What follows belongs to an exercise in optimizing a design on an open flow for small area, a short achievable clock period and few clock cycles per item; a production flow would make more cautious choices. In this exercise RTL edits were held to simulation tests only and were not proved equivalent to the original. The series may have gaps, and a smaller design here may also do less where the tests do not look. Power is estimated from default activity; no workload was simulated.

<file path="run.sh">
#!/bin/bash
# synth_recipe.tcl (not shown) runs the flow's synth.tcl, then flattens the netlist and writes it again
# the make line also repeats each setting of config.mk as NAME=value (left out here)
make -C /OpenROAD-flow-scripts/flow DESIGN_CONFIG=/design/flow/config.mk WORK_HOME=/design/flow/orfs CLKGATE_MAP_FILE= SYNTH_SCRIPT=/design/flow/synth_recipe.tcl finish
</file>
<file path="config.mk">
export PLATFORM = sky130hd
export DESIGN_NAME = matrix2x2_mult
export DESIGN_NICKNAME = matrix2x2_mult
export VERILOG_FILES = /design/flow/design.v
export SDC_FILE = /design/flow/constraint.sdc
export NUM_CORES = 4
export LEC_CHECK = 0
export CAP_MARGIN = 20
export CORE_MARGIN = 2
export CORE_UTILIZATION = 40
export SLEW_MARGIN = 20
</file>
<file path="constraint.sdc">
create_clock -name core_clock -period 7.0 [get_ports {clk}]
set_input_delay 1.4000 -clock core_clock [delete_from_list [all_inputs] [get_ports {clk}]]
set_output_delay 1.4000 -clock core_clock [all_outputs]
set_load 0.01 [all_outputs]
</file>
<file path="design.v">
`timescale 1ns / 1ps
module matrix2x2_mult (
    input       clk,
    input       rst,
    input       start,
    input [7:0]  a00, a01,
    input [7:0]  a10, a11,
    input [7:0]  b00, b01,
    input [7:0]  b10, b11,
    output reg [16:0] c00, c01,
    output reg [16:0] c10, c11,
    output reg done
);
always@(posedge clk, posedge rst)
begin
    if(rst) begin
        c00 <= 0;
        c01 <= 0;
        c10 <= 0;
        c11 <= 0;
        done <= 0;
    end
    else    begin
        if(start)   begin
            c00 <= (a00 * b00) + (a01 * b10);
            c01 <= (a00 * b01) + (a01 * b11);
            c10 <= (a10 * b00) + (a11 * b10);
            c11 <= (a10 * b01) + (a11 * b11);
            done <= 1'b1;
        end
        else    begin
            c00 <= 0;
            c01 <= 0;
            c10 <= 0;
            c11 <= 0;
            done <= 0;    
        end
    end
end
endmodule
</file>
**Run 1: port wiring**

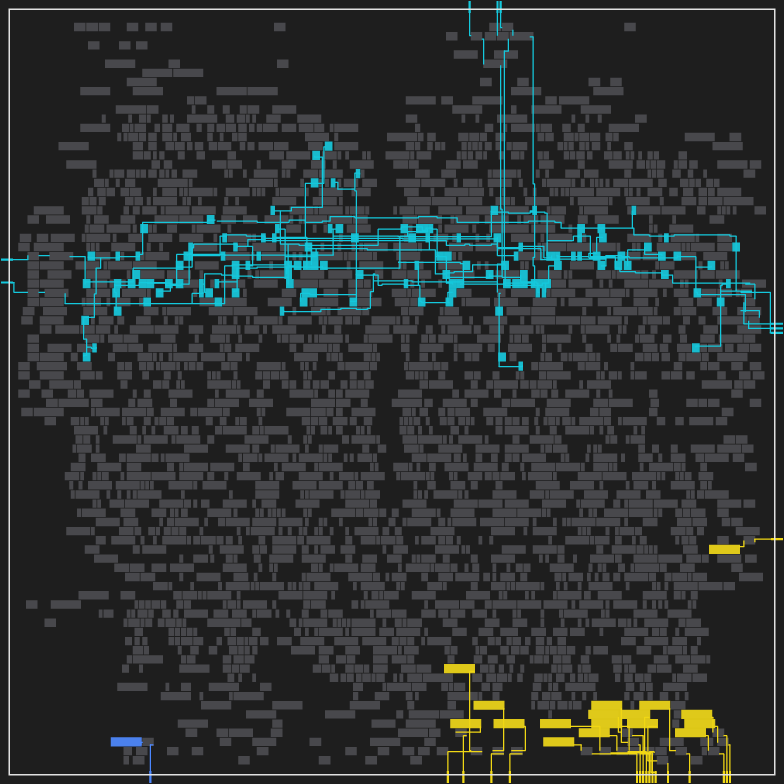
legend:
  cyan:
    port: `b01`
    direction: input
    edge: 3 right, 3 top, 2 left
    end_cells: 128
    buffers: 16
    wire: 2,200 um
  blue:
    port: `done`
    direction: output
    edge: bottom
    end_cells: 1
    buffers: 1
    wire: 10.4 um
  yellow:
    port: `c00`
    direction: output
    edge: 16 bottom, 1 right
    end_cells: 17
    buffers: 17
    wire: 357 um
I/O pins: 136
Port-buffer cells: 135

**Run 1: the metal 1 layer**

Scale bar: 50 um.
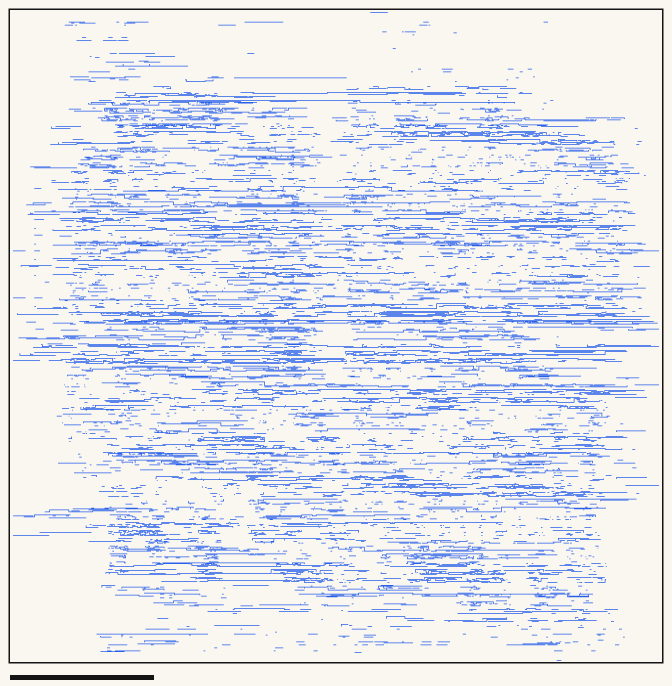
main direction: horizontal
nets with wire on the layer: 2,797
longest straight run: 73.1 um

==> run notes, run 1 <==
- Status: no timing/DRC/antenna violations
- Most area-consuming cells after synthesis: fa_1, ha_1, and2_1, inv_1, dfrtp_1
- 1st-pass router iterations: 5
- Slew Viols, Final: 0
- Sequential cell count: between 60 and 70
- Initial Utilization: 0.405
- Inserted Diodes: 3
- Leak Pwr: 12.3 nW
- MaxCap Viol Count: 0
- Ys async rst share: 1.00
- PnR worst setup slack: 309 ps
- Core ar.: 49,000 sq um
- CLK BUF: 9
- Final Hold Fails: 0
- Synth area leader: fa_1
- Top fanout value on the critical path: 10
- Most common cell in the netlist: inv_1
- Slowest cell delay on critical path: between 500 and 600 ps
- Clock sinks: 69
- Pwr Density: 498 nW/um^2
- CTS tree: done
- First-pass GRT wire length: 82.5 mm
- Largest net degree at the start of global routing: 70
- HP Class: input port to async pin
- Area Growth Syn to Fin: 18.8%
- Non-clock buffer share: 0.123
- Final GP Congestion: 0.864
- Mean post-synth cell area: roughly 9.2 sq um
- Synth Area in Simple Gates: 0.181
- Seq. cell area: 1730 sq um
- Area of the multi-input gates: 15,900 sq um
- Worst Path Arrival: 6970 ps
- Cell family with most CP delay: adder cells
- Fill cell count: ~4,800
- Main flop type after synthesis: dfrtp_1
- Reg clk slew, reported paths: about 60 ps
- Inverters: ~520
- Ys Warns: 1
- Mapped cell area: 19,800 sq um
- Via density per instance: 4.88
- Critical Path RT: 7280 ps
- Initial antenna violation count: 0
- Final Setup Violations: 0
- Layout Nets: about 3,100
- Root Driver: clkbuf_16
- Layout cells sized above 1: 0.0734
- Crit Path Class: input port to flip-flop
- Mux contribution to synthesized area: 0.00404
- Largest family of logic cells by synthesized area: adder cells
- CTS Buffer Depth: 2
- Seq/Total Area, Yosys: 0.0870
- Cells along the critical path: clkdlybuf4s50_1 > buf_4 > buf_4 > and2_1 > fa_1 > inv_1 > fa_1 > inv_1 > fa_1 > fa_1 > fa_1 > inv_1 > fa_1 > inv_1 > ha_1 > nand4_1 > nor4_1 > nor2_1 > a21oi_1 > nor3_1 > nor3_1
- Slew of the pin with the lowest slew margin: roughly 890 ps
- Tmin final: between 6000 and 7000 ps
- Initial DRC Count: 651
- Area fraction of the dominant cell type after synthesis: 0.391
- Syn nets: 2,882
- RSZ-0062 raised after global routing: false
- Well Taps: 664
- Vias: 14,900
- Library cells used by synthesis: 54
- Post-Syn Instances: 2,167
- Adder-Cell Fraction of Synth Area: 0.555
- Fraction of area in multi-input gates: 0.673
- Yosys reg bits: 69
- Die area: between 50,000 and 60,000 sq um
- Detailed-route DRC error count: 0
- Worst setup SP type: input port
- Most frequent CP cell: fa_1
- DR WL/cell: between 15 and 20 um
- Buffers, non-clock: 276
- Peak Freq: 0.149 GHz
- Crit path buffers/inverters: 7
- Worst slack, placed: -84.8 ps
- Hold_buf cts: 0
- Synth Area in Compound Gates: 0.0457
- Row cnt: between 80 and 90
- Total grt overflow: 0
- Clock-cell share of area: 0.0117
- Register share of the cell area: 0.0732
- Comb_multi_in: roughly 1,500
- CP Capture Type: flip-flop
- Detailed placer's ending HPWL: 40.4 mm
- Post-synth EDFFs: 0
- Vias in the first global route: 16,900
- Post-DRT Antenna Nets: 0
- Post CTS Setup Buffer Count: 0
- Critical path's slowest cell: fa_1
- Tot GR Track Use: 0.206
- Post-route clock period utilization: 0.956
- Top post-synthesis cells by count: inv_1, fa_1, and2_1, ha_1, nand2_1
- Max-slew headroom: 0.407
- XOR/XNOR share of the synthesized area: 0.0132
- Htree depth: 3
- CTS Buf Count: 9
- Largest cell class by area: multi-input combinational cells
Testbench counts for the RTL of run 1, summed over its fixed seeds: cycles 16,000, items 16,000.
**Run 1: final layout**

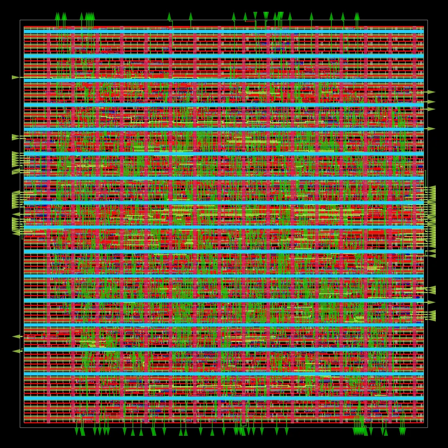
design area: 23,600 sq um
die width: 227 um
Routed WL: 48.5 mm
die span in y: 227 um
Finished Layout Cells: 3,052

-- run 1: sequential cells by signal, summed over array words and instances (netlist names) --
register,cells
c10,17
c11,17
c00,17
done,1
c01,17
-- run 1: tightest hold or removal path, delay by kind of cell --
kind,cells,cell delay [ps]
buf+inv,3,990
-- run 1: what timing repair did --
action	in CTS	in global routing
hold endpoints to repair	0	0
endpoints found under the setup margin	0	1
gates resized for setup	0	1
-- run 1: worst paths after layout --
kind                       cells past startpoint  slack [ps]  startpoint      end
max                                           21         310      b11[5]  c01[15]
min                                            3        1520         rst   c00[1]
max in group asynchronous                      3        4960         rst  c11[14]
min in group core_clock                        2        1530       start     done
-- run 1: placed cells by master, fill, tap and decap left out, types with 5 or more instances in the layout --
master / Yosys / final
nor3_1: 10 / 10
clkdlybuf4s50_1: 0 / 133
nor2_1: 50 / 50
ha_1: 260 / 260
inv_1: 524 / 522
nand2_1: 200 / 200
o21a_1: 12 / 12
nand3_1: 11 / 11
o21bai_1: 5 / 5
xnor2_1: 15 / 15
and2_1: 357 / 357
buf_4: 0 / 101
nor2b_1: 12 / 12
o21ai_0: 25 / 25
a21oi_1: 40 / 40
mux2i_1: 8 / 8
a21o_1: 11 / 11
nand4_1: 6 / 6
a211oi_1: 11 / 11
and3_1: 6 / 6
clkbuf_16: 0 / 9
xor2_1: 15 / 15
nand2b_1: 10 / 10
fa_1: 388 / 388
dfrtp_1: 69 / 69
o31ai_1: 5 / 5
buf_12: 0 / 39
-- run 1: layer usage --
| metal | global-route usage | up-vias | part of all wire |
|---|---|---|---|
| li1 | - | 6864 | - |
| met1 | 0.261 | 7662 | 0.43 |
| met2 | 0.367 | 317 | 0.51 |
| met3 | 0.0267 | 56 | 0.046 |
| met4 | 0.0601 | 0 | 0.023 |
| met5 | 0 | - | 0 |
-- run 1: power breakdown --
part           switching (W)  leakage (nW)  internal (W)  total (W)
Combinational        0.00552          11.3       0.00513     0.0106
Sequential         0.0000433         0.894      0.000606   0.000649
Clock               0.000213         0.132      0.000241   0.000453
-- run 1: stage by stage --
stage	power, W	utilization	instance area, sq um	hold slack [ps]	cells
global route	0.0134	0.482	23600	1550	3049
floorplan	0.00794	-	19800	1430	2167
detailed placement	0.0113	0.476	23300	1930	3033
finish	0.0118	0.482	23600	1520	3052
global placement	0.0112	0.476	23300	1930	3033
CTS	0.0119	0.481	23600	1520	3049
## Run 2: files that changed since run 1, shown whole
==> design.v <==
`timescale 1ns / 1ps
module matrix2x2_mult (
    input       clk,
    input       rst,
    input       start,
    input [7:0]  a00, a01,
    input [7:0]  a10, a11,
    input [7:0]  b00, b01,
    input [7:0]  b10, b11,
    output [16:0] c00, c01,
    output [16:0] c10, c11,
    output done
);
reg [7:0] ra00, ra01, ra10, ra11, rb00, rb01, rb10, rb11;
reg v1, v2;
always @(posedge clk) begin
    ra00 <= a00; ra01 <= a01; ra10 <= a10; ra11 <= a11;
    rb00 <= b00; rb01 <= b01; rb10 <= b10; rb11 <= b11;
end
always @(posedge clk, posedge rst) begin
    if (rst) begin
        v1 <= 1'b0;
        v2 <= 1'b0;
    end else begin
        v1 <= start;
        v2 <= v1;
    end
end
wire [26:0] s00, s01, s10, s11;
mm_dot_s1 d00 (.x0(ra00), .y0(rb00), .x1(ra01), .y1(rb10), .s(s00));
mm_dot_s1 d01 (.x0(ra00), .y0(rb01), .x1(ra01), .y1(rb11), .s(s01));
mm_dot_s1 d10 (.x0(ra10), .y0(rb00), .x1(ra11), .y1(rb10), .s(s10));
mm_dot_s1 d11 (.x0(ra10), .y0(rb01), .x1(ra11), .y1(rb11), .s(s11));
reg [26:0] q00, q01, q10, q11;
always @(posedge clk) begin
    q00 <= s00; q01 <= s01; q10 <= s10; q11 <= s11;
end
mm_dot_s2 e00 (.s(q00), .c(c00));
mm_dot_s2 e01 (.s(q01), .c(c01));
mm_dot_s2 e10 (.s(q10), .c(c10));
mm_dot_s2 e11 (.s(q11), .c(c11));
assign done = v2;
endmodule
module mm_dot_s1 (
  input  [7:0] x0, y0, x1, y1,
  output [26:0] s
);
  wire p_x0_0_0;
  mm_nand n_x0_0_0 (.a(x0[0]), .b(y0[0]), .y(p_x0_0_0));
  wire p_x0_0_1;
  mm_nand n_x0_0_1 (.a(x0[0]), .b(y0[1]), .y(p_x0_0_1));
  wire p_x0_0_2;
  mm_nand n_x0_0_2 (.a(x0[0]), .b(y0[2]), .y(p_x0_0_2));
  wire p_x0_0_3;
  mm_nand n_x0_0_3 (.a(x0[0]), .b(y0[3]), .y(p_x0_0_3));
  wire p_x0_0_4;
  mm_nand n_x0_0_4 (.a(x0[0]), .b(y0[4]), .y(p_x0_0_4));
  wire p_x0_0_5;
  mm_nand n_x0_0_5 (.a(x0[0]), .b(y0[5]), .y(p_x0_0_5));
  wire p_x0_0_6;
  mm_nand n_x0_0_6 (.a(x0[0]), .b(y0[6]), .y(p_x0_0_6));
  wire p_x0_0_7;
  mm_nand n_x0_0_7 (.a(x0[0]), .b(y0[7]), .y(p_x0_0_7));
  wire p_x0_1_0;
  mm_nand n_x0_1_0 (.a(x0[1]), .b(y0[0]), .y(p_x0_1_0));
  wire p_x0_1_1;
  mm_nand n_x0_1_1 (.a(x0[1]), .b(y0[1]), .y(p_x0_1_1));
  wire p_x0_1_2;
  mm_nand n_x0_1_2 (.a(x0[1]), .b(y0[2]), .y(p_x0_1_2));
  wire p_x0_1_3;
  mm_nand n_x0_1_3 (.a(x0[1]), .b(y0[3]), .y(p_x0_1_3));
  wire p_x0_1_4;
  mm_nand n_x0_1_4 (.a(x0[1]), .b(y0[4]), .y(p_x0_1_4));
  wire p_x0_1_5;
  mm_nand n_x0_1_5 (.a(x0[1]), .b(y0[5]), .y(p_x0_1_5));
  wire p_x0_1_6;
  mm_nand n_x0_1_6 (.a(x0[1]), .b(y0[6]), .y(p_x0_1_6));
  wire p_x0_1_7;
  mm_nand n_x0_1_7 (.a(x0[1]), .b(y0[7]), .y(p_x0_1_7));
  wire p_x0_2_0;
  mm_nand n_x0_2_0 (.a(x0[2]), .b(y0[0]), .y(p_x0_2_0));
  wire p_x0_2_1;
  mm_nand n_x0_2_1 (.a(x0[2]), .b(y0[1]), .y(p_x0_2_1));
  wire p_x0_2_2;
  mm_nand n_x0_2_2 (.a(x0[2]), .b(y0[2]), .y(p_x0_2_2));
  wire p_x0_2_3;
  mm_nand n_x0_2_3 (.a(x0[2]), .b(y0[3]), .y(p_x0_2_3));
  wire p_x0_2_4;
  mm_nand n_x0_2_4 (.a(x0[2]), .b(y0[4]), .y(p_x0_2_4));
  wire p_x0_2_5;
  mm_nand n_x0_2_5 (.a(x0[2]), .b(y0[5]), .y(p_x0_2_5));
  wire p_x0_2_6;
  mm_nand n_x0_2_6 (.a(x0[2]), .b(y0[6]), .y(p_x0_2_6));
  wire p_x0_2_7;
  mm_nand n_x0_2_7 (.a(x0[2]), .b(y0[7]), .y(p_x0_2_7));
  wire p_x0_3_0;
  mm_nand n_x0_3_0 (.a(x0[3]), .b(y0[0]), .y(p_x0_3_0));
  wire p_x0_3_1;
  mm_nand n_x0_3_1 (.a(x0[3]), .b(y0[1]), .y(p_x0_3_1));
  wire p_x0_3_2;
  mm_nand n_x0_3_2 (.a(x0[3]), .b(y0[2]), .y(p_x0_3_2));
  wire p_x0_3_3;
  mm_nand n_x0_3_3 (.a(x0[3]), .b(y0[3]), .y(p_x0_3_3));
  wire p_x0_3_4;
  mm_nand n_x0_3_4 (.a(x0[3]), .b(y0[4]), .y(p_x0_3_4));
  wire p_x0_3_5;
  mm_nand n_x0_3_5 (.a(x0[3]), .b(y0[5]), .y(p_x0_3_5));
  wire p_x0_3_6;
  mm_nand n_x0_3_6 (.a(x0[3]), .b(y0[6]), .y(p_x0_3_6));
  wire p_x0_3_7;
  mm_nand n_x0_3_7 (.a(x0[3]), .b(y0[7]), .y(p_x0_3_7));
  wire p_x0_4_0;
  mm_nand n_x0_4_0 (.a(x0[4]), .b(y0[0]), .y(p_x0_4_0));
  wire p_x0_4_1;
  mm_nand n_x0_4_1 (.a(x0[4]), .b(y0[1]), .y(p_x0_4_1));
  wire p_x0_4_2;
  mm_nand n_x0_4_2 (.a(x0[4]), .b(y0[2]), .y(p_x0_4_2));
  wire p_x0_4_3;
  mm_nand n_x0_4_3 (.a(x0[4]), .b(y0[3]), .y(p_x0_4_3));
  wire p_x0_4_4;
  mm_nand n_x0_4_4 (.a(x0[4]), .b(y0[4]), .y(p_x0_4_4));
  wire p_x0_4_5;
  mm_nand n_x0_4_5 (.a(x0[4]), .b(y0[5]), .y(p_x0_4_5));
  wire p_x0_4_6;
  mm_nand n_x0_4_6 (.a(x0[4]), .b(y0[6]), .y(p_x0_4_6));
  wire p_x0_4_7;
  mm_nand n_x0_4_7 (.a(x0[4]), .b(y0[7]), .y(p_x0_4_7));
  wire p_x0_5_0;
  mm_nand n_x0_5_0 (.a(x0[5]), .b(y0[0]), .y(p_x0_5_0));
  wire p_x0_5_1;
  mm_nand n_x0_5_1 (.a(x0[5]), .b(y0[1]), .y(p_x0_5_1));
  wire p_x0_5_2;
  mm_nand n_x0_5_2 (.a(x0[5]), .b(y0[2]), .y(p_x0_5_2));
  wire p_x0_5_3;
  mm_nand n_x0_5_3 (.a(x0[5]), .b(y0[3]), .y(p_x0_5_3));
  wire p_x0_5_4;
  mm_nand n_x0_5_4 (.a(x0[5]), .b(y0[4]), .y(p_x0_5_4));
  wire p_x0_5_5;
  mm_nand n_x0_5_5 (.a(x0[5]), .b(y0[5]), .y(p_x0_5_5));
  wire p_x0_5_6;
  mm_nand n_x0_5_6 (.a(x0[5]), .b(y0[6]), .y(p_x0_5_6));
  wire p_x0_5_7;
  mm_nand n_x0_5_7 (.a(x0[5]), .b(y0[7]), .y(p_x0_5_7));
  wire p_x0_6_0;
  mm_nand n_x0_6_0 (.a(x0[6]), .b(y0[0]), .y(p_x0_6_0));
  wire p_x0_6_1;
  mm_nand n_x0_6_1 (.a(x0[6]), .b(y0[1]), .y(p_x0_6_1));
  wire p_x0_6_2;
  mm_nand n_x0_6_2 (.a(x0[6]), .b(y0[2]), .y(p_x0_6_2));
  wire p_x0_6_3;
  mm_nand n_x0_6_3 (.a(x0[6]), .b(y0[3]), .y(p_x0_6_3));
  wire p_x0_6_4;
  mm_nand n_x0_6_4 (.a(x0[6]), .b(y0[4]), .y(p_x0_6_4));
  wire p_x0_6_5;
  mm_nand n_x0_6_5 (.a(x0[6]), .b(y0[5]), .y(p_x0_6_5));
  wire p_x0_6_6;
  mm_nand n_x0_6_6 (.a(x0[6]), .b(y0[6]), .y(p_x0_6_6));
  wire p_x0_6_7;
  mm_nand n_x0_6_7 (.a(x0[6]), .b(y0[7]), .y(p_x0_6_7));
  wire p_x0_7_0;
  mm_nand n_x0_7_0 (.a(x0[7]), .b(y0[0]), .y(p_x0_7_0));
  wire p_x0_7_1;
  mm_nand n_x0_7_1 (.a(x0[7]), .b(y0[1]), .y(p_x0_7_1));
  wire p_x0_7_2;
  mm_nand n_x0_7_2 (.a(x0[7]), .b(y0[2]), .y(p_x0_7_2));
  wire p_x0_7_3;
  mm_nand n_x0_7_3 (.a(x0[7]), .b(y0[3]), .y(p_x0_7_3));
  wire p_x0_7_4;
  mm_nand n_x0_7_4 (.a(x0[7]), .b(y0[4]), .y(p_x0_7_4));
  wire p_x0_7_5;
  mm_nand n_x0_7_5 (.a(x0[7]), .b(y0[5]), .y(p_x0_7_5));
  wire p_x0_7_6;
  mm_nand n_x0_7_6 (.a(x0[7]), .b(y0[6]), .y(p_x0_7_6));
  wire p_x0_7_7;
  mm_nand n_x0_7_7 (.a(x0[7]), .b(y0[7]), .y(p_x0_7_7));
  wire p_x1_0_0;
  mm_nand n_x1_0_0 (.a(x1[0]), .b(y1[0]), .y(p_x1_0_0));
  wire p_x1_0_1;
  mm_nand n_x1_0_1 (.a(x1[0]), .b(y1[1]), .y(p_x1_0_1));
  wire p_x1_0_2;
  mm_nand n_x1_0_2 (.a(x1[0]), .b(y1[2]), .y(p_x1_0_2));
  wire p_x1_0_3;
  mm_nand n_x1_0_3 (.a(x1[0]), .b(y1[3]), .y(p_x1_0_3));
  wire p_x1_0_4;
  mm_nand n_x1_0_4 (.a(x1[0]), .b(y1[4]), .y(p_x1_0_4));
  wire p_x1_0_5;
  mm_nand n_x1_0_5 (.a(x1[0]), .b(y1[5]), .y(p_x1_0_5));
  wire p_x1_0_6;
  mm_nand n_x1_0_6 (.a(x1[0]), .b(y1[6]), .y(p_x1_0_6));
  wire p_x1_0_7;
  mm_nand n_x1_0_7 (.a(x1[0]), .b(y1[7]), .y(p_x1_0_7));
  wire p_x1_1_0;
  mm_nand n_x1_1_0 (.a(x1[1]), .b(y1[0]), .y(p_x1_1_0));
  wire p_x1_1_1;
  mm_nand n_x1_1_1 (.a(x1[1]), .b(y1[1]), .y(p_x1_1_1));
  wire p_x1_1_2;
  mm_nand n_x1_1_2 (.a(x1[1]), .b(y1[2]), .y(p_x1_1_2));
  wire p_x1_1_3;
  mm_nand n_x1_1_3 (.a(x1[1]), .b(y1[3]), .y(p_x1_1_3));
  wire p_x1_1_4;
  mm_nand n_x1_1_4 (.a(x1[1]), .b(y1[4]), .y(p_x1_1_4));
  wire p_x1_1_5;
  mm_nand n_x1_1_5 (.a(x1[1]), .b(y1[5]), .y(p_x1_1_5));
  wire p_x1_1_6;
  mm_nand n_x1_1_6 (.a(x1[1]), .b(y1[6]), .y(p_x1_1_6));
  wire p_x1_1_7;
  mm_nand n_x1_1_7 (.a(x1[1]), .b(y1[7]), .y(p_x1_1_7));
  wire p_x1_2_0;
  mm_nand n_x1_2_0 (.a(x1[2]), .b(y1[0]), .y(p_x1_2_0));
  wire p_x1_2_1;
  mm_nand n_x1_2_1 (.a(x1[2]), .b(y1[1]), .y(p_x1_2_1));
  wire p_x1_2_2;
  mm_nand n_x1_2_2 (.a(x1[2]), .b(y1[2]), .y(p_x1_2_2));
  wire p_x1_2_3;
  mm_nand n_x1_2_3 (.a(x1[2]), .b(y1[3]), .y(p_x1_2_3));
  wire p_x1_2_4;
  mm_nand n_x1_2_4 (.a(x1[2]), .b(y1[4]), .y(p_x1_2_4));
  wire p_x1_2_5;
  mm_nand n_x1_2_5 (.a(x1[2]), .b(y1[5]), .y(p_x1_2_5));
  wire p_x1_2_6;
  mm_nand n_x1_2_6 (.a(x1[2]), .b(y1[6]), .y(p_x1_2_6));
  wire p_x1_2_7;
  mm_nand n_x1_2_7 (.a(x1[2]), .b(y1[7]), .y(p_x1_2_7));
  wire p_x1_3_0;
  mm_nand n_x1_3_0 (.a(x1[3]), .b(y1[0]), .y(p_x1_3_0));
  wire p_x1_3_1;
  mm_nand n_x1_3_1 (.a(x1[3]), .b(y1[1]), .y(p_x1_3_1));
  wire p_x1_3_2;
  mm_nand n_x1_3_2 (.a(x1[3]), .b(y1[2]), .y(p_x1_3_2));
  wire p_x1_3_3;
  mm_nand n_x1_3_3 (.a(x1[3]), .b(y1[3]), .y(p_x1_3_3));
  wire p_x1_3_4;
  mm_nand n_x1_3_4 (.a(x1[3]), .b(y1[4]), .y(p_x1_3_4));
  wire p_x1_3_5;
  mm_nand n_x1_3_5 (.a(x1[3]), .b(y1[5]), .y(p_x1_3_5));
  wire p_x1_3_6;
  mm_nand n_x1_3_6 (.a(x1[3]), .b(y1[6]), .y(p_x1_3_6));
  wire p_x1_3_7;
  mm_nand n_x1_3_7 (.a(x1[3]), .b(y1[7]), .y(p_x1_3_7));
  wire p_x1_4_0;
  mm_nand n_x1_4_0 (.a(x1[4]), .b(y1[0]), .y(p_x1_4_0));
  wire p_x1_4_1;
  mm_nand n_x1_4_1 (.a(x1[4]), .b(y1[1]), .y(p_x1_4_1));
  wire p_x1_4_2;
  mm_nand n_x1_4_2 (.a(x1[4]), .b(y1[2]), .y(p_x1_4_2));
  wire p_x1_4_3;
  mm_nand n_x1_4_3 (.a(x1[4]), .b(y1[3]), .y(p_x1_4_3));
  wire p_x1_4_4;
  mm_nand n_x1_4_4 (.a(x1[4]), .b(y1[4]), .y(p_x1_4_4));
  wire p_x1_4_5;
  mm_nand n_x1_4_5 (.a(x1[4]), .b(y1[5]), .y(p_x1_4_5));
  wire p_x1_4_6;
  mm_nand n_x1_4_6 (.a(x1[4]), .b(y1[6]), .y(p_x1_4_6));
  wire p_x1_4_7;
  mm_nand n_x1_4_7 (.a(x1[4]), .b(y1[7]), .y(p_x1_4_7));
  wire p_x1_5_0;
  mm_nand n_x1_5_0 (.a(x1[5]), .b(y1[0]), .y(p_x1_5_0));
  wire p_x1_5_1;
  mm_nand n_x1_5_1 (.a(x1[5]), .b(y1[1]), .y(p_x1_5_1));
  wire p_x1_5_2;
  mm_nand n_x1_5_2 (.a(x1[5]), .b(y1[2]), .y(p_x1_5_2));
  wire p_x1_5_3;
  mm_nand n_x1_5_3 (.a(x1[5]), .b(y1[3]), .y(p_x1_5_3));
  wire p_x1_5_4;
  mm_nand n_x1_5_4 (.a(x1[5]), .b(y1[4]), .y(p_x1_5_4));
  wire p_x1_5_5;
  mm_nand n_x1_5_5 (.a(x1[5]), .b(y1[5]), .y(p_x1_5_5));
  wire p_x1_5_6;
  mm_nand n_x1_5_6 (.a(x1[5]), .b(y1[6]), .y(p_x1_5_6));
  wire p_x1_5_7;
  mm_nand n_x1_5_7 (.a(x1[5]), .b(y1[7]), .y(p_x1_5_7));
  wire p_x1_6_0;
  mm_nand n_x1_6_0 (.a(x1[6]), .b(y1[0]), .y(p_x1_6_0));
  wire p_x1_6_1;
  mm_nand n_x1_6_1 (.a(x1[6]), .b(y1[1]), .y(p_x1_6_1));
  wire p_x1_6_2;
  mm_nand n_x1_6_2 (.a(x1[6]), .b(y1[2]), .y(p_x1_6_2));
  wire p_x1_6_3;
  mm_nand n_x1_6_3 (.a(x1[6]), .b(y1[3]), .y(p_x1_6_3));
  wire p_x1_6_4;
  mm_nand n_x1_6_4 (.a(x1[6]), .b(y1[4]), .y(p_x1_6_4));
  wire p_x1_6_5;
  mm_nand n_x1_6_5 (.a(x1[6]), .b(y1[5]), .y(p_x1_6_5));
  wire p_x1_6_6;
  mm_nand n_x1_6_6 (.a(x1[6]), .b(y1[6]), .y(p_x1_6_6));
  wire p_x1_6_7;
  mm_nand n_x1_6_7 (.a(x1[6]), .b(y1[7]), .y(p_x1_6_7));
  wire p_x1_7_0;
  mm_nand n_x1_7_0 (.a(x1[7]), .b(y1[0]), .y(p_x1_7_0));
  wire p_x1_7_1;
  mm_nand n_x1_7_1 (.a(x1[7]), .b(y1[1]), .y(p_x1_7_1));
  wire p_x1_7_2;
  mm_nand n_x1_7_2 (.a(x1[7]), .b(y1[2]), .y(p_x1_7_2));
  wire p_x1_7_3;
  mm_nand n_x1_7_3 (.a(x1[7]), .b(y1[3]), .y(p_x1_7_3));
  wire p_x1_7_4;
  mm_nand n_x1_7_4 (.a(x1[7]), .b(y1[4]), .y(p_x1_7_4));
  wire p_x1_7_5;
  mm_nand n_x1_7_5 (.a(x1[7]), .b(y1[5]), .y(p_x1_7_5));
  wire p_x1_7_6;
  mm_nand n_x1_7_6 (.a(x1[7]), .b(y1[6]), .y(p_x1_7_6));
  wire p_x1_7_7;
  mm_nand n_x1_7_7 (.a(x1[7]), .b(y1[7]), .y(p_x1_7_7));
  wire c2;
  mm_xnor xn1 (.a(p_x0_0_0), .b(p_x1_0_0), .y(s[0]));
  mm_or or1 (.a(p_x0_0_0), .b(p_x1_0_0), .y(c2));
  wire s3, c4;
  mm_fa fa3 (.a(p_x0_0_1), .b(p_x0_1_0), .c(p_x1_0_1), .s(s3), .co(c4));
  wire c6;
  mm_fa fa5 (.a(p_x1_1_0), .b(c2), .c(s3), .s(s[1]), .co(c6));
  wire s7, c8;
  mm_fa fa7 (.a(p_x0_0_2), .b(p_x0_1_1), .c(p_x0_2_0), .s(s7), .co(c8));
  wire s9, c10;
  mm_fa fa9 (.a(p_x1_0_2), .b(p_x1_1_1), .c(p_x1_2_0), .s(s9), .co(c10));
  wire s11, c12;
  mm_fa fa11 (.a(c4), .b(s7), .c(s9), .s(s11), .co(c12));
  wire c14;
  mm_xnor xn13 (.a(c6), .b(s11), .y(s[2]));
  mm_or or13 (.a(c6), .b(s11), .y(c14));
  wire s15, c16;
  mm_fa fa15 (.a(p_x0_0_3), .b(p_x0_1_2), .c(p_x0_2_1), .s(s15), .co(c16));
  wire s17, c18;
  mm_fa fa17 (.a(p_x0_3_0), .b(p_x1_0_3), .c(p_x1_1_2), .s(s17), .co(c18));
  wire s19, c20;
  mm_fa fa19 (.a(p_x1_2_1), .b(p_x1_3_0), .c(c10), .s(s19), .co(c20));
  wire s21, c22;
  mm_fa fa21 (.a(c8), .b(s15), .c(s17), .s(s21), .co(c22));
  wire s23, c24;
  mm_fa fa23 (.a(s19), .b(c12), .c(s21), .s(s23), .co(c24));
  wire c26;
  mm_xnor xn25 (.a(c14), .b(s23), .y(s[3]));
  mm_or or25 (.a(c14), .b(s23), .y(c26));
  wire s27, c28;
  mm_fa fa27 (.a(p_x0_0_4), .b(p_x0_1_3), .c(p_x0_2_2), .s(s27), .co(c28));
  wire s29, c30;
  mm_fa fa29 (.a(p_x0_3_1), .b(p_x0_4_0), .c(p_x1_0_4), .s(s29), .co(c30));
  wire s31, c32;
  mm_fa fa31 (.a(p_x1_1_3), .b(p_x1_2_2), .c(p_x1_3_1), .s(s31), .co(c32));
  wire s33, c34;
  mm_fa fa33 (.a(p_x1_4_0), .b(c16), .c(c18), .s(s33), .co(c34));
  wire s35, c36;
  mm_fa fa35 (.a(s27), .b(s29), .c(s31), .s(s35), .co(c36));
  wire s37, c38;
  mm_fa fa37 (.a(c20), .b(s33), .c(c22), .s(s37), .co(c38));
  wire s39, c40;
  mm_fa fa39 (.a(s35), .b(c24), .c(s37), .s(s39), .co(c40));
  mm_xnor xn41 (.a(c26), .b(s39), .y(s[4]));
  mm_or or41 (.a(c26), .b(s39), .y(s[5]));
  wire s43, c44;
  mm_fa fa43 (.a(p_x0_0_5), .b(p_x0_1_4), .c(p_x0_2_3), .s(s43), .co(c44));
  wire s45, c46;
  mm_fa fa45 (.a(p_x0_3_2), .b(p_x0_4_1), .c(p_x0_5_0), .s(s45), .co(c46));
  wire s47, c48;
  mm_fa fa47 (.a(p_x1_0_5), .b(p_x1_1_4), .c(p_x1_2_3), .s(s47), .co(c48));
  wire s49, c50;
  mm_fa fa49 (.a(p_x1_3_2), .b(p_x1_4_1), .c(p_x1_5_0), .s(s49), .co(c50));
  wire s51, c52;
  mm_fa fa51 (.a(c28), .b(c30), .c(c32), .s(s51), .co(c52));
  wire s53, c54;
  mm_fa fa53 (.a(s43), .b(s45), .c(s47), .s(s53), .co(c54));
  wire s55, c56;
  mm_fa fa55 (.a(s49), .b(c34), .c(s51), .s(s55), .co(c56));
  wire s57, c58;
  mm_fa fa57 (.a(c36), .b(s53), .c(c38), .s(s57), .co(c58));
  mm_fa fa59 (.a(s55), .b(c40), .c(s57), .s(s[6]), .co(s[8]));
  wire s61, c62;
  mm_fa fa61 (.a(p_x0_0_6), .b(p_x0_1_5), .c(p_x0_2_4), .s(s61), .co(c62));
  wire s63, c64;
  mm_fa fa63 (.a(p_x0_3_3), .b(p_x0_4_2), .c(p_x0_5_1), .s(s63), .co(c64));
  wire s65, c66;
  mm_fa fa65 (.a(p_x0_6_0), .b(p_x1_0_6), .c(p_x1_1_5), .s(s65), .co(c66));
  wire s67, c68;
  mm_fa fa67 (.a(p_x1_2_4), .b(p_x1_3_3), .c(p_x1_4_2), .s(s67), .co(c68));
  wire s69, c70;
  mm_fa fa69 (.a(p_x1_5_1), .b(p_x1_6_0), .c(c44), .s(s69), .co(c70));
  wire s71, c72;
  mm_fa fa71 (.a(c46), .b(c48), .c(c50), .s(s71), .co(c72));
  wire s73, c74;
  mm_fa fa73 (.a(s61), .b(s63), .c(s65), .s(s73), .co(c74));
  wire s75, c76;
  mm_fa fa75 (.a(s67), .b(c52), .c(s69), .s(s75), .co(c76));
  wire s77, c78;
  mm_fa fa77 (.a(s71), .b(c54), .c(s73), .s(s77), .co(c78));
  wire s79, c80;
  mm_fa fa79 (.a(c56), .b(s75), .c(s77), .s(s79), .co(c80));
  wire c82;
  mm_xnor xn81 (.a(c58), .b(s79), .y(s[7]));
  mm_or or81 (.a(c58), .b(s79), .y(c82));
  wire s83, c84;
  mm_fa fa83 (.a(p_x0_0_7), .b(p_x0_1_6), .c(p_x0_2_5), .s(s83), .co(c84));
  wire s85, c86;
  mm_fa fa85 (.a(p_x0_3_4), .b(p_x0_4_3), .c(p_x0_5_2), .s(s85), .co(c86));
  wire s87, c88;
  mm_fa fa87 (.a(p_x0_6_1), .b(p_x0_7_0), .c(p_x1_0_7), .s(s87), .co(c88));
  wire s89, c90;
  mm_fa fa89 (.a(p_x1_1_6), .b(p_x1_2_5), .c(p_x1_3_4), .s(s89), .co(c90));
  wire s91, c92;
  mm_fa fa91 (.a(p_x1_4_3), .b(p_x1_5_2), .c(p_x1_6_1), .s(s91), .co(c92));
  wire s93, c94;
  mm_fa fa93 (.a(p_x1_7_0), .b(c62), .c(c64), .s(s93), .co(c94));
  wire s95, c96;
  mm_fa fa95 (.a(c66), .b(c68), .c(s83), .s(s95), .co(c96));
  wire s97, c98;
  mm_fa fa97 (.a(s85), .b(s87), .c(s89), .s(s97), .co(c98));
  wire s99, c100;
  mm_fa fa99 (.a(s91), .b(c70), .c(c72), .s(s99), .co(c100));
  wire s101, c102;
  mm_fa fa101 (.a(s93), .b(c74), .c(s95), .s(s101), .co(c102));
  wire s103, c104;
  mm_fa fa103 (.a(s97), .b(c76), .c(s99), .s(s103), .co(c104));
  wire c106;
  mm_fa fa105 (.a(c78), .b(s101), .c(s103), .s(s[9]), .co(c106));
  mm_xnor xn107 (.a(c80), .b(c82), .y(s[10]));
  mm_or or107 (.a(c80), .b(c82), .y(s[11]));
  wire s109, c110;
  mm_fa fa109 (.a(p_x0_1_7), .b(p_x0_2_6), .c(p_x0_3_5), .s(s109), .co(c110));
  wire s111, c112;
  mm_fa fa111 (.a(p_x0_4_4), .b(p_x0_5_3), .c(p_x0_6_2), .s(s111), .co(c112));
  wire s113, c114;
  mm_fa fa113 (.a(p_x0_7_1), .b(p_x1_1_7), .c(p_x1_2_6), .s(s113), .co(c114));
  wire s115, c116;
  mm_fa fa115 (.a(p_x1_3_5), .b(p_x1_4_4), .c(p_x1_5_3), .s(s115), .co(c116));
  wire s117, c118;
  mm_fa fa117 (.a(p_x1_6_2), .b(p_x1_7_1), .c(c84), .s(s117), .co(c118));
  wire s119, c120;
  mm_fa fa119 (.a(c86), .b(c88), .c(c90), .s(s119), .co(c120));
  wire s121, c122;
  mm_fa fa121 (.a(c92), .b(s109), .c(s111), .s(s121), .co(c122));
  wire s123, c124;
  mm_fa fa123 (.a(s113), .b(s115), .c(c94), .s(s123), .co(c124));
  wire s125, c126;
  mm_fa fa125 (.a(s117), .b(s119), .c(c96), .s(s125), .co(c126));
  wire s127, c128;
  mm_fa fa127 (.a(c98), .b(s121), .c(c100), .s(s127), .co(c128));
  wire s129, c130;
  mm_fa fa129 (.a(s123), .b(c102), .c(s125), .s(s129), .co(c130));
  wire s131, c132;
  mm_fa fa131 (.a(c104), .b(s127), .c(s129), .s(s131), .co(c132));
  wire c134;
  mm_xnor xn133 (.a(c106), .b(s131), .y(s[12]));
  mm_or or133 (.a(c106), .b(s131), .y(c134));
  wire s135, c136;
  mm_fa fa135 (.a(p_x0_2_7), .b(p_x0_3_6), .c(p_x0_4_5), .s(s135), .co(c136));
  wire s137, c138;
  mm_fa fa137 (.a(p_x0_5_4), .b(p_x0_6_3), .c(p_x0_7_2), .s(s137), .co(c138));
  wire s139, c140;
  mm_fa fa139 (.a(p_x1_2_7), .b(p_x1_3_6), .c(p_x1_4_5), .s(s139), .co(c140));
  wire s141, c142;
  mm_fa fa141 (.a(p_x1_5_4), .b(p_x1_6_3), .c(p_x1_7_2), .s(s141), .co(c142));
  wire s143, c144;
  mm_fa fa143 (.a(c110), .b(c112), .c(c114), .s(s143), .co(c144));
  wire s145, c146;
  mm_fa fa145 (.a(c116), .b(s135), .c(s137), .s(s145), .co(c146));
  wire s147, c148;
  mm_fa fa147 (.a(s139), .b(s141), .c(c118), .s(s147), .co(c148));
  wire s149, c150;
  mm_fa fa149 (.a(c120), .b(s143), .c(c122), .s(s149), .co(c150));
  wire s151, c152;
  mm_fa fa151 (.a(s145), .b(c124), .c(c126), .s(s151), .co(c152));
  wire s153, c154;
  mm_fa fa153 (.a(s147), .b(s149), .c(c128), .s(s153), .co(c154));
  wire c156;
  mm_fa fa155 (.a(c130), .b(s151), .c(s153), .s(s[13]), .co(c156));
  mm_xnor xn157 (.a(c132), .b(c134), .y(s[14]));
  mm_or or157 (.a(c132), .b(c134), .y(s[15]));
  wire s159, c160;
  mm_fa fa159 (.a(p_x0_3_7), .b(p_x0_4_6), .c(p_x0_5_5), .s(s159), .co(c160));
  wire s161, c162;
  mm_fa fa161 (.a(p_x0_6_4), .b(p_x0_7_3), .c(p_x1_3_7), .s(s161), .co(c162));
  wire s163, c164;
  mm_fa fa163 (.a(p_x1_4_6), .b(p_x1_5_5), .c(p_x1_6_4), .s(s163), .co(c164));
  wire s165, c166;
  mm_fa fa165 (.a(p_x1_7_3), .b(c136), .c(c138), .s(s165), .co(c166));
  wire s167, c168;
  mm_fa fa167 (.a(c140), .b(c142), .c(s159), .s(s167), .co(c168));
  wire s169, c170;
  mm_fa fa169 (.a(s161), .b(s163), .c(c144), .s(s169), .co(c170));
  wire s171, c172;
  mm_fa fa171 (.a(s165), .b(c146), .c(s167), .s(s171), .co(c172));
  wire s173, c174;
  mm_fa fa173 (.a(c148), .b(c150), .c(s169), .s(s173), .co(c174));
  wire s175, c176;
  mm_fa fa175 (.a(s171), .b(c152), .c(s173), .s(s175), .co(c176));
  mm_fa fa177 (.a(c154), .b(s175), .c(c156), .s(s[16]), .co(s[18]));
  wire s179, c180;
  mm_fa fa179 (.a(p_x0_4_7), .b(p_x0_5_6), .c(p_x0_6_5), .s(s179), .co(c180));
  wire s181, c182;
  mm_fa fa181 (.a(p_x0_7_4), .b(p_x1_4_7), .c(p_x1_5_6), .s(s181), .co(c182));
  wire s183, c184;
  mm_fa fa183 (.a(p_x1_6_5), .b(p_x1_7_4), .c(c160), .s(s183), .co(c184));
  wire s185, c186;
  mm_fa fa185 (.a(c162), .b(c164), .c(s179), .s(s185), .co(c186));
  wire s187, c188;
  mm_fa fa187 (.a(s181), .b(c166), .c(s183), .s(s187), .co(c188));
  wire s189, c190;
  mm_fa fa189 (.a(c168), .b(s185), .c(c170), .s(s189), .co(c190));
  wire s191, c192;
  mm_fa fa191 (.a(s187), .b(c172), .c(c174), .s(s191), .co(c192));
  mm_fa fa193 (.a(s189), .b(c176), .c(s191), .s(s[17]), .co(s[19]));
  wire s195, c196;
  mm_fa fa195 (.a(p_x0_5_7), .b(p_x0_6_6), .c(p_x0_7_5), .s(s195), .co(c196));
  wire s197, c198;
  mm_fa fa197 (.a(p_x1_5_7), .b(p_x1_6_6), .c(p_x1_7_5), .s(s197), .co(c198));
  wire s199, c200;
  mm_fa fa199 (.a(c180), .b(c182), .c(s195), .s(s199), .co(c200));
  wire s201, c202;
  mm_fa fa201 (.a(s197), .b(c184), .c(c186), .s(s201), .co(c202));
  wire s203, c204;
  mm_fa fa203 (.a(s199), .b(c188), .c(s201), .s(s203), .co(c204));
  mm_fa fa205 (.a(c190), .b(s203), .c(c192), .s(s[20]), .co(s[22]));
  wire s207, c208;
  mm_fa fa207 (.a(p_x0_6_7), .b(p_x0_7_6), .c(p_x1_6_7), .s(s207), .co(c208));
  wire s209, c210;
  mm_fa fa209 (.a(p_x1_7_6), .b(c196), .c(c198), .s(s209), .co(c210));
  wire s211, c212;
  mm_fa fa211 (.a(s207), .b(s209), .c(c200), .s(s211), .co(c212));
  mm_fa fa213 (.a(c202), .b(s211), .c(c204), .s(s[21]), .co(s[24]));
  wire s215;
  mm_fa fa215 (.a(p_x0_7_7), .b(p_x1_7_7), .c(c208), .s(s215), .co(s[25]));
  mm_fa fa217 (.a(c210), .b(s215), .c(c212), .s(s[23]), .co(s[26]));
endmodule
module mm_dot_s2 (
  input  [26:0] s,
  output [16:0] c
);
  mm_inv u1 (.a(s[0]), .y(c[0]));
  mm_inv u2 (.a(s[1]), .y(c[1]));
  mm_inv u3 (.a(s[2]), .y(c[2]));
  mm_inv u4 (.a(s[3]), .y(c[3]));
  mm_inv u5 (.a(s[4]), .y(c[4]));
  wire g6;
  mm_nor u6 (.a(s[5]), .b(s[6]), .y(g6));
  mm_xor u7 (.a(s[5]), .b(s[6]), .y(c[5]));
  wire g8;
  mm_nor u8 (.a(s[7]), .b(s[8]), .y(g8));
  wire g9;
  mm_xor u9 (.a(s[7]), .b(s[8]), .y(g9));
  wire g10;
  mm_nor u10 (.a(s[9]), .b(s[10]), .y(g10));
  wire g11;
  mm_xor u11 (.a(s[9]), .b(s[10]), .y(g11));
  wire g12;
  mm_nor u12 (.a(s[11]), .b(s[12]), .y(g12));
  wire g13;
  mm_xor u13 (.a(s[11]), .b(s[12]), .y(g13));
  wire g14;
  mm_nor u14 (.a(s[13]), .b(s[14]), .y(g14));
  wire g15;
  mm_xor u15 (.a(s[13]), .b(s[14]), .y(g15));
  wire g16;
  mm_nor u16 (.a(s[15]), .b(s[16]), .y(g16));
  wire g17;
  mm_xor u17 (.a(s[15]), .b(s[16]), .y(g17));
  wire g18;
  mm_nor u18 (.a(s[17]), .b(s[18]), .y(g18));
  wire g19;
  mm_xor u19 (.a(s[17]), .b(s[18]), .y(g19));
  wire g20;
  mm_nor u20 (.a(s[19]), .b(s[20]), .y(g20));
  wire g21;
  mm_xor u21 (.a(s[19]), .b(s[20]), .y(g21));
  wire g22;
  mm_nor u22 (.a(s[21]), .b(s[22]), .y(g22));
  wire g23;
  mm_xor u23 (.a(s[21]), .b(s[22]), .y(g23));
  wire g24;
  mm_nor u24 (.a(s[23]), .b(s[24]), .y(g24));
  wire g25;
  mm_xor u25 (.a(s[23]), .b(s[24]), .y(g25));
  wire g26;
  mm_nor u26 (.a(s[25]), .b(s[26]), .y(g26));
  wire g27;
  mm_xor u27 (.a(s[25]), .b(s[26]), .y(g27));
  wire g28;
  mm_a21oi u28 (.a(g9), .b(g6), .c(g8), .y(g28));
  wire g29;
  mm_a21oi u29 (.a(g13), .b(g10), .c(g12), .y(g29));
  wire g30;
  mm_nand u30 (.a(g13), .b(g11), .y(g30));
  wire g31;
  mm_a21oi u31 (.a(g17), .b(g14), .c(g16), .y(g31));
  wire g32;
  mm_nand u32 (.a(g17), .b(g15), .y(g32));
  wire g33;
  mm_a21oi u33 (.a(g21), .b(g18), .c(g20), .y(g33));
  wire g34;
  mm_nand u34 (.a(g21), .b(g19), .y(g34));
  wire g35;
  mm_a21oi u35 (.a(g25), .b(g22), .c(g24), .y(g35));
  wire g36;
  mm_nand u36 (.a(g25), .b(g23), .y(g36));
  wire g37;
  mm_inv u37 (.a(g10), .y(g37));
  wire g38;
  mm_inv u38 (.a(g11), .y(g38));
  wire g39;
  mm_o21ai u39 (.a(g38), .b(g28), .c(g37), .y(g39));
  wire g40;
  mm_o21ai u40 (.a(g30), .b(g28), .c(g29), .y(g40));
  wire g41;
  mm_inv u41 (.a(g18), .y(g41));
  wire g42;
  mm_inv u42 (.a(g19), .y(g42));
  wire g43;
  mm_o21ai u43 (.a(g42), .b(g31), .c(g41), .y(g43));
  wire g44;
  mm_inv u44 (.a(g19), .y(g44));
  wire g45;
  mm_nor u45 (.a(g44), .b(g32), .y(g45));
  wire g46;
  mm_o21ai u46 (.a(g34), .b(g31), .c(g33), .y(g46));
  wire g47;
  mm_nor u47 (.a(g34), .b(g32), .y(g47));
  wire g48;
  mm_inv u48 (.a(g26), .y(g48));
  wire g49;
  mm_inv u49 (.a(g27), .y(g49));
  wire g50;
  mm_o21ai u50 (.a(g49), .b(g35), .c(g48), .y(g50));
  wire g51;
  mm_inv u51 (.a(g27), .y(g51));
  wire g52;
  mm_nor u52 (.a(g51), .b(g36), .y(g52));
  wire g53;
  mm_a21oi u53 (.a(g15), .b(g40), .c(g14), .y(g53));
  wire g54;
  mm_inv u54 (.a(g31), .y(g54));
  wire g55;
  mm_inv u55 (.a(g32), .y(g55));
  wire g56;
  mm_a21oi u56 (.a(g55), .b(g40), .c(g54), .y(g56));
  wire g57;
  mm_a21oi u57 (.a(g45), .b(g40), .c(g43), .y(g57));
  wire g58;
  mm_a21oi u58 (.a(g47), .b(g40), .c(g46), .y(g58));
  wire g59;
  mm_inv u59 (.a(g22), .y(g59));
  wire g60;
  mm_inv u60 (.a(g23), .y(g60));
  wire g61;
  mm_o21ai u61 (.a(g60), .b(g58), .c(g59), .y(g61));
  wire g62;
  mm_o21ai u62 (.a(g36), .b(g58), .c(g35), .y(g62));
  wire g63;
  mm_inv u63 (.a(g50), .y(g63));
  wire g64;
  mm_inv u64 (.a(g52), .y(g64));
  mm_o21ai u65 (.a(g64), .b(g58), .c(g63), .y(c[16]));
  mm_xor u66 (.a(g9), .b(g6), .y(c[6]));
  mm_xnor u67 (.a(g11), .b(g28), .y(c[7]));
  mm_xor u68 (.a(g13), .b(g39), .y(c[8]));
  mm_xor u69 (.a(g15), .b(g40), .y(c[9]));
  mm_xnor u70 (.a(g17), .b(g53), .y(c[10]));
  mm_xnor u71 (.a(g19), .b(g56), .y(c[11]));
  mm_xnor u72 (.a(g21), .b(g57), .y(c[12]));
  mm_xnor u73 (.a(g23), .b(g58), .y(c[13]));
  mm_xor u74 (.a(g25), .b(g61), .y(c[14]));
  mm_xor u75 (.a(g27), .b(g62), .y(c[15]));
endmodule
module mm_nand (input a, b, output y); assign y = ~(a & b); endmodule
module mm_nor (input a, b, output y); assign y = ~(a | b); endmodule
module mm_xor (input a, b, output y); assign y = a ^ b; endmodule
module mm_inv (input a, output y); assign y = ~a; endmodule
module mm_a21oi (input a, b, c, output y); assign y = ~((a & b) | c); endmodule
module mm_o21ai (input a, b, c, output y); assign y = ~((a | b) & c); endmodule
module mm_fa (
  input  a, b, c,
  output s, co
);
  assign s = a ^ b ^ c;
  assign co = (a & b) | (a & c) | (b & c);
endmodule
module mm_xnor (
  input  a, b,
  output y
);
  assign y = ~(a ^ b);
endmodule
module mm_or (
  input  a, b,
  output y
);
  assign y = a | b;
endmodule
==> config.mk <==
export PLATFORM = sky130hd
export DESIGN_NAME = matrix2x2_mult
export DESIGN_NICKNAME = matrix2x2_mult
export VERILOG_FILES = /design/flow/design.v
export SDC_FILE = /design/flow/constraint.sdc
export NUM_CORES = 4
export LEC_CHECK = 0
export CAP_MARGIN = 20
export CORE_MARGIN = 2
export CORE_UTILIZATION = 40
export SETUP_SLACK_MARGIN = 3.3
export SLEW_MARGIN = 20
export SYNTH_HIERARCHICAL = 1
export SYNTH_MINIMUM_KEEP_SIZE = 0
**Run 2: placement density heat map**

The die is cut into 20 by 20 equal tiles; white is low, dark blue is high, 0 to 100% covered.
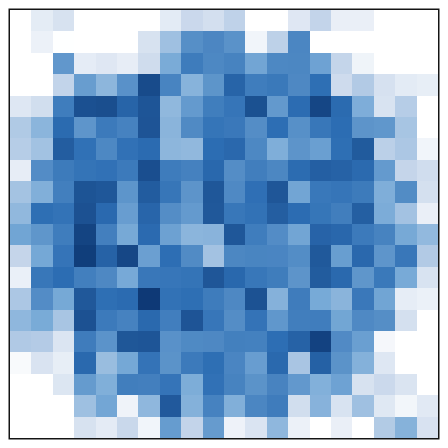
fullest tile: 96%
mean over tiles: 49%
tiles over 75% full: 17%
nearly empty tiles: 12%
Core ar.: 38,700 sq um
utilization after layout: 0.532

**Run 2: the metal 1 layer**

Scale bar: 50 um.
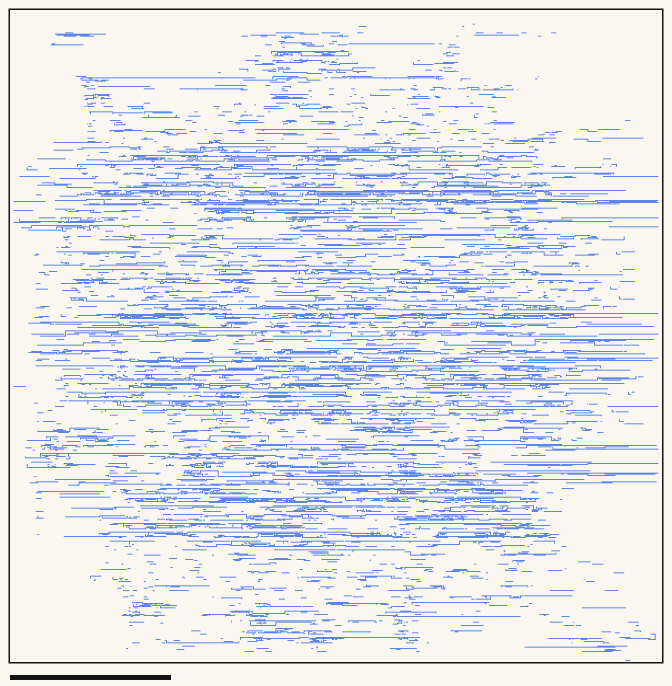
longest straight run: 65.8 um
main direction: horizontal
wire length on this layer: 19,000 um
share of all routed wire: 43%
nets with wire on the layer: 1,949

==> run 2 against run 1 <==
Worst hold slack got worse by 1200 ps. Design area decreased by 13%. Die area is 20% lower. Combinational power shrank 56%. Count of clock-buffer cells in the layout is 10 higher. Routed wire length decreased by 9.2%. Synthesized cell count fell by 33%. Non-clock buffer count grew 48. Setup slack better by 3000 ps. First-iteration DRC count up 31%. Cell count fell by 24%. Total power down 38%.
==> run notes, run 2 <==
- Crit path buffers/inverters: 2 (-5)
- Die width: 202 um (-11%)
- Detailed placer's ending HPWL: 28.5 mm (-29%)
- Synth area leader: fa_1
- Worst setup SP type: flip-flop
- Post-synth EDFFs: 0 (unchanged)
- Leak Pwr: 7.79 nW (-37%)
- Syn nets: 1,926 (-33%)
- Critical Path RT: 7340 ps (+60 ps)
- Crit Path Class: flip-flop to flip-flop
- Most frequent CP cell: fa_1
- Max-slew headroom: 0.689 (+0.282)
- Post-route clock period utilization: 0.527 (-0.429)
- Final Hold Fails: 0 (unchanged)
- Ys Warns: 7 (+6)
- HP Class: flip-flop to flip-flop
- Via density per instance: 5.02 (+2.7%)
- Dpl cells: 2,111 (-30%)
- MaxCap Viol Count: 0 (unchanged)
- Detailed-route DRC error count: 0 (unchanged)
- I/O pins: 136 (unchanged)
- Post-Syn Instances: 1,455 (-33%)
- Mean post-synth cell area: 10.8 sq um (+18%)
- RSZ-0062 raised after global routing: true
- FF-to-FF path depth: 10
- Top post-synthesis cells by count: nand2_1, fa_1, dfxtp_1, inv_1, xor2_1
- Worst Path Arrival: 4030 ps (-2940 ps)
- Tot GR Track Use: 0.222 (+0.0164)
- Yosys reg bits: 174 (+150%)
- Most area-consuming cells after synthesis: fa_1, dfxtp_1, nand2_1, xor2_1, xnor2_1
- Library cells used by synthesis: 11 (-80%)
- Slew Viols, Final: 0 (unchanged)
- Mapped cell area: 15,800 sq um (-21%)
- Finished Layout Cells: 2,329 (-24%)
- Clock Latency Late Sink: between 400 and 500 ps
- DR WL/cell: 18.9 um (+19%)
- Vias in the first global route: 12,800 (-24%)
- Largest net degree at the start of global routing: 19 (-73%)
- Peak Freq: 0.271 GHz (+81%)
- Clock skew: around 14 ps
- Setup_tns: 0 ps
- Root Driver: clkbuf_16
- Initial DRC Count: 855 (+31%)
- CTS Buffer Depth: 2 (unchanged)
- Main flop type after synthesis: dfxtp_1
- Inserted Diodes: 0 (-3)
- Most common cell in the netlist: nand2_1
- Row cnt: 72 (-11%)
- Post-DRT Antenna Nets: 0 (unchanged)
- Clock sinks: 174 (+150%)
- Total grt overflow: 0 (unchanged)
- Layout Nets: 2,269 (-27%)
- Tmin final: 3690 ps (-3000 ps)
- Layout cells sized above 1: 0.220 (+0.146)
- Vias: 11,700 (-22%)
- Final GP Congestion: 0.857 (-0.76%)
- CTS tree: done
- Cell family with most CP delay: adder cells
- 1st-pass router iterations: 5 (unchanged)
- Final Setup Violations: 0 (unchanged)
- CP Capture Type: flip-flop
- Initial antenna violation count: 1 (+1)
- Reg clk slew, reported paths: 80 ps (+20 ps)
- Htree depth: 4 (+1)
- Min-Delay Path Depth: 0
- Area Growth Syn to Fin: 30.9%
- Area fraction of the dominant cell type after synthesis: 0.513 (+0.122)
- Routed WL: 44.1 mm (-9.2%)
- CTS Buf Count: 17 (+8)
- Die area: 41,000 sq um (-20%)
- Ys async rst share: 0.0115 (-0.989)
- Slowest cell delay on critical path: 570 ps (+30 ps)
- Top fanout value on the critical path: 6 (-4)
- Pwr Density: 351 nW/um^2 (-30%)
- Most common cell after layout, fill and taps aside: nand2_1
- First-pass GRT wire length: 69.4 mm (-16%)
- Status: no timing/DRC/antenna violations
- Critical path's slowest cell: fa_1
- WHS: 358 ps (-1160 ps)
- Seq/Total Area, Yosys: 0.222 (+0.135)
- Port-buffer cells: 135 (unchanged)
- Critical hold path startpoint: v1
- Hold_buf cts: 0 (unchanged)
- Initial Utilization: 0.407 (+0.00130)
- Cells along the critical path: clkbuf_4 > buf_4 > nand2_1 > fa_1 > fa_1 > fa_1 > fa_1 > fa_1 > or2_1 > or2_1
- Die span in y: 202 um (-11%)
- Most frequent cells in the layout: nand2_1, fa_1, buf_4, dfxtp_1, clkdlybuf4s50_1
- Slew of the pin with the lowest slew margin: 467 ps (-422 ps)
- Worst hold endpoint: v2
Testbench counts for the RTL of run 2, summed over its fixed seeds: cycles 16,008, items 16,000.
-- run 2: report_power, final --
part	internal (W)	switching [W]	leakage [nW]
combinational	0.00233	0.00230	6.01
clock	0.000496	0.000479	0.292
sequential	0.00132	0.000300	1.49
total	0.00415	0.00308	7.79
-- run 2: cell type report --
cell class	count	area, sq um
Inverter	77	289
Timing Repair Buffer	324	2970
Fill cell	3419	18100
Clock inverter	13	134
Sequential cell	174	3720
Tap cell	518	648
Clock buffer	19	453
Multi-Input combinational cell	1204	12400
-- run 2: repair_timing --
item / 4_1_cts / 5_1_grt
setup endpoints to repair: 73 / 34
resized for setup: 193 / 74
pin swaps: 16 / 31
setup buffers: 114 / 72
hold endpoints to repair: 0 / 0
-- run 2: worst max path at each step --
stage | startpoint | to | slack (ps) | cells after the start
3_3_place_gp | ra01[0] | q00[16] | 2910 | 8
2_1_floorplan | ra00[3] | q00[16] | 3320 | 8
5_1_grt | rb00[1] | q00[15] | 3210 | 9
3_5_place_dp | rb11[5] | q11[16] | 2830 | 8
4_1_cts | q11[8] | c11[8] | 3210 | 6
6_report | ra00[4] | q01[15] | 3310 | 10
-- run 2: cells by family (layout without fill, tap and decap cells) --
family	after synthesis	after routing	synth area share
simple gates	616	616	0.152
fa+ha+maj	404	404	0.513
xor+xnor	116	116	0.0645
flops	174	174	0.222
compound gates	68	68	0.0302
buf+inv	77	433	0.0183
-- run 2: modules after synthesis, one instance, submodules excluded, a selection --
module,flip-flops and latches,cells inside,copies in the design,cell area [sq um]
matrix2x2_mult,174,175,1,3500
mm_a21oi,0,1,36,8.76
mm_fa,0,1,404,20.0
mm_inv,0,1,76,3.75
mm_nand,0,1,528,3.75
mm_nor,0,1,56,3.75
mm_o21ai,0,1,32,5.00
mm_or,0,1,32,6.26
mm_xnor,0,1,52,8.76
mm_xor,0,1,64,8.76
-- run 2: routing by layer --
metal	vias to the layer above	track usage	share of wire
met5	-	0.00714	0
met4	0	0.0555	0.017
met3	47	0.0719	0.11
met2	613	0.326	0.44
met1	5962	0.320	0.43
li1	5060	-	-
-- run 2: per-stage QoR --
stage | worst slack (ps) | total power, W | area [sq um]
floorplan | 3320 | 0.00429 | 15800
global placement | 2910 | 0.00583 | 17800
detailed placement | 2830 | 0.00591 | 17800
CTS | 3210 | 0.00714 | 19800
global route | 3210 | 0.00791 | 20600
finish | 3310 | 0.00723 | 20600
## Run 3: what changed since run 2
--- a/config.mk
+++ b/config.mk
@@ -8,7 +8,6 @@
 export CAP_MARGIN = 20
 export CORE_MARGIN = 2
 export CORE_UTILIZATION = 40
-export SETUP_SLACK_MARGIN = 3.3
 export SLEW_MARGIN = 20
 export SYNTH_HIERARCHICAL = 1
 export SYNTH_MINIMUM_KEEP_SIZE = 0
**Run 3: placement density heat map**

The die is cut into 20 by 20 equal tiles; white is low, dark blue is high, 0 to 100% covered.
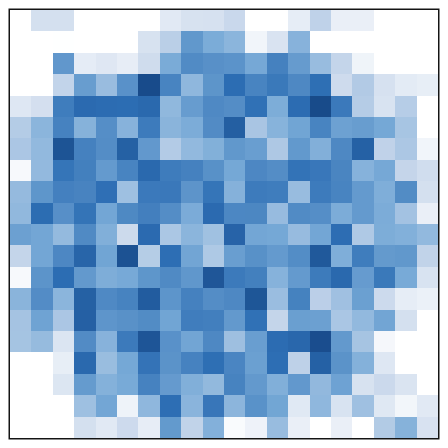
nearly empty tiles: 12%
fullest tile: 89%
tiles over 75% full: 9.0%
mean over tiles: 43%
utilization after layout: 0.474
Initial Utilization: 0.407

**Run 3: the metal 1 layer**

Scale bar: 50 um.
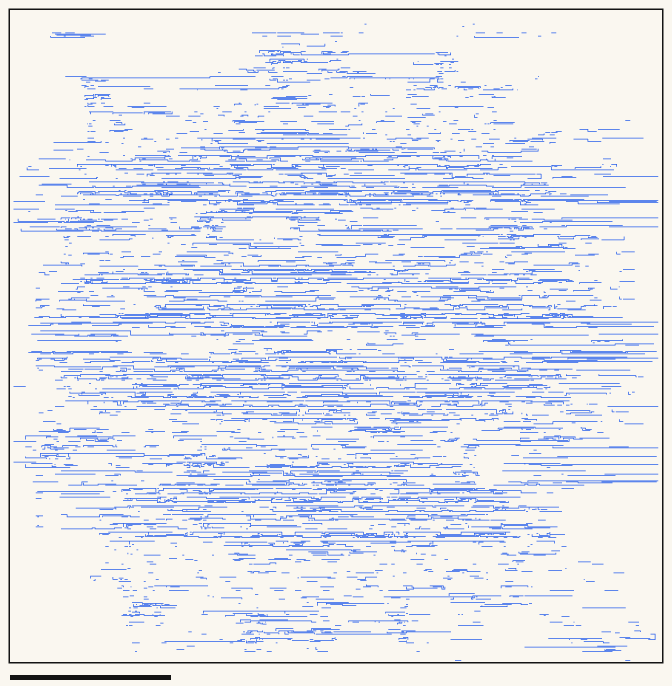
longest straight run: 50.6 um
nets with wire on the layer: 1,775
main direction: horizontal
share of all routed wire: 46%
wire length on this layer: 18,000 um

==> run 3 against run 2 <==
First-iteration DRC count down 2.5%. Combinational power down 9.1%. Area after synthesis unchanged. Utilization down 5.8 points. Non-clock buffer count down 186. Critical endpoint is now c11[14]. Highest routed layer unchanged.
==> run notes, run 3 <==
- Tmin final: 4470 ps (+785 ps)
- Slew Viols, Final: 0 (unchanged)
- CTS tree: done
- Worst setup SP type: flip-flop
- Area Growth Syn to Fin: 16.6%
- Min-Delay Path Depth: 0 (unchanged)
- Final GP Congestion: 0.857 (unchanged)
- Initial DRC Count: 834 (-2.5%)
- Pwr Density: 369 nW/um^2 (+5.3%)
- Post CTS Setup Buffer Count: 0 (-100%)
- Worst Path Arrival: 3070 ps (-960 ps)
- Most frequent cells in the layout: nand2_1, fa_1, dfxtp_1, clkdlybuf4s50_1, inv_1
- Inserted Diodes: 0 (unchanged)
- Final Setup Violations: 0 (unchanged)
- I/O pins: 136 (unchanged)
- Die area: 41,000 sq um (unchanged)
- Die span in y: 202 um (unchanged)
- DR WL/cell: 18.2 um (-4.0%)
- Htree depth: 4 (unchanged)
- Post-route clock period utilization: 0.639 (+0.112)
- Most common cell after layout, fill and taps aside: nand2_1
- Row cnt: 72 (unchanged)
- Post-CTS sizing: 0 (-100%)
- Detailed placer's ending HPWL: 28.5 mm (unchanged)
- Critical hold path startpoint: v1
- Status: no timing/DRC/antenna violations
- First-pass GRT wire length: 64.6 mm (-6.9%)
- GRT met1 Usage: 0.305 (-0.0157)
- Main flop type after synthesis: dfxtp_1
- Mean post-synth cell area: 10.8 sq um (unchanged)
- Vias in the first global route: 12,000 (-6.2%)
- Die width: 202 um (unchanged)
- CP Capture Type: output pin
- Setup_tns: 0 ps (unchanged)
- Hold_buf cts: 0 (unchanged)
- Most common cell in the netlist: nand2_1
- Layout Nets: 2,083 (-8.2%)
- GR Layer Usage met3: 0.0494 (-0.0225)
- Peak Freq: 0.224 GHz (-18%)
- FF-to-FF path depth: 8 (-2)
- Final Hold Fails: 0 (unchanged)
- Seq/Total Area, Yosys: 0.222 (unchanged)
- Tot GR Track Use: 0.205 (-0.0178)
- Design area: 18,400 sq um (-11%)
- Most area-consuming cells after synthesis: fa_1, dfxtp_1, nand2_1, xor2_1, xnor2_1
- Clock skew: 12.0 ps (-2.32 ps)
- Top post-synthesis cells by count: nand2_1, fa_1, dfxtp_1, inv_1, xor2_1
- Slew of the pin with the lowest slew margin: 929 ps (+462 ps)
- Total grt overflow: 0 (unchanged)
- Cells along the critical path: xor2_1 > a21oi_2 > o21ai_1 > a21oi_2 > o21ai_1 > xor2_1 > clkdlybuf4s50_1
- Layout cells sized above 1: 0.0437 (-0.176)
- MaxCap Viol Count: 0 (unchanged)
- Post-synth EDFFs: 0 (unchanged)
- 1st-pass router iterations: 7 (+2)
- Root Driver: clkbuf_16
- Vias: 10,700 (-8.6%)
- CTS Buf Count: 17 (unchanged)
- Core ar.: 38,700 sq um (unchanged)
- Critical path's slowest cell: o21ai_1
- Leak Pwr: 6.59 nW (-15%)
- Port-buffer cells: 135 (unchanged)
- Clock sinks: 174 (unchanged)
- Worst slack, placed: 2830 ps (unchanged)
- Worst setup startpoint: q11[8]
- RSZ-0062 raised after global routing: false
- PnR worst setup slack: 2530 ps (-785 ps)
- Critical Path RT: 5600 ps (-1740 ps)
- Reg clk slew, reported paths: 80 ps (about the same)
- Ys async rst share: 0.0115 (unchanged)
-- run 3: cell count changes in the layout (fill, tap and decap cells not counted), sizes merged --
cell	delta
dlymetal6s2s	-6
clkbuf	-11
clkdlybuf4s15	-1
buf	-180
clkdlybuf4s50	+33
dlygate4sd2	-21
-- run 3: logic make-up (layout without fill, tap and decap cells) --
family	after synthesis	after routing	share of synthesized area
adder cells (fa/ha/maj)	404	404	0.513
AND/OR/NAND/NOR	616	616	0.152
XOR/XNOR	116	116	0.0645
flip-flops	174	174	0.222
buffers and inverters	77	247	0.0183
AO/OA/AOI/OAI	68	68	0.0302
-- run 3: area by class of cell --
class	count	area, sq um
Clock buffer	19	453
Tap cell	518	648
Inverter	77	289
Clock inverter	13	134
Timing Repair Buffer	138	1370
Fill cell	3621	20400
Multi-Input combinational cell	1204	12000
Sequential cell	174	3490
-- run 3: modules after synthesis, one instance, submodules excluded, a selection --
module,cells,area (sq um)
mm_or,1,6.26
mm_o21ai,1,5.00
mm_nand,1,3.75
mm_xor,1,8.76
mm_a21oi,1,8.76
mm_nor,1,3.75
mm_inv,1,3.75
mm_fa,1,20.0
mm_xnor,1,8.76
matrix2x2_mult,175,3500
-- run 3: where the power goes --
group	switching [W]	total [W]	internal (W)
registers	0.000274	0.00160	0.00133
logic	0.00207	0.00421	0.00214
clock network	0.000474	0.000970	0.000496
total	0.00282	0.00678	0.00396
-- run 3: critical path, delay by kind of cell, from the launching register on --
family,cells,cell delay [ps]
xor+xnor,2,430
buf+inv,1,560
compound gates,4,1260
flops,1,360
-- run 3: path summary, 6_finish.rpt --
check / slack [ps] / end
max in group asynchronous: 5800 / v2
hold / removal: 360 / v2
min in group asynchronous: 1090 / v1
hold reg to reg: 360 / v2
setup / recovery: 2530 / c11[14]
setup reg to reg: 2800 / q11[16]
-- run 3: per-stage QoR --
step | total power (W) | instances | hold WS [ps]
after floorplan | 0.00429 | 1455 | 331
after global placement | 0.00583 | 2111 | 341
after detailed placement | 0.00591 | 2111 | 338
after CTS | 0.00691 | 2143 | 361
after global routing | 0.00745 | 2143 | 373
final | 0.00678 | 2143 | 358
-- run 3: routing by layer --
metal / vias to the layer above / part of all wire
met2: 484 / 0.43
met4: 0 / 0.014
met3: 30 / 0.091
met1: 5473 / 0.46
li1: 4693 / -
met5: - / 0
==> run 4: too many edits to list; what changed since run 3 <==
design.v: 684 -> 716 lines; modules unchanged: 7
  matrix2x2_mult: edited, 42 -> 60 lines
  mm_t1: new, 424 lines
  mm_cpa: new, 216 lines
  mm_or: edited, 6 -> 1 lines
  mm_xnor: edited, 6 -> 1 lines
  removed: mm_dot_s1, mm_dot_s2
==> module matrix2x2_mult as of run 4 <==
module matrix2x2_mult (
    input       clk,
    input       rst,
    input       start,
    input [7:0]  a00, a01,
    input [7:0]  a10, a11,
    input [7:0]  b00, b01,
    input [7:0]  b10, b11,
    output [16:0] c00, c01,
    output [16:0] c10, c11,
    output done
);
reg [7:0] ra00, ra01, ra10, ra11, rb00, rb01, rb10, rb11;
always @(posedge clk) begin
    ra00 <= a00; ra01 <= a01; ra10 <= a10; ra11 <= a11;
    rb00 <= b00; rb01 <= b01; rb10 <= b10; rb11 <= b11;
end
reg [2:0] v;
always @(posedge clk, posedge rst) begin
    if (rst)
        v <= 3'd0;
    else
        v <= {v[1:0], start};
end
assign done = v[2];
wire [38:0] t1_00;
mm_t1 s1_00 (.x0(ra00), .y0(rb00), .x1(ra01), .y1(rb10), .o(t1_00));
wire [38:0] t1_01;
mm_t1 s1_01 (.x0(ra00), .y0(rb01), .x1(ra01), .y1(rb11), .o(t1_01));
wire [38:0] t1_10;
mm_t1 s1_10 (.x0(ra10), .y0(rb00), .x1(ra11), .y1(rb10), .o(t1_10));
wire [38:0] t1_11;
mm_t1 s1_11 (.x0(ra10), .y0(rb01), .x1(ra11), .y1(rb11), .o(t1_11));
reg [38:0] q1_00, q1_01, q1_10, q1_11;
always @(posedge clk) begin
    q1_00 <= t1_00;
    q1_01 <= t1_01;
    q1_10 <= t1_10;
    q1_11 <= t1_11;
end
wire [16:0] s_00;
mm_cpa a_00 (.i(q1_00), .c(s_00));
wire [16:0] s_01;
mm_cpa a_01 (.i(q1_01), .c(s_01));
wire [16:0] s_10;
mm_cpa a_10 (.i(q1_10), .c(s_10));
wire [16:0] s_11;
mm_cpa a_11 (.i(q1_11), .c(s_11));
reg [16:0] r00, r01, r10, r11;
always @(posedge clk) begin
    r00 <= s_00;
    r01 <= s_01;
    r10 <= s_10;
    r11 <= s_11;
end
assign c00 = r00;
assign c01 = r01;
assign c10 = r10;
assign c11 = r11;
endmodule
==> module mm_cpa as of run 4 <==
module mm_cpa (
  input  [38:0] i,
  output [16:0] c
);
  wire w1_0;
  mm_xnor u1 (.a(i[0]), .b(i[1]), .y(w1_0));
  wire w2_0;
  mm_or u2 (.a(i[0]), .b(i[1]), .y(w2_0));
  wire w3_0, w3_1;
  mm_fa u3 (.a(i[2]), .b(i[3]), .c(w2_0), .s(w3_0), .co(w3_1));
  wire w4_0, w4_1;
  mm_fa u4 (.a(i[7]), .b(i[8]), .c(i[9]), .s(w4_0), .co(w4_1));
  wire w5_0;
  mm_xnor u5 (.a(i[10]), .b(i[11]), .y(w5_0));
  wire w6_0;
  mm_or u6 (.a(i[10]), .b(i[11]), .y(w6_0));
  wire w7_0, w7_1;
  mm_fa u7 (.a(i[12]), .b(i[13]), .c(i[14]), .s(w7_0), .co(w7_1));
  wire w8_0;
  mm_xnor u8 (.a(i[15]), .b(w6_0), .y(w8_0));
  wire w9_0;
  mm_or u9 (.a(i[15]), .b(w6_0), .y(w9_0));
  wire w10_0, w10_1;
  mm_fa u10 (.a(i[16]), .b(i[17]), .c(i[18]), .s(w10_0), .co(w10_1));
  wire w11_0;
  mm_xnor u11 (.a(w7_1), .b(w9_0), .y(w11_0));
  wire w12_0;
  mm_or u12 (.a(w7_1), .b(w9_0), .y(w12_0));
  wire w13_0, w13_1;
  mm_fa u13 (.a(i[19]), .b(i[20]), .c(i[21]), .s(w13_0), .co(w13_1));
  wire w14_0, w14_1;
  mm_fa u14 (.a(i[22]), .b(i[23]), .c(w10_1), .s(w14_0), .co(w14_1));
  wire w15_0;
  mm_xnor u15 (.a(w13_0), .b(w12_0), .y(w15_0));
  wire w16_0;
  mm_or u16 (.a(w13_0), .b(w12_0), .y(w16_0));
  wire w17_0, w17_1;
  mm_fa u17 (.a(i[24]), .b(i[25]), .c(i[26]), .s(w17_0), .co(w17_1));
  wire w18_0, w18_1;
  mm_fa u18 (.a(w13_1), .b(w17_0), .c(w14_1), .s(w18_0), .co(w18_1));
  wire w19_0, w19_1;
  mm_fa u19 (.a(i[27]), .b(i[28]), .c(i[29]), .s(w19_0), .co(w19_1));
  wire w20_0, w20_1;
  mm_fa u20 (.a(i[30]), .b(w17_1), .c(w19_0), .s(w20_0), .co(w20_1));
  wire w21_0, w21_1;
  mm_fa u21 (.a(i[31]), .b(i[32]), .c(w19_1), .s(w21_0), .co(w21_1));
  wire w22_0, w22_1;
  mm_fa u22 (.a(i[33]), .b(i[34]), .c(i[35]), .s(w22_0), .co(w22_1));
  mm_inv u23 (.a(w1_0), .y(c[0]));
  mm_inv u24 (.a(w3_0), .y(c[1]));
  wire w25_0;
  mm_nor u25 (.a(i[4]), .b(w3_1), .y(w25_0));
  mm_xor u26 (.a(i[4]), .b(w3_1), .y(c[2]));
  wire w27_0;
  mm_nor u27 (.a(w5_0), .b(w4_1), .y(w27_0));
  wire w28_0;
  mm_xor u28 (.a(w5_0), .b(w4_1), .y(w28_0));
  wire w29_0;
  mm_nor u29 (.a(w8_0), .b(w7_0), .y(w29_0));
  wire w30_0;
  mm_xor u30 (.a(w8_0), .b(w7_0), .y(w30_0));
  wire w31_0;
  mm_nor u31 (.a(w10_0), .b(w11_0), .y(w31_0));
  wire w32_0;
  mm_xor u32 (.a(w10_0), .b(w11_0), .y(w32_0));
  wire w33_0;
  mm_nor u33 (.a(w15_0), .b(w14_0), .y(w33_0));
  wire w34_0;
  mm_xor u34 (.a(w15_0), .b(w14_0), .y(w34_0));
  wire w35_0;
  mm_nor u35 (.a(w16_0), .b(w18_0), .y(w35_0));
  wire w36_0;
  mm_xor u36 (.a(w16_0), .b(w18_0), .y(w36_0));
  wire w37_0;
  mm_nor u37 (.a(w20_0), .b(w18_1), .y(w37_0));
  wire w38_0;
  mm_xor u38 (.a(w20_0), .b(w18_1), .y(w38_0));
  wire w39_0;
  mm_nor u39 (.a(w20_1), .b(w21_0), .y(w39_0));
  wire w40_0;
  mm_xor u40 (.a(w20_1), .b(w21_0), .y(w40_0));
  wire w41_0;
  mm_nor u41 (.a(w22_0), .b(w21_1), .y(w41_0));
  wire w42_0;
  mm_xor u42 (.a(w22_0), .b(w21_1), .y(w42_0));
  wire w43_0;
  mm_nor u43 (.a(i[36]), .b(w22_1), .y(w43_0));
  wire w44_0;
  mm_xor u44 (.a(i[36]), .b(w22_1), .y(w44_0));
  wire w45_0;
  mm_nor u45 (.a(i[37]), .b(i[38]), .y(w45_0));
  wire w46_0;
  mm_xor u46 (.a(i[37]), .b(i[38]), .y(w46_0));
  wire w47_0;
  mm_inv u47 (.a(i[5]), .y(w47_0));
  wire w48_0;
  mm_nand u48 (.a(w47_0), .b(w25_0), .y(w48_0));
  wire w49_0;
  mm_nor u49 (.a(w4_0), .b(i[6]), .y(w49_0));
  wire w50_0;
  mm_a21oi u50 (.a(w30_0), .b(w27_0), .c(w29_0), .y(w50_0));
  wire w51_0;
  mm_nand u51 (.a(w30_0), .b(w28_0), .y(w51_0));
  wire w52_0;
  mm_a21oi u52 (.a(w34_0), .b(w31_0), .c(w33_0), .y(w52_0));
  wire w53_0;
  mm_nand u53 (.a(w34_0), .b(w32_0), .y(w53_0));
  wire w54_0;
  mm_a21oi u54 (.a(w38_0), .b(w35_0), .c(w37_0), .y(w54_0));
  wire w55_0;
  mm_nand u55 (.a(w38_0), .b(w36_0), .y(w55_0));
  wire w56_0;
  mm_a21oi u56 (.a(w42_0), .b(w39_0), .c(w41_0), .y(w56_0));
  wire w57_0;
  mm_nand u57 (.a(w42_0), .b(w40_0), .y(w57_0));
  wire w58_0;
  mm_a21oi u58 (.a(w46_0), .b(w43_0), .c(w45_0), .y(w58_0));
  wire w59_0;
  mm_nand u59 (.a(w46_0), .b(w44_0), .y(w59_0));
  wire w60_0;
  mm_nor u60 (.a(i[6]), .b(w48_0), .y(w60_0));
  wire w61_0;
  mm_inv u61 (.a(w49_0), .y(w61_0));
  wire w62_0;
  mm_nor u62 (.a(w61_0), .b(w48_0), .y(w62_0));
  wire w63_0;
  mm_inv u63 (.a(w31_0), .y(w63_0));
  wire w64_0;
  mm_inv u64 (.a(w32_0), .y(w64_0));
  wire w65_0;
  mm_o21ai u65 (.a(w64_0), .b(w50_0), .c(w63_0), .y(w65_0));
  wire w66_0;
  mm_inv u66 (.a(w32_0), .y(w66_0));
  wire w67_0;
  mm_nor u67 (.a(w66_0), .b(w51_0), .y(w67_0));
  wire w68_0;
  mm_o21ai u68 (.a(w53_0), .b(w50_0), .c(w52_0), .y(w68_0));
  wire w69_0;
  mm_nor u69 (.a(w53_0), .b(w51_0), .y(w69_0));
  wire w70_0;
  mm_inv u70 (.a(w39_0), .y(w70_0));
  wire w71_0;
  mm_inv u71 (.a(w40_0), .y(w71_0));
  wire w72_0;
  mm_o21ai u72 (.a(w71_0), .b(w54_0), .c(w70_0), .y(w72_0));
  wire w73_0;
  mm_inv u73 (.a(w40_0), .y(w73_0));
  wire w74_0;
  mm_nor u74 (.a(w73_0), .b(w55_0), .y(w74_0));
  wire w75_0;
  mm_o21ai u75 (.a(w57_0), .b(w54_0), .c(w56_0), .y(w75_0));
  wire w76_0;
  mm_nor u76 (.a(w57_0), .b(w55_0), .y(w76_0));
  wire w77_0;
  mm_a21oi u77 (.a(w28_0), .b(w62_0), .c(w27_0), .y(w77_0));
  wire w78_0;
  mm_inv u78 (.a(w50_0), .y(w78_0));
  wire w79_0;
  mm_inv u79 (.a(w51_0), .y(w79_0));
  wire w80_0;
  mm_a21oi u80 (.a(w79_0), .b(w62_0), .c(w78_0), .y(w80_0));
  wire w81_0;
  mm_a21oi u81 (.a(w67_0), .b(w62_0), .c(w65_0), .y(w81_0));
  wire w82_0;
  mm_a21oi u82 (.a(w69_0), .b(w62_0), .c(w68_0), .y(w82_0));
  wire w83_0;
  mm_a21oi u83 (.a(w44_0), .b(w75_0), .c(w43_0), .y(w83_0));
  wire w84_0;
  mm_nand u84 (.a(w44_0), .b(w76_0), .y(w84_0));
  wire w85_0;
  mm_inv u85 (.a(w58_0), .y(w85_0));
  wire w86_0;
  mm_inv u86 (.a(w59_0), .y(w86_0));
  wire w87_0;
  mm_a21oi u87 (.a(w86_0), .b(w75_0), .c(w85_0), .y(w87_0));
  wire w88_0;
  mm_inv u88 (.a(w59_0), .y(w88_0));
  wire w89_0;
  mm_nand u89 (.a(w88_0), .b(w76_0), .y(w89_0));
  wire w90_0;
  mm_inv u90 (.a(w35_0), .y(w90_0));
  wire w91_0;
  mm_inv u91 (.a(w36_0), .y(w91_0));
  wire w92_0;
  mm_o21ai u92 (.a(w91_0), .b(w82_0), .c(w90_0), .y(w92_0));
  wire w93_0;
  mm_o21ai u93 (.a(w55_0), .b(w82_0), .c(w54_0), .y(w93_0));
  wire w94_0;
  mm_inv u94 (.a(w72_0), .y(w94_0));
  wire w95_0;
  mm_inv u95 (.a(w74_0), .y(w95_0));
  wire w96_0;
  mm_o21ai u96 (.a(w95_0), .b(w82_0), .c(w94_0), .y(w96_0));
  wire w97_0;
  mm_inv u97 (.a(w75_0), .y(w97_0));
  wire w98_0;
  mm_inv u98 (.a(w76_0), .y(w98_0));
  wire w99_0;
  mm_o21ai u99 (.a(w98_0), .b(w82_0), .c(w97_0), .y(w99_0));
  wire w100_0;
  mm_o21ai u100 (.a(w84_0), .b(w82_0), .c(w83_0), .y(w100_0));
  mm_o21ai u101 (.a(w89_0), .b(w82_0), .c(w87_0), .y(c[16]));
  mm_xnor u102 (.a(i[5]), .b(w25_0), .y(c[3]));
  mm_xor u103 (.a(i[6]), .b(w48_0), .y(c[4]));
  mm_xnor u104 (.a(w4_0), .b(w60_0), .y(c[5]));
  mm_xor u105 (.a(w28_0), .b(w62_0), .y(c[6]));
  mm_xnor u106 (.a(w30_0), .b(w77_0), .y(c[7]));
  mm_xnor u107 (.a(w32_0), .b(w80_0), .y(c[8]));
  mm_xnor u108 (.a(w34_0), .b(w81_0), .y(c[9]));
  mm_xnor u109 (.a(w36_0), .b(w82_0), .y(c[10]));
  mm_xor u110 (.a(w38_0), .b(w92_0), .y(c[11]));
  mm_xor u111 (.a(w40_0), .b(w93_0), .y(c[12]));
  mm_xor u112 (.a(w42_0), .b(w96_0), .y(c[13]));
  mm_xor u113 (.a(w44_0), .b(w99_0), .y(c[14]));
  mm_xor u114 (.a(w46_0), .b(w100_0), .y(c[15]));
endmodule
==> module mm_or as of run 4 <==
module mm_or (input a, b, output y); assign y = a | b; endmodule
==> module mm_xnor as of run 4 <==
module mm_xnor (input a, b, output y); assign y = ~(a ^ b); endmodule
--- a/config.mk
+++ b/config.mk
@@ -8,5 +8,7 @@
 export CAP_MARGIN = 20
 export CORE_MARGIN = 2
-export CORE_UTILIZATION = 40
+export CORE_UTILIZATION = 60
+export CTS_BUF_LIST = sky130_fd_sc_hd__clkbuf_4 sky130_fd_sc_hd__clkbuf_8
+export SETUP_SLACK_MARGIN = 4.1
 export SLEW_MARGIN = 20
 export SYNTH_HIERARCHICAL = 1
**Run 4: drive-strength map**

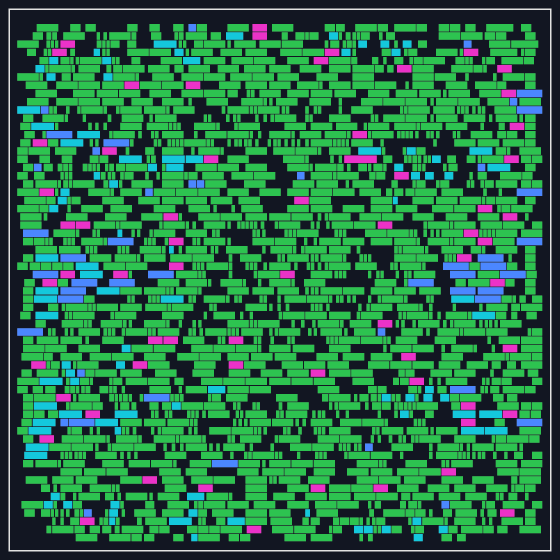
legend:
  magenta:
    size: _6 and larger
    cells: 63
    share: 3.4%
  blue:
    size: _3 and _4 cells
    cells: 47
    share: 2.6%
  cyan:
    size: _2 cells
    cells: 97
    share: 5.3%
  green:
    size: _0 and _1 cells
    cells: 1,628
    share: 89%

**Run 4: placement density heat map**

The die is cut into 18 by 18 equal tiles; white is low, dark blue is high, 0 to 100% covered.
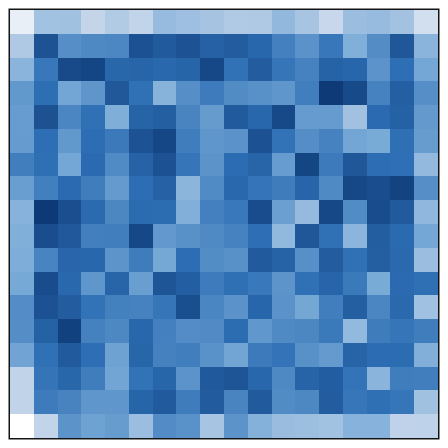
tiles over 75% full: 34%
mean over tiles: 66%
nearly empty tiles: 0.30%

==> run 4 against run 3 <==
Sequential cell count increased by 117. Routed wire length grew 8.5%. Clock power is about 60% higher. Largest cell class unchanged.
==> run notes, run 4 <==
- Status: no timing/DRC/antenna violations
- Dpl cells: 2,141 (+1.4%)
- CTS tree: done
- Seq/Total Area, Yosys: 0.319 (+0.0977)
- Clock power share: 0.160 (+0.017)
- Slowest cell delay on critical path: 580 ps
- Initial DRC Count: 882 (+5.8%)
- Post-synth EDFFs: 0 (unchanged)
- Area Growth Syn to Fin: 17.0%
- Row cnt: 63 (-13%)
- Clock skew: 19.2 ps (+7.21 ps)
- Design area: 21,400 sq um (+16%)
- FF-to-FF path depth: 5 (-3)
- Vias: 12,200 (+14%)
- Synth area leader: fa_1
- Finished Layout Cells: 2,225 (+3.8%)
- Setup_tns: 0 ps (unchanged)
- Yosys reg bits: 291
- CTS Buf Count: 49 (+32)
- Combinational power share: 0.563 (-0.058)
- Ys async rst share: 0.0103 (-0.00118)
- Reg clk slew, reported paths: 60 ps (-20 ps)
- Critical hold path startpoint: v[1]
- Crit Path Class: flip-flop to flip-flop
- Most area-consuming cells after synthesis: fa_1, dfxtp_1, nand2_1, xor2_1, a21oi_2
- 1st-pass router iterations: 5 (-2)
- Peak Freq: 0.349 GHz (+56%)
- Initial Utilization: 0.614 (+0.207)
- Critical Path RT: 7440 ps (+1840 ps)
- Post-Syn Instances: around 1,600
- Port-buffer cells: 135 (unchanged)
- Hold_buf cts: 0 (unchanged)
- Detailed-route DRC error count: 0
- Tot GR Track Use: 0.284 (+0.0792)
- Most frequent CP cell: fa_1
- Peak supply drop: 0.352 mV
- Min-Delay Path Depth: 0 (unchanged)
- Die span in y: 179 um (-12%)
- Worst setup SP type: flip-flop
- Sw power: 0.00410 W (+45%)
- Most frequent cells in the layout: nand2_1, fa_1, dfxtp_1, clkdlybuf4s50_1, inv_1
- I/O pins: 136 (unchanged)
- Sw Ratio: 0.423 (+0.00722)
- CP Capture Type: flip-flop
- Slew of the pin with the lowest slew margin: 548 ps (-381 ps)
- Final Hold Fails: 0 (unchanged)
- Inserted Diodes: 0 (unchanged)
- R2r endpoint: q1_00[11]
- Ys Warns: 7
- Clock Latency Late Sink: 570 ps
- Tmin final: 2870 ps (-1600 ps)
- Area fraction of the dominant cell type after synthesis: 0.442
- Most common cell in the netlist: nand2_1
- First-pass GRT wire length: 68.8 mm (+6.5%)
- Crit path buffers/inverters: 0 (-1)
- Layout cells sized above 1: 0.113 (+0.0691)
- RSZ-0062 raised after global routing: true
- HP Class: flip-flop to flip-flop
- Worst Path Arrival: 3300 ps (+230 ps)
- Leak Pwr: 7.99 nW (+21%)
- R2R Setup Slk: 4130 ps (+1330 ps)
- Largest net degree at the start of global routing: 17
- Die area: 31,900 sq um (-22%)
- Core ar.: 29,800 sq um (-23%)
- Worst slack, placed: 3830 ps (+1000 ps)
- Detailed placer's ending HPWL: 28.8 mm (+0.99%)
- Pwr Density: 453 nW/um^2 (+23%)
- Clock sinks: 291 (+67%)
- R2r startpoint: ra01[5]
- Worst hold endpoint: v[2]
- Max-slew headroom: 0.635
- DR WL/cell: 19.0 um (+4.5%)
- Total power: 0.00968 W (+43%)
- PnR worst setup slack: 4130 ps (+1600 ps)
- Library cells used by synthesis: 11
- Routed WL: between 40 and 50 mm
- Internal power: 0.00559 W (+41%)
- Mapped cell area: approximately 18,000 sq um
- Layout Nets: 2,276 (+9.3%)
- Most common cell after layout, fill and taps aside: nand2_1
- Final GP Congestion: 0.846 (-1.3%)
- Total grt overflow: 0 (unchanged)
- Top post-synthesis cells by count: nand2_1, fa_1, dfxtp_1, inv_1
- Cell family with most CP delay: adder cells
- Utilization after layout: 0.718 (+0.244)
- Root Driver: clkbuf_8
- CTS Buffer Depth: 3
- Critical path's slowest cell: dfxtp_2
- Top fanout value on the critical path: 16
- MaxCap Viol Count: 0 (unchanged)
- Slew Viols, Final: 0 (unchanged)
- Htree depth: 2 (-2)
- Die width: 179 um (-12%)
- Final Setup Violations: 0 (unchanged)
- Via density per instance: 5.48
- Mean post-synth cell area: 11.3 sq um (+4.5%)
- Main flop type after synthesis: dfxtp_1
- Initial antenna violation count: 0
- Cells along the critical path: nand2_1 > fa_1 > fa_1 > fa_1 > fa_1
- Vias in the first global route: 13,400 (+12%)
- Syn nets: 2,087
- Post-DRT Antenna Nets: 0
- Sequential share of power: 0.277 (+0.041)
- WHS: 354 ps (-4.40 ps)
- DP Area: 20,100 sq um
- Post-route clock period utilization: 0.410 (-0.229)
Testbench counts for the RTL of run 4, summed over its fixed seeds: cycles 16,016, items 16,000.
==> run 4: changes by cell type after synthesis, moves of 12 or more <==
cell,before,now
dfxtp_1,172,288
nand2_1,528,544
nor2_1,56,72
or2_1,32,20
==> run 4: cells by family after synthesis <==
group	after synthesis	share of synthesized area
adders and majority gates	404	0.442
AOI/OAI and AO/OA	84	0.0320
DFF	291	0.319
buffers and inverters	85	0.0174
and+or+nand+nor	636	0.133
xor gates and xnor gates	116	0.0556
==> run 4: final cells by class <==
cell class	instances	area, sq um
clock buffer	75	951
sequential	291	6000
fill	2139	8410
multi-input combinational	1240	12200
clock inverter	6	57.6
inverter	85	319
tap	390	488
timing repair buffer	138	1370
==> run 4: Yosys stat by module, one instance, submodules excluded, excerpt <==
module          copies in the design  cell area [sq um]
matrix2x2_mult                     1               5840
mm_a21oi                          44               8.76
mm_fa                            404               20.0
mm_inv                            84               3.75
mm_nand                          544               3.75
mm_nor                            72               3.75
mm_o21ai                          40               5.00
mm_or                             20               6.26
mm_xnor                           44               8.76
mm_xor                            72               8.76
==> run 4: worst max path at each step <==
| stage | startpoint | end | slack (ps) | depth (start not counted) |
|---|---|---|---|---|
| global placement | rb10[1] | q1_00[11] | 3870 | 5 |
| global route | q1_11[16] | r11[15] | 4050 | 9 |
| detailed placement | rb10[1] | q1_00[11] | 3830 | 5 |
| CTS | q1_01[16] | r01[15] | 4110 | 9 |
| floorplan | ra01[5] | q1_00[11] | 4310 | 5 |
| finish | ra01[5] | q1_00[11] | 4130 | 5 |
==> run 4: repair_timing <==
action / 4_1_cts / 5_1_grt
buffers inserted: 0 / 3
gates resized for setup: 64 / 45
pin swaps: 0 / 3
setup endpoints to repair: 79 / 24
==> run 4: power groups by stage <==
stage	sequential [W]	clock, W	combinational, W
floorplan	0.00271	0	0.00377
global placement	0.00270	0	0.00509
detailed placement	0.00272	0	0.00525
CTS	0.00269	0.00160	0.00530
global route	0.00275	0.00166	0.00617
finish	0.00268	0.00155	0.00545
==> run 4: routing by layer <==
| layer | up-vias | routed length, um | track usage |
|---|---|---|---|
| met5 | - | 0 | 0 |
| met4 | 0 | 936 | 0.0783 |
| met3 | 78 | 5110 | 0.0891 |
| met2 | 746 | 18700 | 0.420 |
| met1 | 6103 | 17500 | 0.410 |
| li1 | 5273 | - | - |
## Run 5: what changed since run 4
==> flow/run.sh (new file) <==
#!/bin/bash
# The standard layout, with plain buffers (buf_2) on the ports instead of the
# delay buffer buffer_ports picks by default.
set -euo pipefail
bash standard.sh "BUFFER_PORTS_ARGS=-buffer_cell sky130_fd_sc_hd__buf_2" finish > standard_flow.log 2>&1
==> standard.sh (new file) <==
#!/bin/bash
# synth_recipe.tcl (not shown) runs the flow's synth.tcl, then flattens the netlist and writes it again
# the make line also repeats each setting of config.mk as NAME=value (left out here)
make -C /OpenROAD-flow-scripts/flow DESIGN_CONFIG=/design/flow/config.mk WORK_HOME=/design/flow/orfs CLKGATE_MAP_FILE= SYNTH_SCRIPT=/design/flow/synth_recipe.tcl "${@:-finish}"
--- a/config.mk
+++ b/config.mk
@@ -7,9 +7,11 @@
 export LEC_CHECK = 0
 export CAP_MARGIN = 20
 export CORE_MARGIN = 2
-export CORE_UTILIZATION = 60
-export CTS_BUF_LIST = sky130_fd_sc_hd__clkbuf_4 sky130_fd_sc_hd__clkbuf_8
-export SETUP_SLACK_MARGIN = 4.1
+export CORE_UTILIZATION = 65
+export CTS_BUF_LIST = sky130_fd_sc_hd__clkbuf_8
+export CTS_CLUSTER_DIAMETER = 100
+export CTS_CLUSTER_SIZE = 16
+export SETUP_SLACK_MARGIN = 4.3
 export SLEW_MARGIN = 20
 export SYNTH_HIERARCHICAL = 1
 export SYNTH_MINIMUM_KEEP_SIZE = 0
removed: run.sh
**Run 5: drive-strength map**

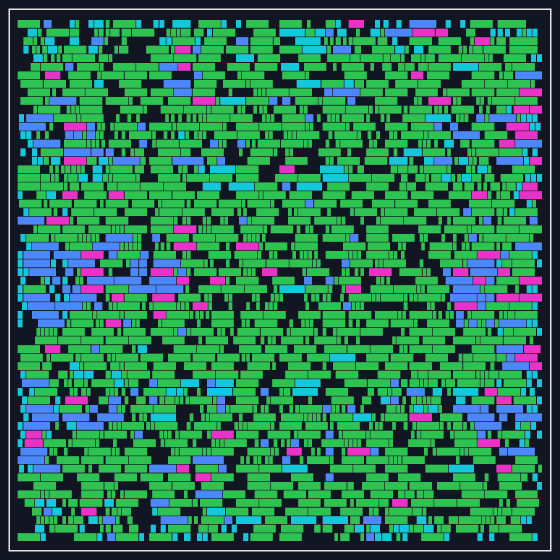
legend:
  magenta:
    size: _6 and larger
    cells: 70
    share: 3.7%
  green:
    size: _0 and _1 cells
    cells: 1,448
    share: 76%
  cyan:
    size: _2 cells
    cells: 226
    share: 12%
  blue:
    size: _3 and _4 cells
    cells: 170
    share: 8.9%
Buffers, non-clock: 273
Area Growth Syn to Fin: 19.3%
design area: 21,800 sq um
PnR worst setup slack: 4290 ps

**Run 5: placement density heat map**

The die is cut into 17 by 17 equal tiles; white is low, dark blue is high, 0 to 100% covered.
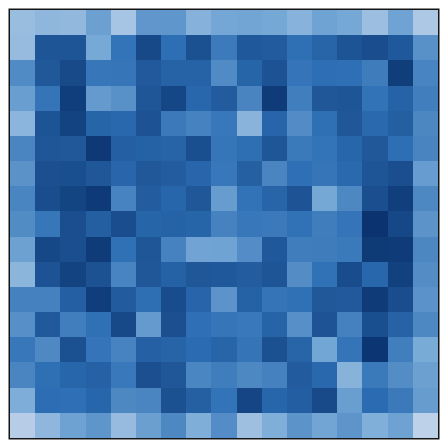
fullest tile: 99%
mean over tiles: 72%
tiles over 75% full: 47%
utilization after layout: 0.788
Core ar.: 27,700 sq um

==> run 5 against run 4 <==
Still clean on timing, DRC and antenna. Clock power decreased by 46%. Non-clock buffer count increased by 135. Sequential cell count unchanged. Die area decreased by 7.5%. Critical path type unchanged. Largest power group unchanged. Highest routed layer unchanged.
==> run notes, run 5 <==
- Synth area leader: fa_1
- Die span in y: 172 um (-3.8%)
- Sequential share of power: 0.266 (-0.011)
- Final GP Congestion: 0.864 (+2.2%)
- Mean post-synth cell area: 11.3 sq um (unchanged)
- Top power group: combinational logic
- Clock power share: 0.085 (-0.075)
- Cells along the critical path: buf_4 > nand2_1 > fa_1 > fa_1 > fa_1 > fa_1
- Combinational Power: 0.00643 W (+18%)
- HP Class: flip-flop to flip-flop
- I/O pins: 136 (unchanged)
- First-pass GRT wire length: 67.7 mm (-1.7%)
- Clock Latency Late Sink: 600 ps (+30 ps)
- Peak Freq: 0.369 GHz (+6.0%)
- CTS tree: done
- Seq/Total Area, Yosys: 0.319 (unchanged)
- Status: no timing/DRC/antenna violations
- Detailed-route DRC error count: 0 (unchanged)
- Initial DRC Count: 1,398 (+59%)
- Area fraction of the dominant cell type after synthesis: 0.442 (unchanged)
- Internal power: 0.00541 W (-3.2%)
- Final Hold Fails: 0 (unchanged)
- Ys Warns: 7 (unchanged)
- Die width: 172 um (-3.8%)
- RSZ-0062 raised after global routing: true
- CTS Buf Count: 22 (-55%)
- CP Capture Type: flip-flop
- Ys async rst share: 0.0103 (unchanged)
- WHS: 364 ps (+9.76 ps)
- Via density per instance: 5.70 (+4.0%)
- Yosys reg bits: 291 (unchanged)
- Initial Utilization: 0.660 (+0.0463)
- Clock skew: 44.2 ps (+25.0 ps)
- Hold_buf cts: 0 (unchanged)
- Slowest cell delay on critical path: 530 ps (-50 ps)
- Tmin final: 2710 ps (-162 ps)
- Most common cell in the netlist: nand2_1
- Clock sinks: 291 (unchanged)
- Total grt overflow: 0 (unchanged)
- DR WL/cell: 21.5 um (+13%)
- Main flop type after synthesis: dfxtp_1
- Library cells used by synthesis: 11 (unchanged)
- Syn nets: 2,087 (unchanged)
- Vias in the first global route: 13,200 (-1.6%)
- Max-slew headroom: 0.553 (-0.0814)
- Row cnt: 61 (-3.2%)
- Port-buffer cells: 135 (unchanged)
- Post-route clock period utilization: 0.387 (-0.0232)
- Clk pwr: 0.000838 W (-46%)
- Total power: 0.00989 W (+2.2%)
- Initial antenna violation count: 1 (+1)
- Sequential power: 0.00263 W (-2%)
- Worst Path Arrival: 3180 ps (-120 ps)
- Final Setup Violations: 0 (unchanged)
- CTS Buffer Depth: 3 (unchanged)
- Htree depth: 1 (-1)
- Top fanout value on the critical path: 4 (-12)
- Routed WL: 49.4 mm (+17%)
- MaxCap Viol Count: 0 (unchanged)
- Post-DRT Antenna Nets: 0 (unchanged)
- Setup_tns: 0 ps (unchanged)
- Detailed placer's ending HPWL: 28.5 mm (-0.95%)
- Critical path's slowest cell: fa_1
- Finished Layout Cells: 2,292 (+3.0%)
- 1st-pass router iterations: 8 (+3)
- Most area-consuming cells after synthesis: fa_1, dfxtp_1, nand2_1, xor2_1, a21oi_2
- Die area: 29,500 sq um (-7.5%)
- Crit Path Class: flip-flop to flip-flop
- Slew Viols, Final: 0 (unchanged)
- Reg clk slew, reported paths: 110 ps (+50 ps)
- Combinational power share: 0.650 (+0.087)
- Pwr Density: 453 nW/um^2 (+0.15%)
- Peak supply drop: 0.388 mV (+10%)
==> run 5: layout make-up <==
cell class                 instances  area [sq um]
clock inverter                     2          20.0
clock buffer                      23           317
sequential                       291          6080
fill                            1756          5890
tap                              378           473
multi-input combinational       1240         12400
inverter                          85           319
timing repair buffer             273          2160
==> run 5: final timing paths <==
path / from / end / slack, ps / depth (start not counted)
max: rb11[0] / q1_11[11] / 4290 / 6
min reg2reg: v[0] / v[1] / 360 / 0
max in group asynchronous: rst / v[0] / 6230 / 2
min in group asynchronous: rst / v[1] / 650 / 2
max reg2reg: rb11[0] / q1_11[11] / 4290 / 6
min: v[0] / v[1] / 360 / 0
==> run 5: modules after synthesis (local to each module, per instance), excerpt <==
module,cell area (sq um),copies in the design
matrix2x2_mult,5840,1
mm_a21oi,8.76,44
mm_fa,20.0,404
mm_inv,3.75,84
mm_nand,3.75,544
mm_nor,3.75,72
mm_o21ai,5.00,40
mm_or,6.26,20
mm_xnor,8.76,44
mm_xor,8.76,72
==> run 5: what timing repair did <==
action,4_1_cts,5_1_grt
endpoints found under the setup margin,103,67
gates resized for setup,154,62
pin swaps,14,29
setup buffers,10,128
==> run 5: per-stage QoR <==
| step | utilization | instance area [sq um] |
|---|---|---|
| 5_1_grt | 0.788 | 21800 |
| 6_report | 0.788 | 21800 |
| 2_1_floorplan | - | 18300 |
| 4_1_cts | 0.729 | 20200 |
| 3_3_place_gp | 0.701 | 19400 |
| 3_5_place_dp | 0.701 | 19400 |
==> run 5: per-layer routing <==
| metal | up-vias | wire (um) | global-route usage |
|---|---|---|---|
| met4 | 0 | 2150 | 0.0669 |
| li1 | 5457 | - | - |
| met1 | 6508 | 18400 | 0.440 |
| met5 | - | 0 | 0 |
| met2 | 954 | 22300 | 0.460 |
| met3 | 151 | 6550 | 0.0819 |
==> run 5: cells by family after synthesis <==
group                    count (synthesis)  synth area share
buffers and inverters                   85            0.0174
adder cells (fa/ha/maj)                404             0.442
AO/OA/AOI/OAI                           84            0.0320
flip-flops                             291             0.319
XOR/XNOR                               116            0.0556
AND/OR/NAND/NOR                        636             0.133
==> run 5: critical path: cells and delay by family, from the launching register on <==
kind                     cells  cell delay (ps)
AND/OR/NAND/NOR              1               90
flip-flops                   1              380
adder cells (fa/ha/maj)      4             1930
buffers and inverters        1              180
## Run 6: what changed since run 5
--- a/config.mk
+++ b/config.mk
@@ -8,9 +8,9 @@
 export CAP_MARGIN = 20
 export CORE_MARGIN = 2
 export CORE_UTILIZATION = 65
-export CTS_BUF_LIST = sky130_fd_sc_hd__clkbuf_8
-export CTS_CLUSTER_DIAMETER = 100
-export CTS_CLUSTER_SIZE = 16
+export CTS_BUF_LIST = sky130_fd_sc_hd__clkbuf_16
+export CTS_CLUSTER_DIAMETER = 150
+export CTS_CLUSTER_SIZE = 30
 export SETUP_SLACK_MARGIN = 4.3
 export SLEW_MARGIN = 20
 export SYNTH_HIERARCHICAL = 1
**Run 6: the metal 1 layer**

Scale bar: 50 um.
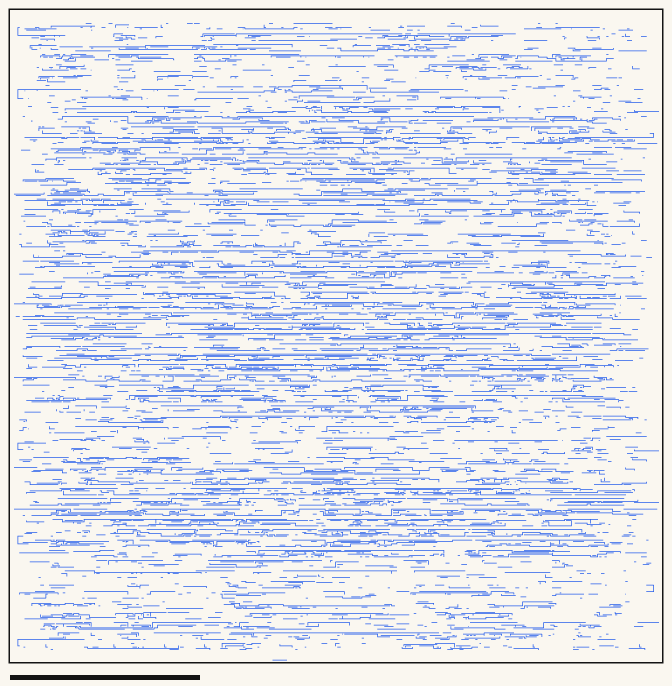
Routed WL: 46.8 mm
Vias: 12,800
GRT met1 Usage: 0.443

**Run 6: drive-strength map**

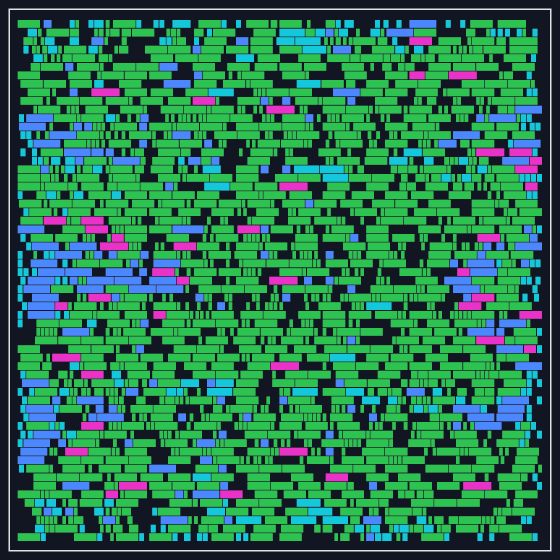
design area: 21,500 sq um
PnR worst setup slack: 4260 ps
Area Growth Syn to Fin: 17.4%
Buffers, non-clock: 247

==> run 6 against run 5 <==
Still clean. Sequential share of layout area up 0.47 points. Register-to-register slack worse by 30 ps. Area after synthesis stayed put. Total power down 2.9%. Global-route usage increased by 0.053 points. Cell count is 1.6% lower. Critical path depth is the same. Routed wire length decreased by 5.2%. Sequential power about the same. Clock skew down 26 ps. Clock power rose by 2%. Utilization down 1.3 points. Critical path type unchanged. Critical endpoint is now q1_11[32].
==> run notes, run 6 <==
- Worst setup SP type: flip-flop
- Hold_buf cts: 0 (unchanged)
- Peak supply drop: 0.363 mV (-6.3%)
- Detailed placer's ending HPWL: 28.5 mm (unchanged)
- Htree depth: 1 (unchanged)
- Initial DRC Count: 1,369 (-2.1%)
- CP Capture Type: flip-flop
- Largest net degree at the start of global routing: 32
- 1st-pass router iterations: 6 (-2)
- Crit path buffers/inverters: 1 (unchanged)
- DR WL/cell: 20.8 um (-3.7%)
- Ys Warns: 7 (unchanged)
- Sequential share of power: 0.275 (+0.009)
- Critical path's slowest cell: fa_1
- Worst Path Arrival: 3130 ps (-50 ps)
- Yosys reg bits: 291 (unchanged)
- Seq/Total Area, Yosys: 0.319 (unchanged)
- I/O pins: 136 (unchanged)
- Library cells used by synthesis: 11 (unchanged)
- Cell family with most CP delay: adder cells
- Post-DRT Antenna Nets: 0 (unchanged)
- Core ar.: 27,700 sq um (unchanged)
- Post-route clock period utilization: 0.391 (+0.00470)
- Post-synth EDFFs: 0
- Total grt overflow: 0 (unchanged)
- CTS tree: done
- Peak Freq: 0.365 GHz (-1.2%)
- Clock skew: 17.9 ps (-26.3 ps)
- Vias in the first global route: 13,200 (-0.023%)
- Row cnt: 61 (unchanged)
- Final Hold Fails: 0 (unchanged)
- CTS Buf Count: 13 (-41%)
- Total power: 0.00960 W (-2.9%)
- Port-buffer cells: 135 (unchanged)
- Slowest cell delay on critical path: 540 ps (about the same)
- Max-slew headroom: 0.539 (-0.0147)
- Slew Viols, Final: 0 (unchanged)
- Tmin final: 2740 ps (+32.9 ps)
- Synth area leader: fa_1
- Syn nets: 2,087 (unchanged)
- Clock Latency Late Sink: 510 ps (-90 ps)
- Cells along the critical path: buf_6 > nand2_1 > fa_1 > fa_1 > fa_1 > fa_1
- First-pass GRT wire length: 67.7 mm (about the same)
- Top fanout value on the critical path: 9 (+5)
- Crit Path Class: flip-flop to flip-flop
- Layout cells sized above 1: 0.227
- Pwr Density: 447 nW/um^2 (-1.3%)
- Detailed-route DRC error count: 0 (unchanged)
- Status: no timing/DRC/antenna violations
- Final GP Congestion: 0.864 (unchanged)
- Initial Utilization: 0.660 (unchanged)
- Inserted Diodes: 0
- Reg clk slew, reported paths: 110 ps (about the same)
- Utilization after layout: 0.775 (-0.0128)
- Ys async rst share: 0.0103 (unchanged)
- WHS: 367 ps (+2.90 ps)
- Clock power share: 0.089 (+0.004)
- Main flop type after synthesis: dfxtp_1
- Clock sinks: 291 (unchanged)
- Die width: 172 um (unchanged)
- Initial antenna violation count: 0 (-1)
- DP Area: 19,400 sq um (unchanged)
- CTS Buffer Depth: 3 (unchanged)
- Setup_tns: 0 ps (unchanged)
- Via density per instance: 5.67 (-0.53%)
- Most common cell in the netlist: nand2_1
- Mean post-synth cell area: 11.3 sq um (unchanged)
- HP Class: flip-flop to flip-flop
- Most area-consuming cells after synthesis: fa_1, dfxtp_1, nand2_1, xor2_1, a21oi_2
- Final Setup Violations: 0 (unchanged)
- Finished Layout Cells: 2,256 (-1.6%)
- Die span in y: 172 um (unchanged)
- Top post-synthesis cells by count: nand2_1, fa_1, dfxtp_1, inv_1
-- run 6: cell counts after synthesis --
Identical to the previous run, type by type.
-- run 6: logic make-up after synthesis --
| logic type | after synthesis | synth area share |
|---|---|---|
| buffers and inverters | 85 | 0.0174 |
| adders and majority gates | 404 | 0.442 |
| AOI/OAI and AO/OA | 84 | 0.0320 |
| DFF | 291 | 0.319 |
| xor gates and xnor gates | 116 | 0.0556 |
| and+or+nand+nor | 636 | 0.133 |
-- run 6: cell type report --
type                            count  area (sq um)
Multi-Input combinational cell   1240         12400
Fill cell                        1826          6240
Clock inverter                      2          15.0
Timing Repair Buffer              247          1800
Inverter                           85           319
Sequential cell                   291          6090
Tap cell                          378           473
Clock buffer                       13           325
-- run 6: power groups by stage --
stage	Combinational, W	Clock [W]	Sequential (W)
final	0.00611	0.000855	0.00264
after global routing	0.00681	0.000932	0.00270
after CTS	0.00549	0.000868	0.00267
after detailed placement	0.00506	0	0.00271
after global placement	0.00486	0	0.00269
after floorplan	0.00377	0	0.00271
-- run 6: what timing repair did --
action                                  4_1_cts  5_1_grt
resized for setup                           146       60
setup buffers                                23       89
endpoints found under the setup margin      100       73
pin swaps                                     9       26
hold endpoints to repair                      0        0
-- run 6: worst paths after layout --
check	start	to	slack, ps	cells after the start
min	v[0]	v[1]	370	0
max	rb11[6]	q1_11[32]	4260	6
min in group asynchronous	rst	v[1]	730	2
max in group asynchronous	rst	v[0]	6150	2
min reg2reg	v[0]	v[1]	370	0
max reg2reg	rb11[6]	q1_11[32]	4260	6
-- run 6: per-module statistics from Yosys, one instance, submodules excluded, excerpt --
module	cells	flip-flops and latches
matrix2x2_mult	292	291
mm_inv	1	0
mm_a21oi	1	0
mm_o21ai	1	0
mm_or	1	0
mm_fa	1	0
mm_nor	1	0
mm_nand	1	0
-- run 6: per-layer routing --
metal  routed length, um  vias up  part of all wire  global-route usage
li1                    -     5394                 -                   -
met1               18100     6379              0.39               0.443
met2               21200      888              0.45               0.459
met3                5830      134              0.12              0.0803
met4                1590        2             0.034              0.0698
met5                  40        -           0.00085                   0
## Run 7: what changed since run 6
--- a/config.mk
+++ b/config.mk
@@ -11,7 +11,7 @@
 export CTS_BUF_LIST = sky130_fd_sc_hd__clkbuf_16
 export CTS_CLUSTER_DIAMETER = 150
 export CTS_CLUSTER_SIZE = 30
-export SETUP_SLACK_MARGIN = 4.3
+export SETUP_SLACK_MARGIN = 4.0
 export SLEW_MARGIN = 20
 export SYNTH_HIERARCHICAL = 1
 export SYNTH_MINIMUM_KEEP_SIZE = 0
**Run 7: port wiring**

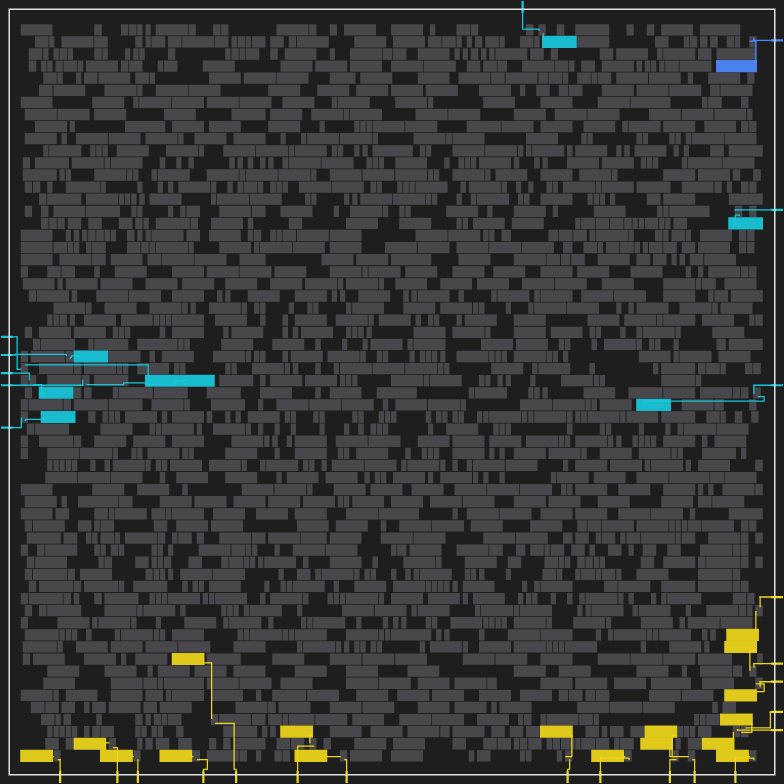
legend:
  blue:
    port: `done`
    direction: output
    edge: right
    end_cells: 1
    buffers: 1
    wire: 11.0 um
  yellow:
    port: `c00`
    direction: output
    edge: 12 bottom, 5 right
    end_cells: 17
    buffers: 17
    wire: 177 um
  cyan:
    port: `b01`
    direction: input
    edge: 5 left, 2 right, 1 top
    end_cells: 8
    buffers: 8
    wire: 176 um

**Run 7: drive-strength map**

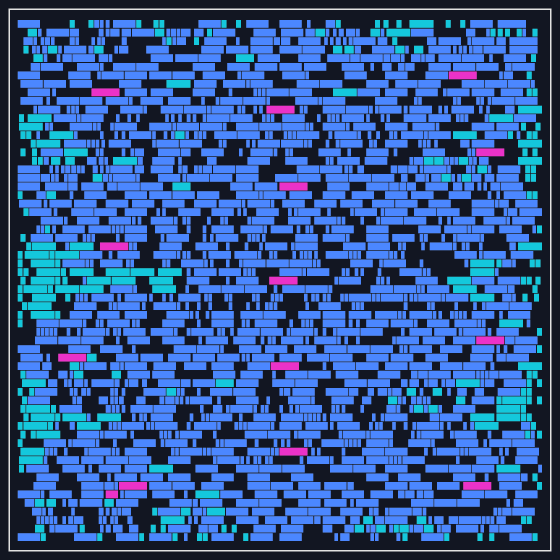
Area Growth Syn to Fin: 8.74%
Buffers, non-clock: 135
design area: 19,900 sq um
PnR worst setup slack: 4090 ps

==> run 7 against run 6 <==
Still clean on timing, DRC and antenna. Sequential share of layout area increased by 1.4 points. First-iteration DRC count is 25% lower. Register-to-register slack worse by 170 ps. Maximum frequency down 6.0%. Sequential power increased by 2%. Critical endpoint is now q1_11[11].
==> run notes, run 7 <==
- Initial Utilization: 0.660 (unchanged)
- Cells along the critical path: nand2_1 > fa_1 > fa_1 > fa_1 > fa_1
- Htree depth: 1 (unchanged)
- Reg clk slew, reported paths: 110 ps (about the same)
- Die width: 172 um (unchanged)
- Top Metal Used: met4
- Mean post-synth cell area: 11.3 sq um (unchanged)
- Area fraction of the dominant cell type after synthesis: 0.442
- Clock power share: 0.098 (+0.009)
- First-pass GRT wire length: 66.5 mm (-1.8%)
- I/O pins: 136 (unchanged)
- Critical hold path startpoint: v[0]
- Final Setup Violations: 0 (unchanged)
- Slew Viols, Final: 0 (unchanged)
- CTS Buf Count: 13 (unchanged)
- Core ar.: 27,700 sq um (unchanged)
- Sequential share of power: 0.310 (+0.035)
- R2R Setup Slk: 4090 ps (-170 ps)
- Most frequent CP cell: fa_1
- Layout Nets: 2,237
- Syn nets: 2,087 (unchanged)
- Leak Pwr: between 7 and 8 nW
- Die span in y: 172 um (unchanged)
- Post-route clock period utilization: 0.416 (+0.0248)
- Tot GR Track Use: 0.295
- Sw Ratio: 0.449
- Port-buffer cells: 135 (unchanged)
- Clock skew: 17.9 ps (+0.0551 ps)
- Top post-synthesis cells by count: nand2_1, fa_1, dfxtp_1, inv_1
- CTS tree: done
- Min-Delay Path Depth: 0 (unchanged)
- Met3 wire len: 4.78 mm (-18%)
- Most area-consuming cells after synthesis: fa_1, dfxtp_1, nand2_1, xor2_1, a21oi_2
- Detailed placer's ending HPWL: 28.5 mm (unchanged)
- RSZ-0062 raised after global routing: true
- Worst setup SP type: flip-flop
- Layout cells sized above 1: 0.148 (-0.0796)
- Internal power: 0.00476 W
- Met1 wire length: 16.9 mm (-6.7%)
- Largest net degree at the start of global routing: 32 (unchanged)
- Combinational power share: 0.592
- Met2 Use GR: 0.454 (-0.00489)
- Peak supply drop: 0.309 mV (-15%)
- Max-slew headroom: 0.626 (+0.0870)
- 1st-pass router iterations: 6 (unchanged)
- Post-Syn Instances: 1,616
- Most frequent cells in the layout: nand2_1, fa_1, dfxtp_1, buf_2, inv_1
- Initial antenna violation count: 0 (unchanged)
- R2r startpoint: rb11[1]
- Routed WL: 41.0 mm (-13%)
- Critical Path RT: 7390 ps
- Cell family with most CP delay: adder cells
- Worst hold endpoint: v[1]
- Most common cell after layout, fill and taps aside: nand2_1
- Vias: 12,000 (-6.4%)
- CTS Buffer Depth: 3 (unchanged)
- Clock sinks: 291 (unchanged)
- Crit path buffers/inverters: 0 (-1)
- Slew of the pin with the lowest slew margin: 562 ps
- Post-synth EDFFs: 0 (unchanged)
- Setup_tns: 0 ps (unchanged)
- Die area: 29,500 sq um
- Ys Warns: 7 (unchanged)
- Most common cell in the netlist: nand2_1
- Status: no timing/DRC/antenna violations
- HP Class: flip-flop to flip-flop
- DR WL/cell: 19.1 um (-7.9%)
- MaxCap Viol Count: 0
- GRT met1 Usage: 0.435 (-0.00770)
- Seq/Total Area, Yosys: 0.319 (unchanged)
- Worst Path Arrival: 3300 ps (+170 ps)
- Final Hold Fails: 0 (unchanged)
- Main flop type after synthesis: dfxtp_1
- Synth area leader: fa_1
- Top fanout value on the critical path: 16 (+7)
- Worst slack, placed: 3840 ps
- WHS: 367 ps (+0.652 ps)
- Final GP Congestion: 0.864 (unchanged)
- Critical path's slowest cell: dfxtp_2
- Total grt overflow: 0 (unchanged)
- Ys async rst share: 0.0103 (unchanged)
- Total power: 0.00864 W (-10%)
- Clock Latency Late Sink: 510 ps (about the same)
- Via density per instance: 5.58 (-1.6%)
- Crit Path Class: flip-flop to flip-flop
- Row cnt: 61 (unchanged)
- Met2 WL: 18.7 mm (-12%)
- CP Capture Type: flip-flop
- GRT busiest layer: met2
- Initial DRC Count: 1,029 (-25%)
- FF-to-FF path depth: 5 (-1)
- Mapped cell area: 18,300 sq um
- Yosys reg bits: 291 (unchanged)
- Vias in the first global route: 13,000 (-1.7%)
- Tmin final: 2910 ps (+174 ps)
- Inserted Diodes: 0 (unchanged)
- Peak Freq: 0.343 GHz (-6.0%)
- Root Driver: clkbuf_16
- GR Layer Usage met3: 0.0787 (-0.00161)
- R2r endpoint: q1_11[11]
- Post-DRT Antenna Nets: 0 (unchanged)
- Sw power: 0.00388 W
- Pwr Density: 434 nW/um^2 (-2.9%)
- Library cells used by synthesis: 11 (unchanged)
- Detailed-route DRC error count: 0 (unchanged)
- Slowest cell delay on critical path: 640 ps (+100 ps)
-- run 7: cell counts after synthesis --
No cell type changed its count.
-- run 7: worst max-delay path by stage --
stage | from | end | slack, ps | depth (start not counted)
finish | rb11[1] | q1_11[11] | 4090 | 5
global route | q1_01[16] | r01[15] | 3920 | 9
CTS | ra01[0] | q1_01[11] | 4010 | 5
detailed placement | rb11[1] | q1_11[11] | 3840 | 5
global placement | rb10[1] | q1_00[11] | 3910 | 5
floorplan | ra01[5] | q1_00[11] | 4310 | 5
-- run 7: per-module statistics from Yosys (local to each module, per instance), excerpt --
module | cell area (sq um) | flip-flops and latches
mm_xnor | 8.76 | 0
mm_o21ai | 5.00 | 0
mm_fa | 20.0 | 0
mm_or | 6.26 | 0
mm_xor | 8.76 | 0
mm_nor | 3.75 | 0
mm_nand | 3.75 | 0
matrix2x2_mult | 5840 | 291
mm_a21oi | 8.76 | 0
-- run 7: cell type report --
type	instances	area, sq um
Clock inverter	2	15.0
Timing Repair Buffer	135	676
Fill cell	2061	7820
Sequential cell	291	5920
Multi-Input combinational cell	1240	12200
Tap cell	378	473
Inverter	85	319
Clock buffer	13	325
-- run 7: power groups by stage --
stage | Clock [W] | Combinational (W) | Sequential, W
2_1_floorplan | 0 | 0.00377 | 0.00271
3_3_place_gp | 0 | 0.00486 | 0.00269
3_5_place_dp | 0 | 0.00506 | 0.00271
4_1_cts | 0.000869 | 0.00510 | 0.00268
5_1_grt | 0.000927 | 0.00580 | 0.00274
6_report | 0.000848 | 0.00511 | 0.00268
-- run 7: cell families (layout without fill, tap and decap cells) --
logic type	after synthesis	in the layout	share of synthesized area
AOI/OAI and AO/OA	84	84	0.0320
xor gates and xnor gates	116	116	0.0556
adders and majority gates	404	404	0.442
buffers and inverters	85	235	0.0174
DFF	291	291	0.319
and+or+nand+nor	636	636	0.133
-- run 7: repair_timing --
action | CTS | global route
setup endpoints to repair | 42 | 37
pin swaps | 0 | 0
hold buffers | 0 | 0
setup buffers | 0 | 0
gates resized for setup | 59 | 9
-- run 7: stage by stage --
stage	std cells	util	instance area, sq um
2_1_floorplan	1616	-	18300
3_3_place_gp	2129	0.701	19400
3_5_place_dp	2129	0.701	19400
4_1_cts	2144	0.716	19800
5_1_grt	2144	0.718	19900
6_report	2144	0.718	19900

==> layout pictures side by side <==
Drive-strength map.
(a)
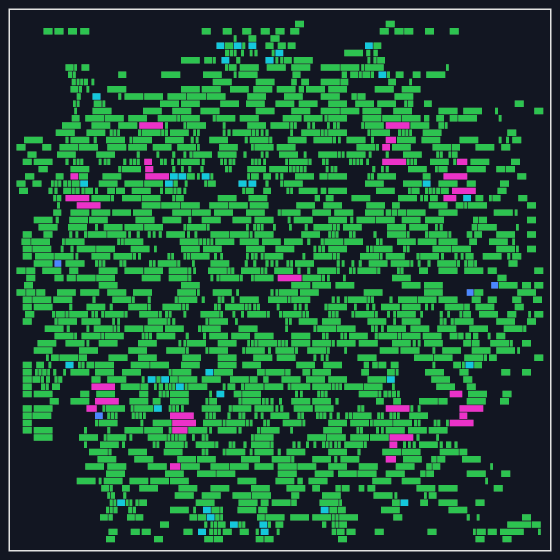
(b)
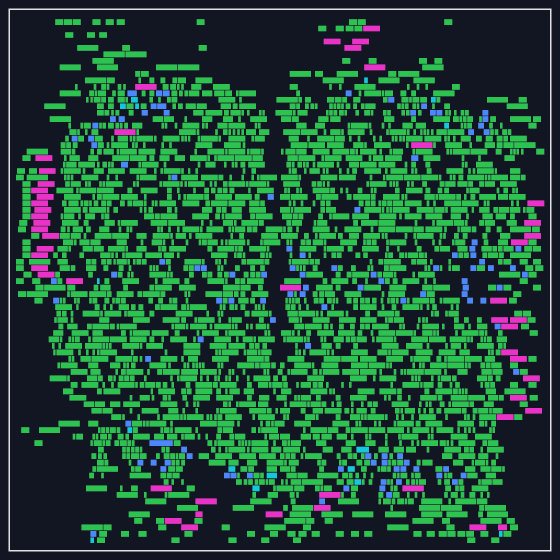
- run 3 = (a)
- run 1 = (b)
Of these, most cells: (b)


==> notes/layouts.md <==
Pictures saved along the way, in no particular order.

Placement density heat map.
Plate I
The die is cut into 23 by 23 equal tiles; white is low, dark blue is high, 0 to 100% covered.
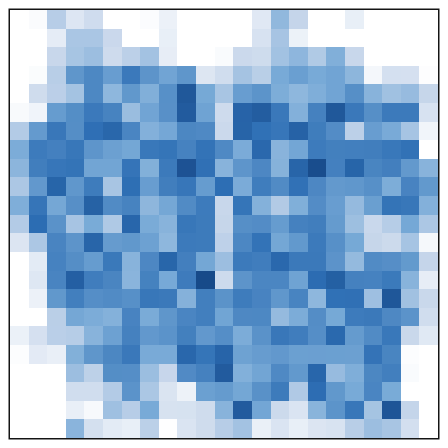
Plate II
The die is cut into 17 by 17 equal tiles; white is low, dark blue is high, 0 to 100% covered.
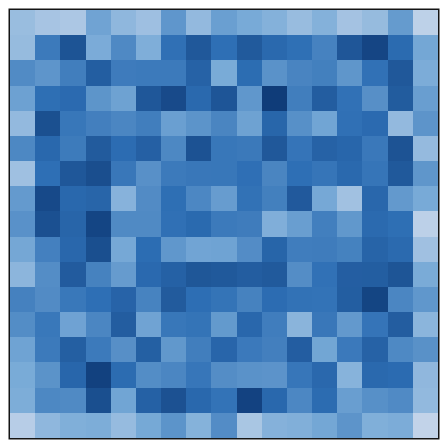
Plate III
The die is cut into 17 by 17 equal tiles; white is low, dark blue is high, 0 to 100% covered.
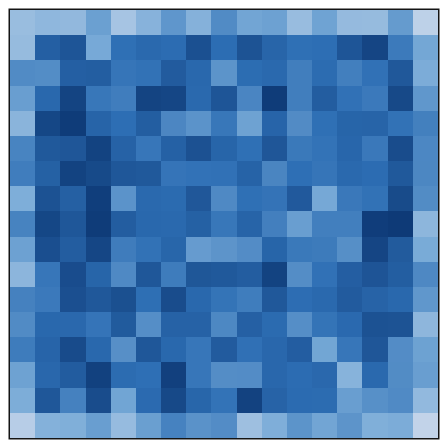
The one with the lowest utilization is Plate I.
Plate I is run 1.
Plate III is run 6.
Plate II is run 7.

-- static timing again, ports no longer ideal --
Ports are ideal in the flow. The routed layouts listed here were re-timed in OpenROAD.
Step 1 (the two cells are an assumption about what drives the block):
set clk [get_ports {clk}]
set_driving_cell -lib_cell sky130_fd_sc_hd__clkbuf_16 $clk
set_driving_cell -lib_cell sky130_fd_sc_hd__buf_2 [delete_from_list [all_inputs] $clk]
Step 2, shift: input delay + t, output delay - t, t = (earliest + latest rising clock arrival at the registers) / 2. This alone moves slack from input paths to output paths.
Slacks: ideal / step 1 / step 2; pairs: ideal / step 1.
run	t (ns)	setup slack, ns	latest minus earliest clock arrival (ns)	worst register clock-pin slew, ns
run 1	0.429	0.309 / 0.342 / -0.088	0.011 / 0.011	0.07 / 0.07
run 2	0.506	3.311 / 3.311 / 3.311	0.015 / 0.015	0.08 / 0.08
run 3	0.504	2.526 / 2.474 / 2.796	0.012 / 0.013	0.08 / 0.08
run 4	0.608	4.131 / 4.117 / 4.131	0.019 / 0.020	0.06 / 0.06
run 5	0.624	4.293 / 4.293 / 4.293	0.044 / 0.044	0.11 / 0.11
run 6	0.553	4.260 / 4.260 / 4.260	0.019 / 0.018	0.11 / 0.11
run 7	0.548	4.086 / 4.086 / 4.086	0.021 / 0.021	0.11 / 0.11
Met with ideal ports but missed after step 2: setup timing in run 1. The setup slack of run 1, which loses most, moves by +0.033 ns with the drivers and by -0.397 ns with both steps.
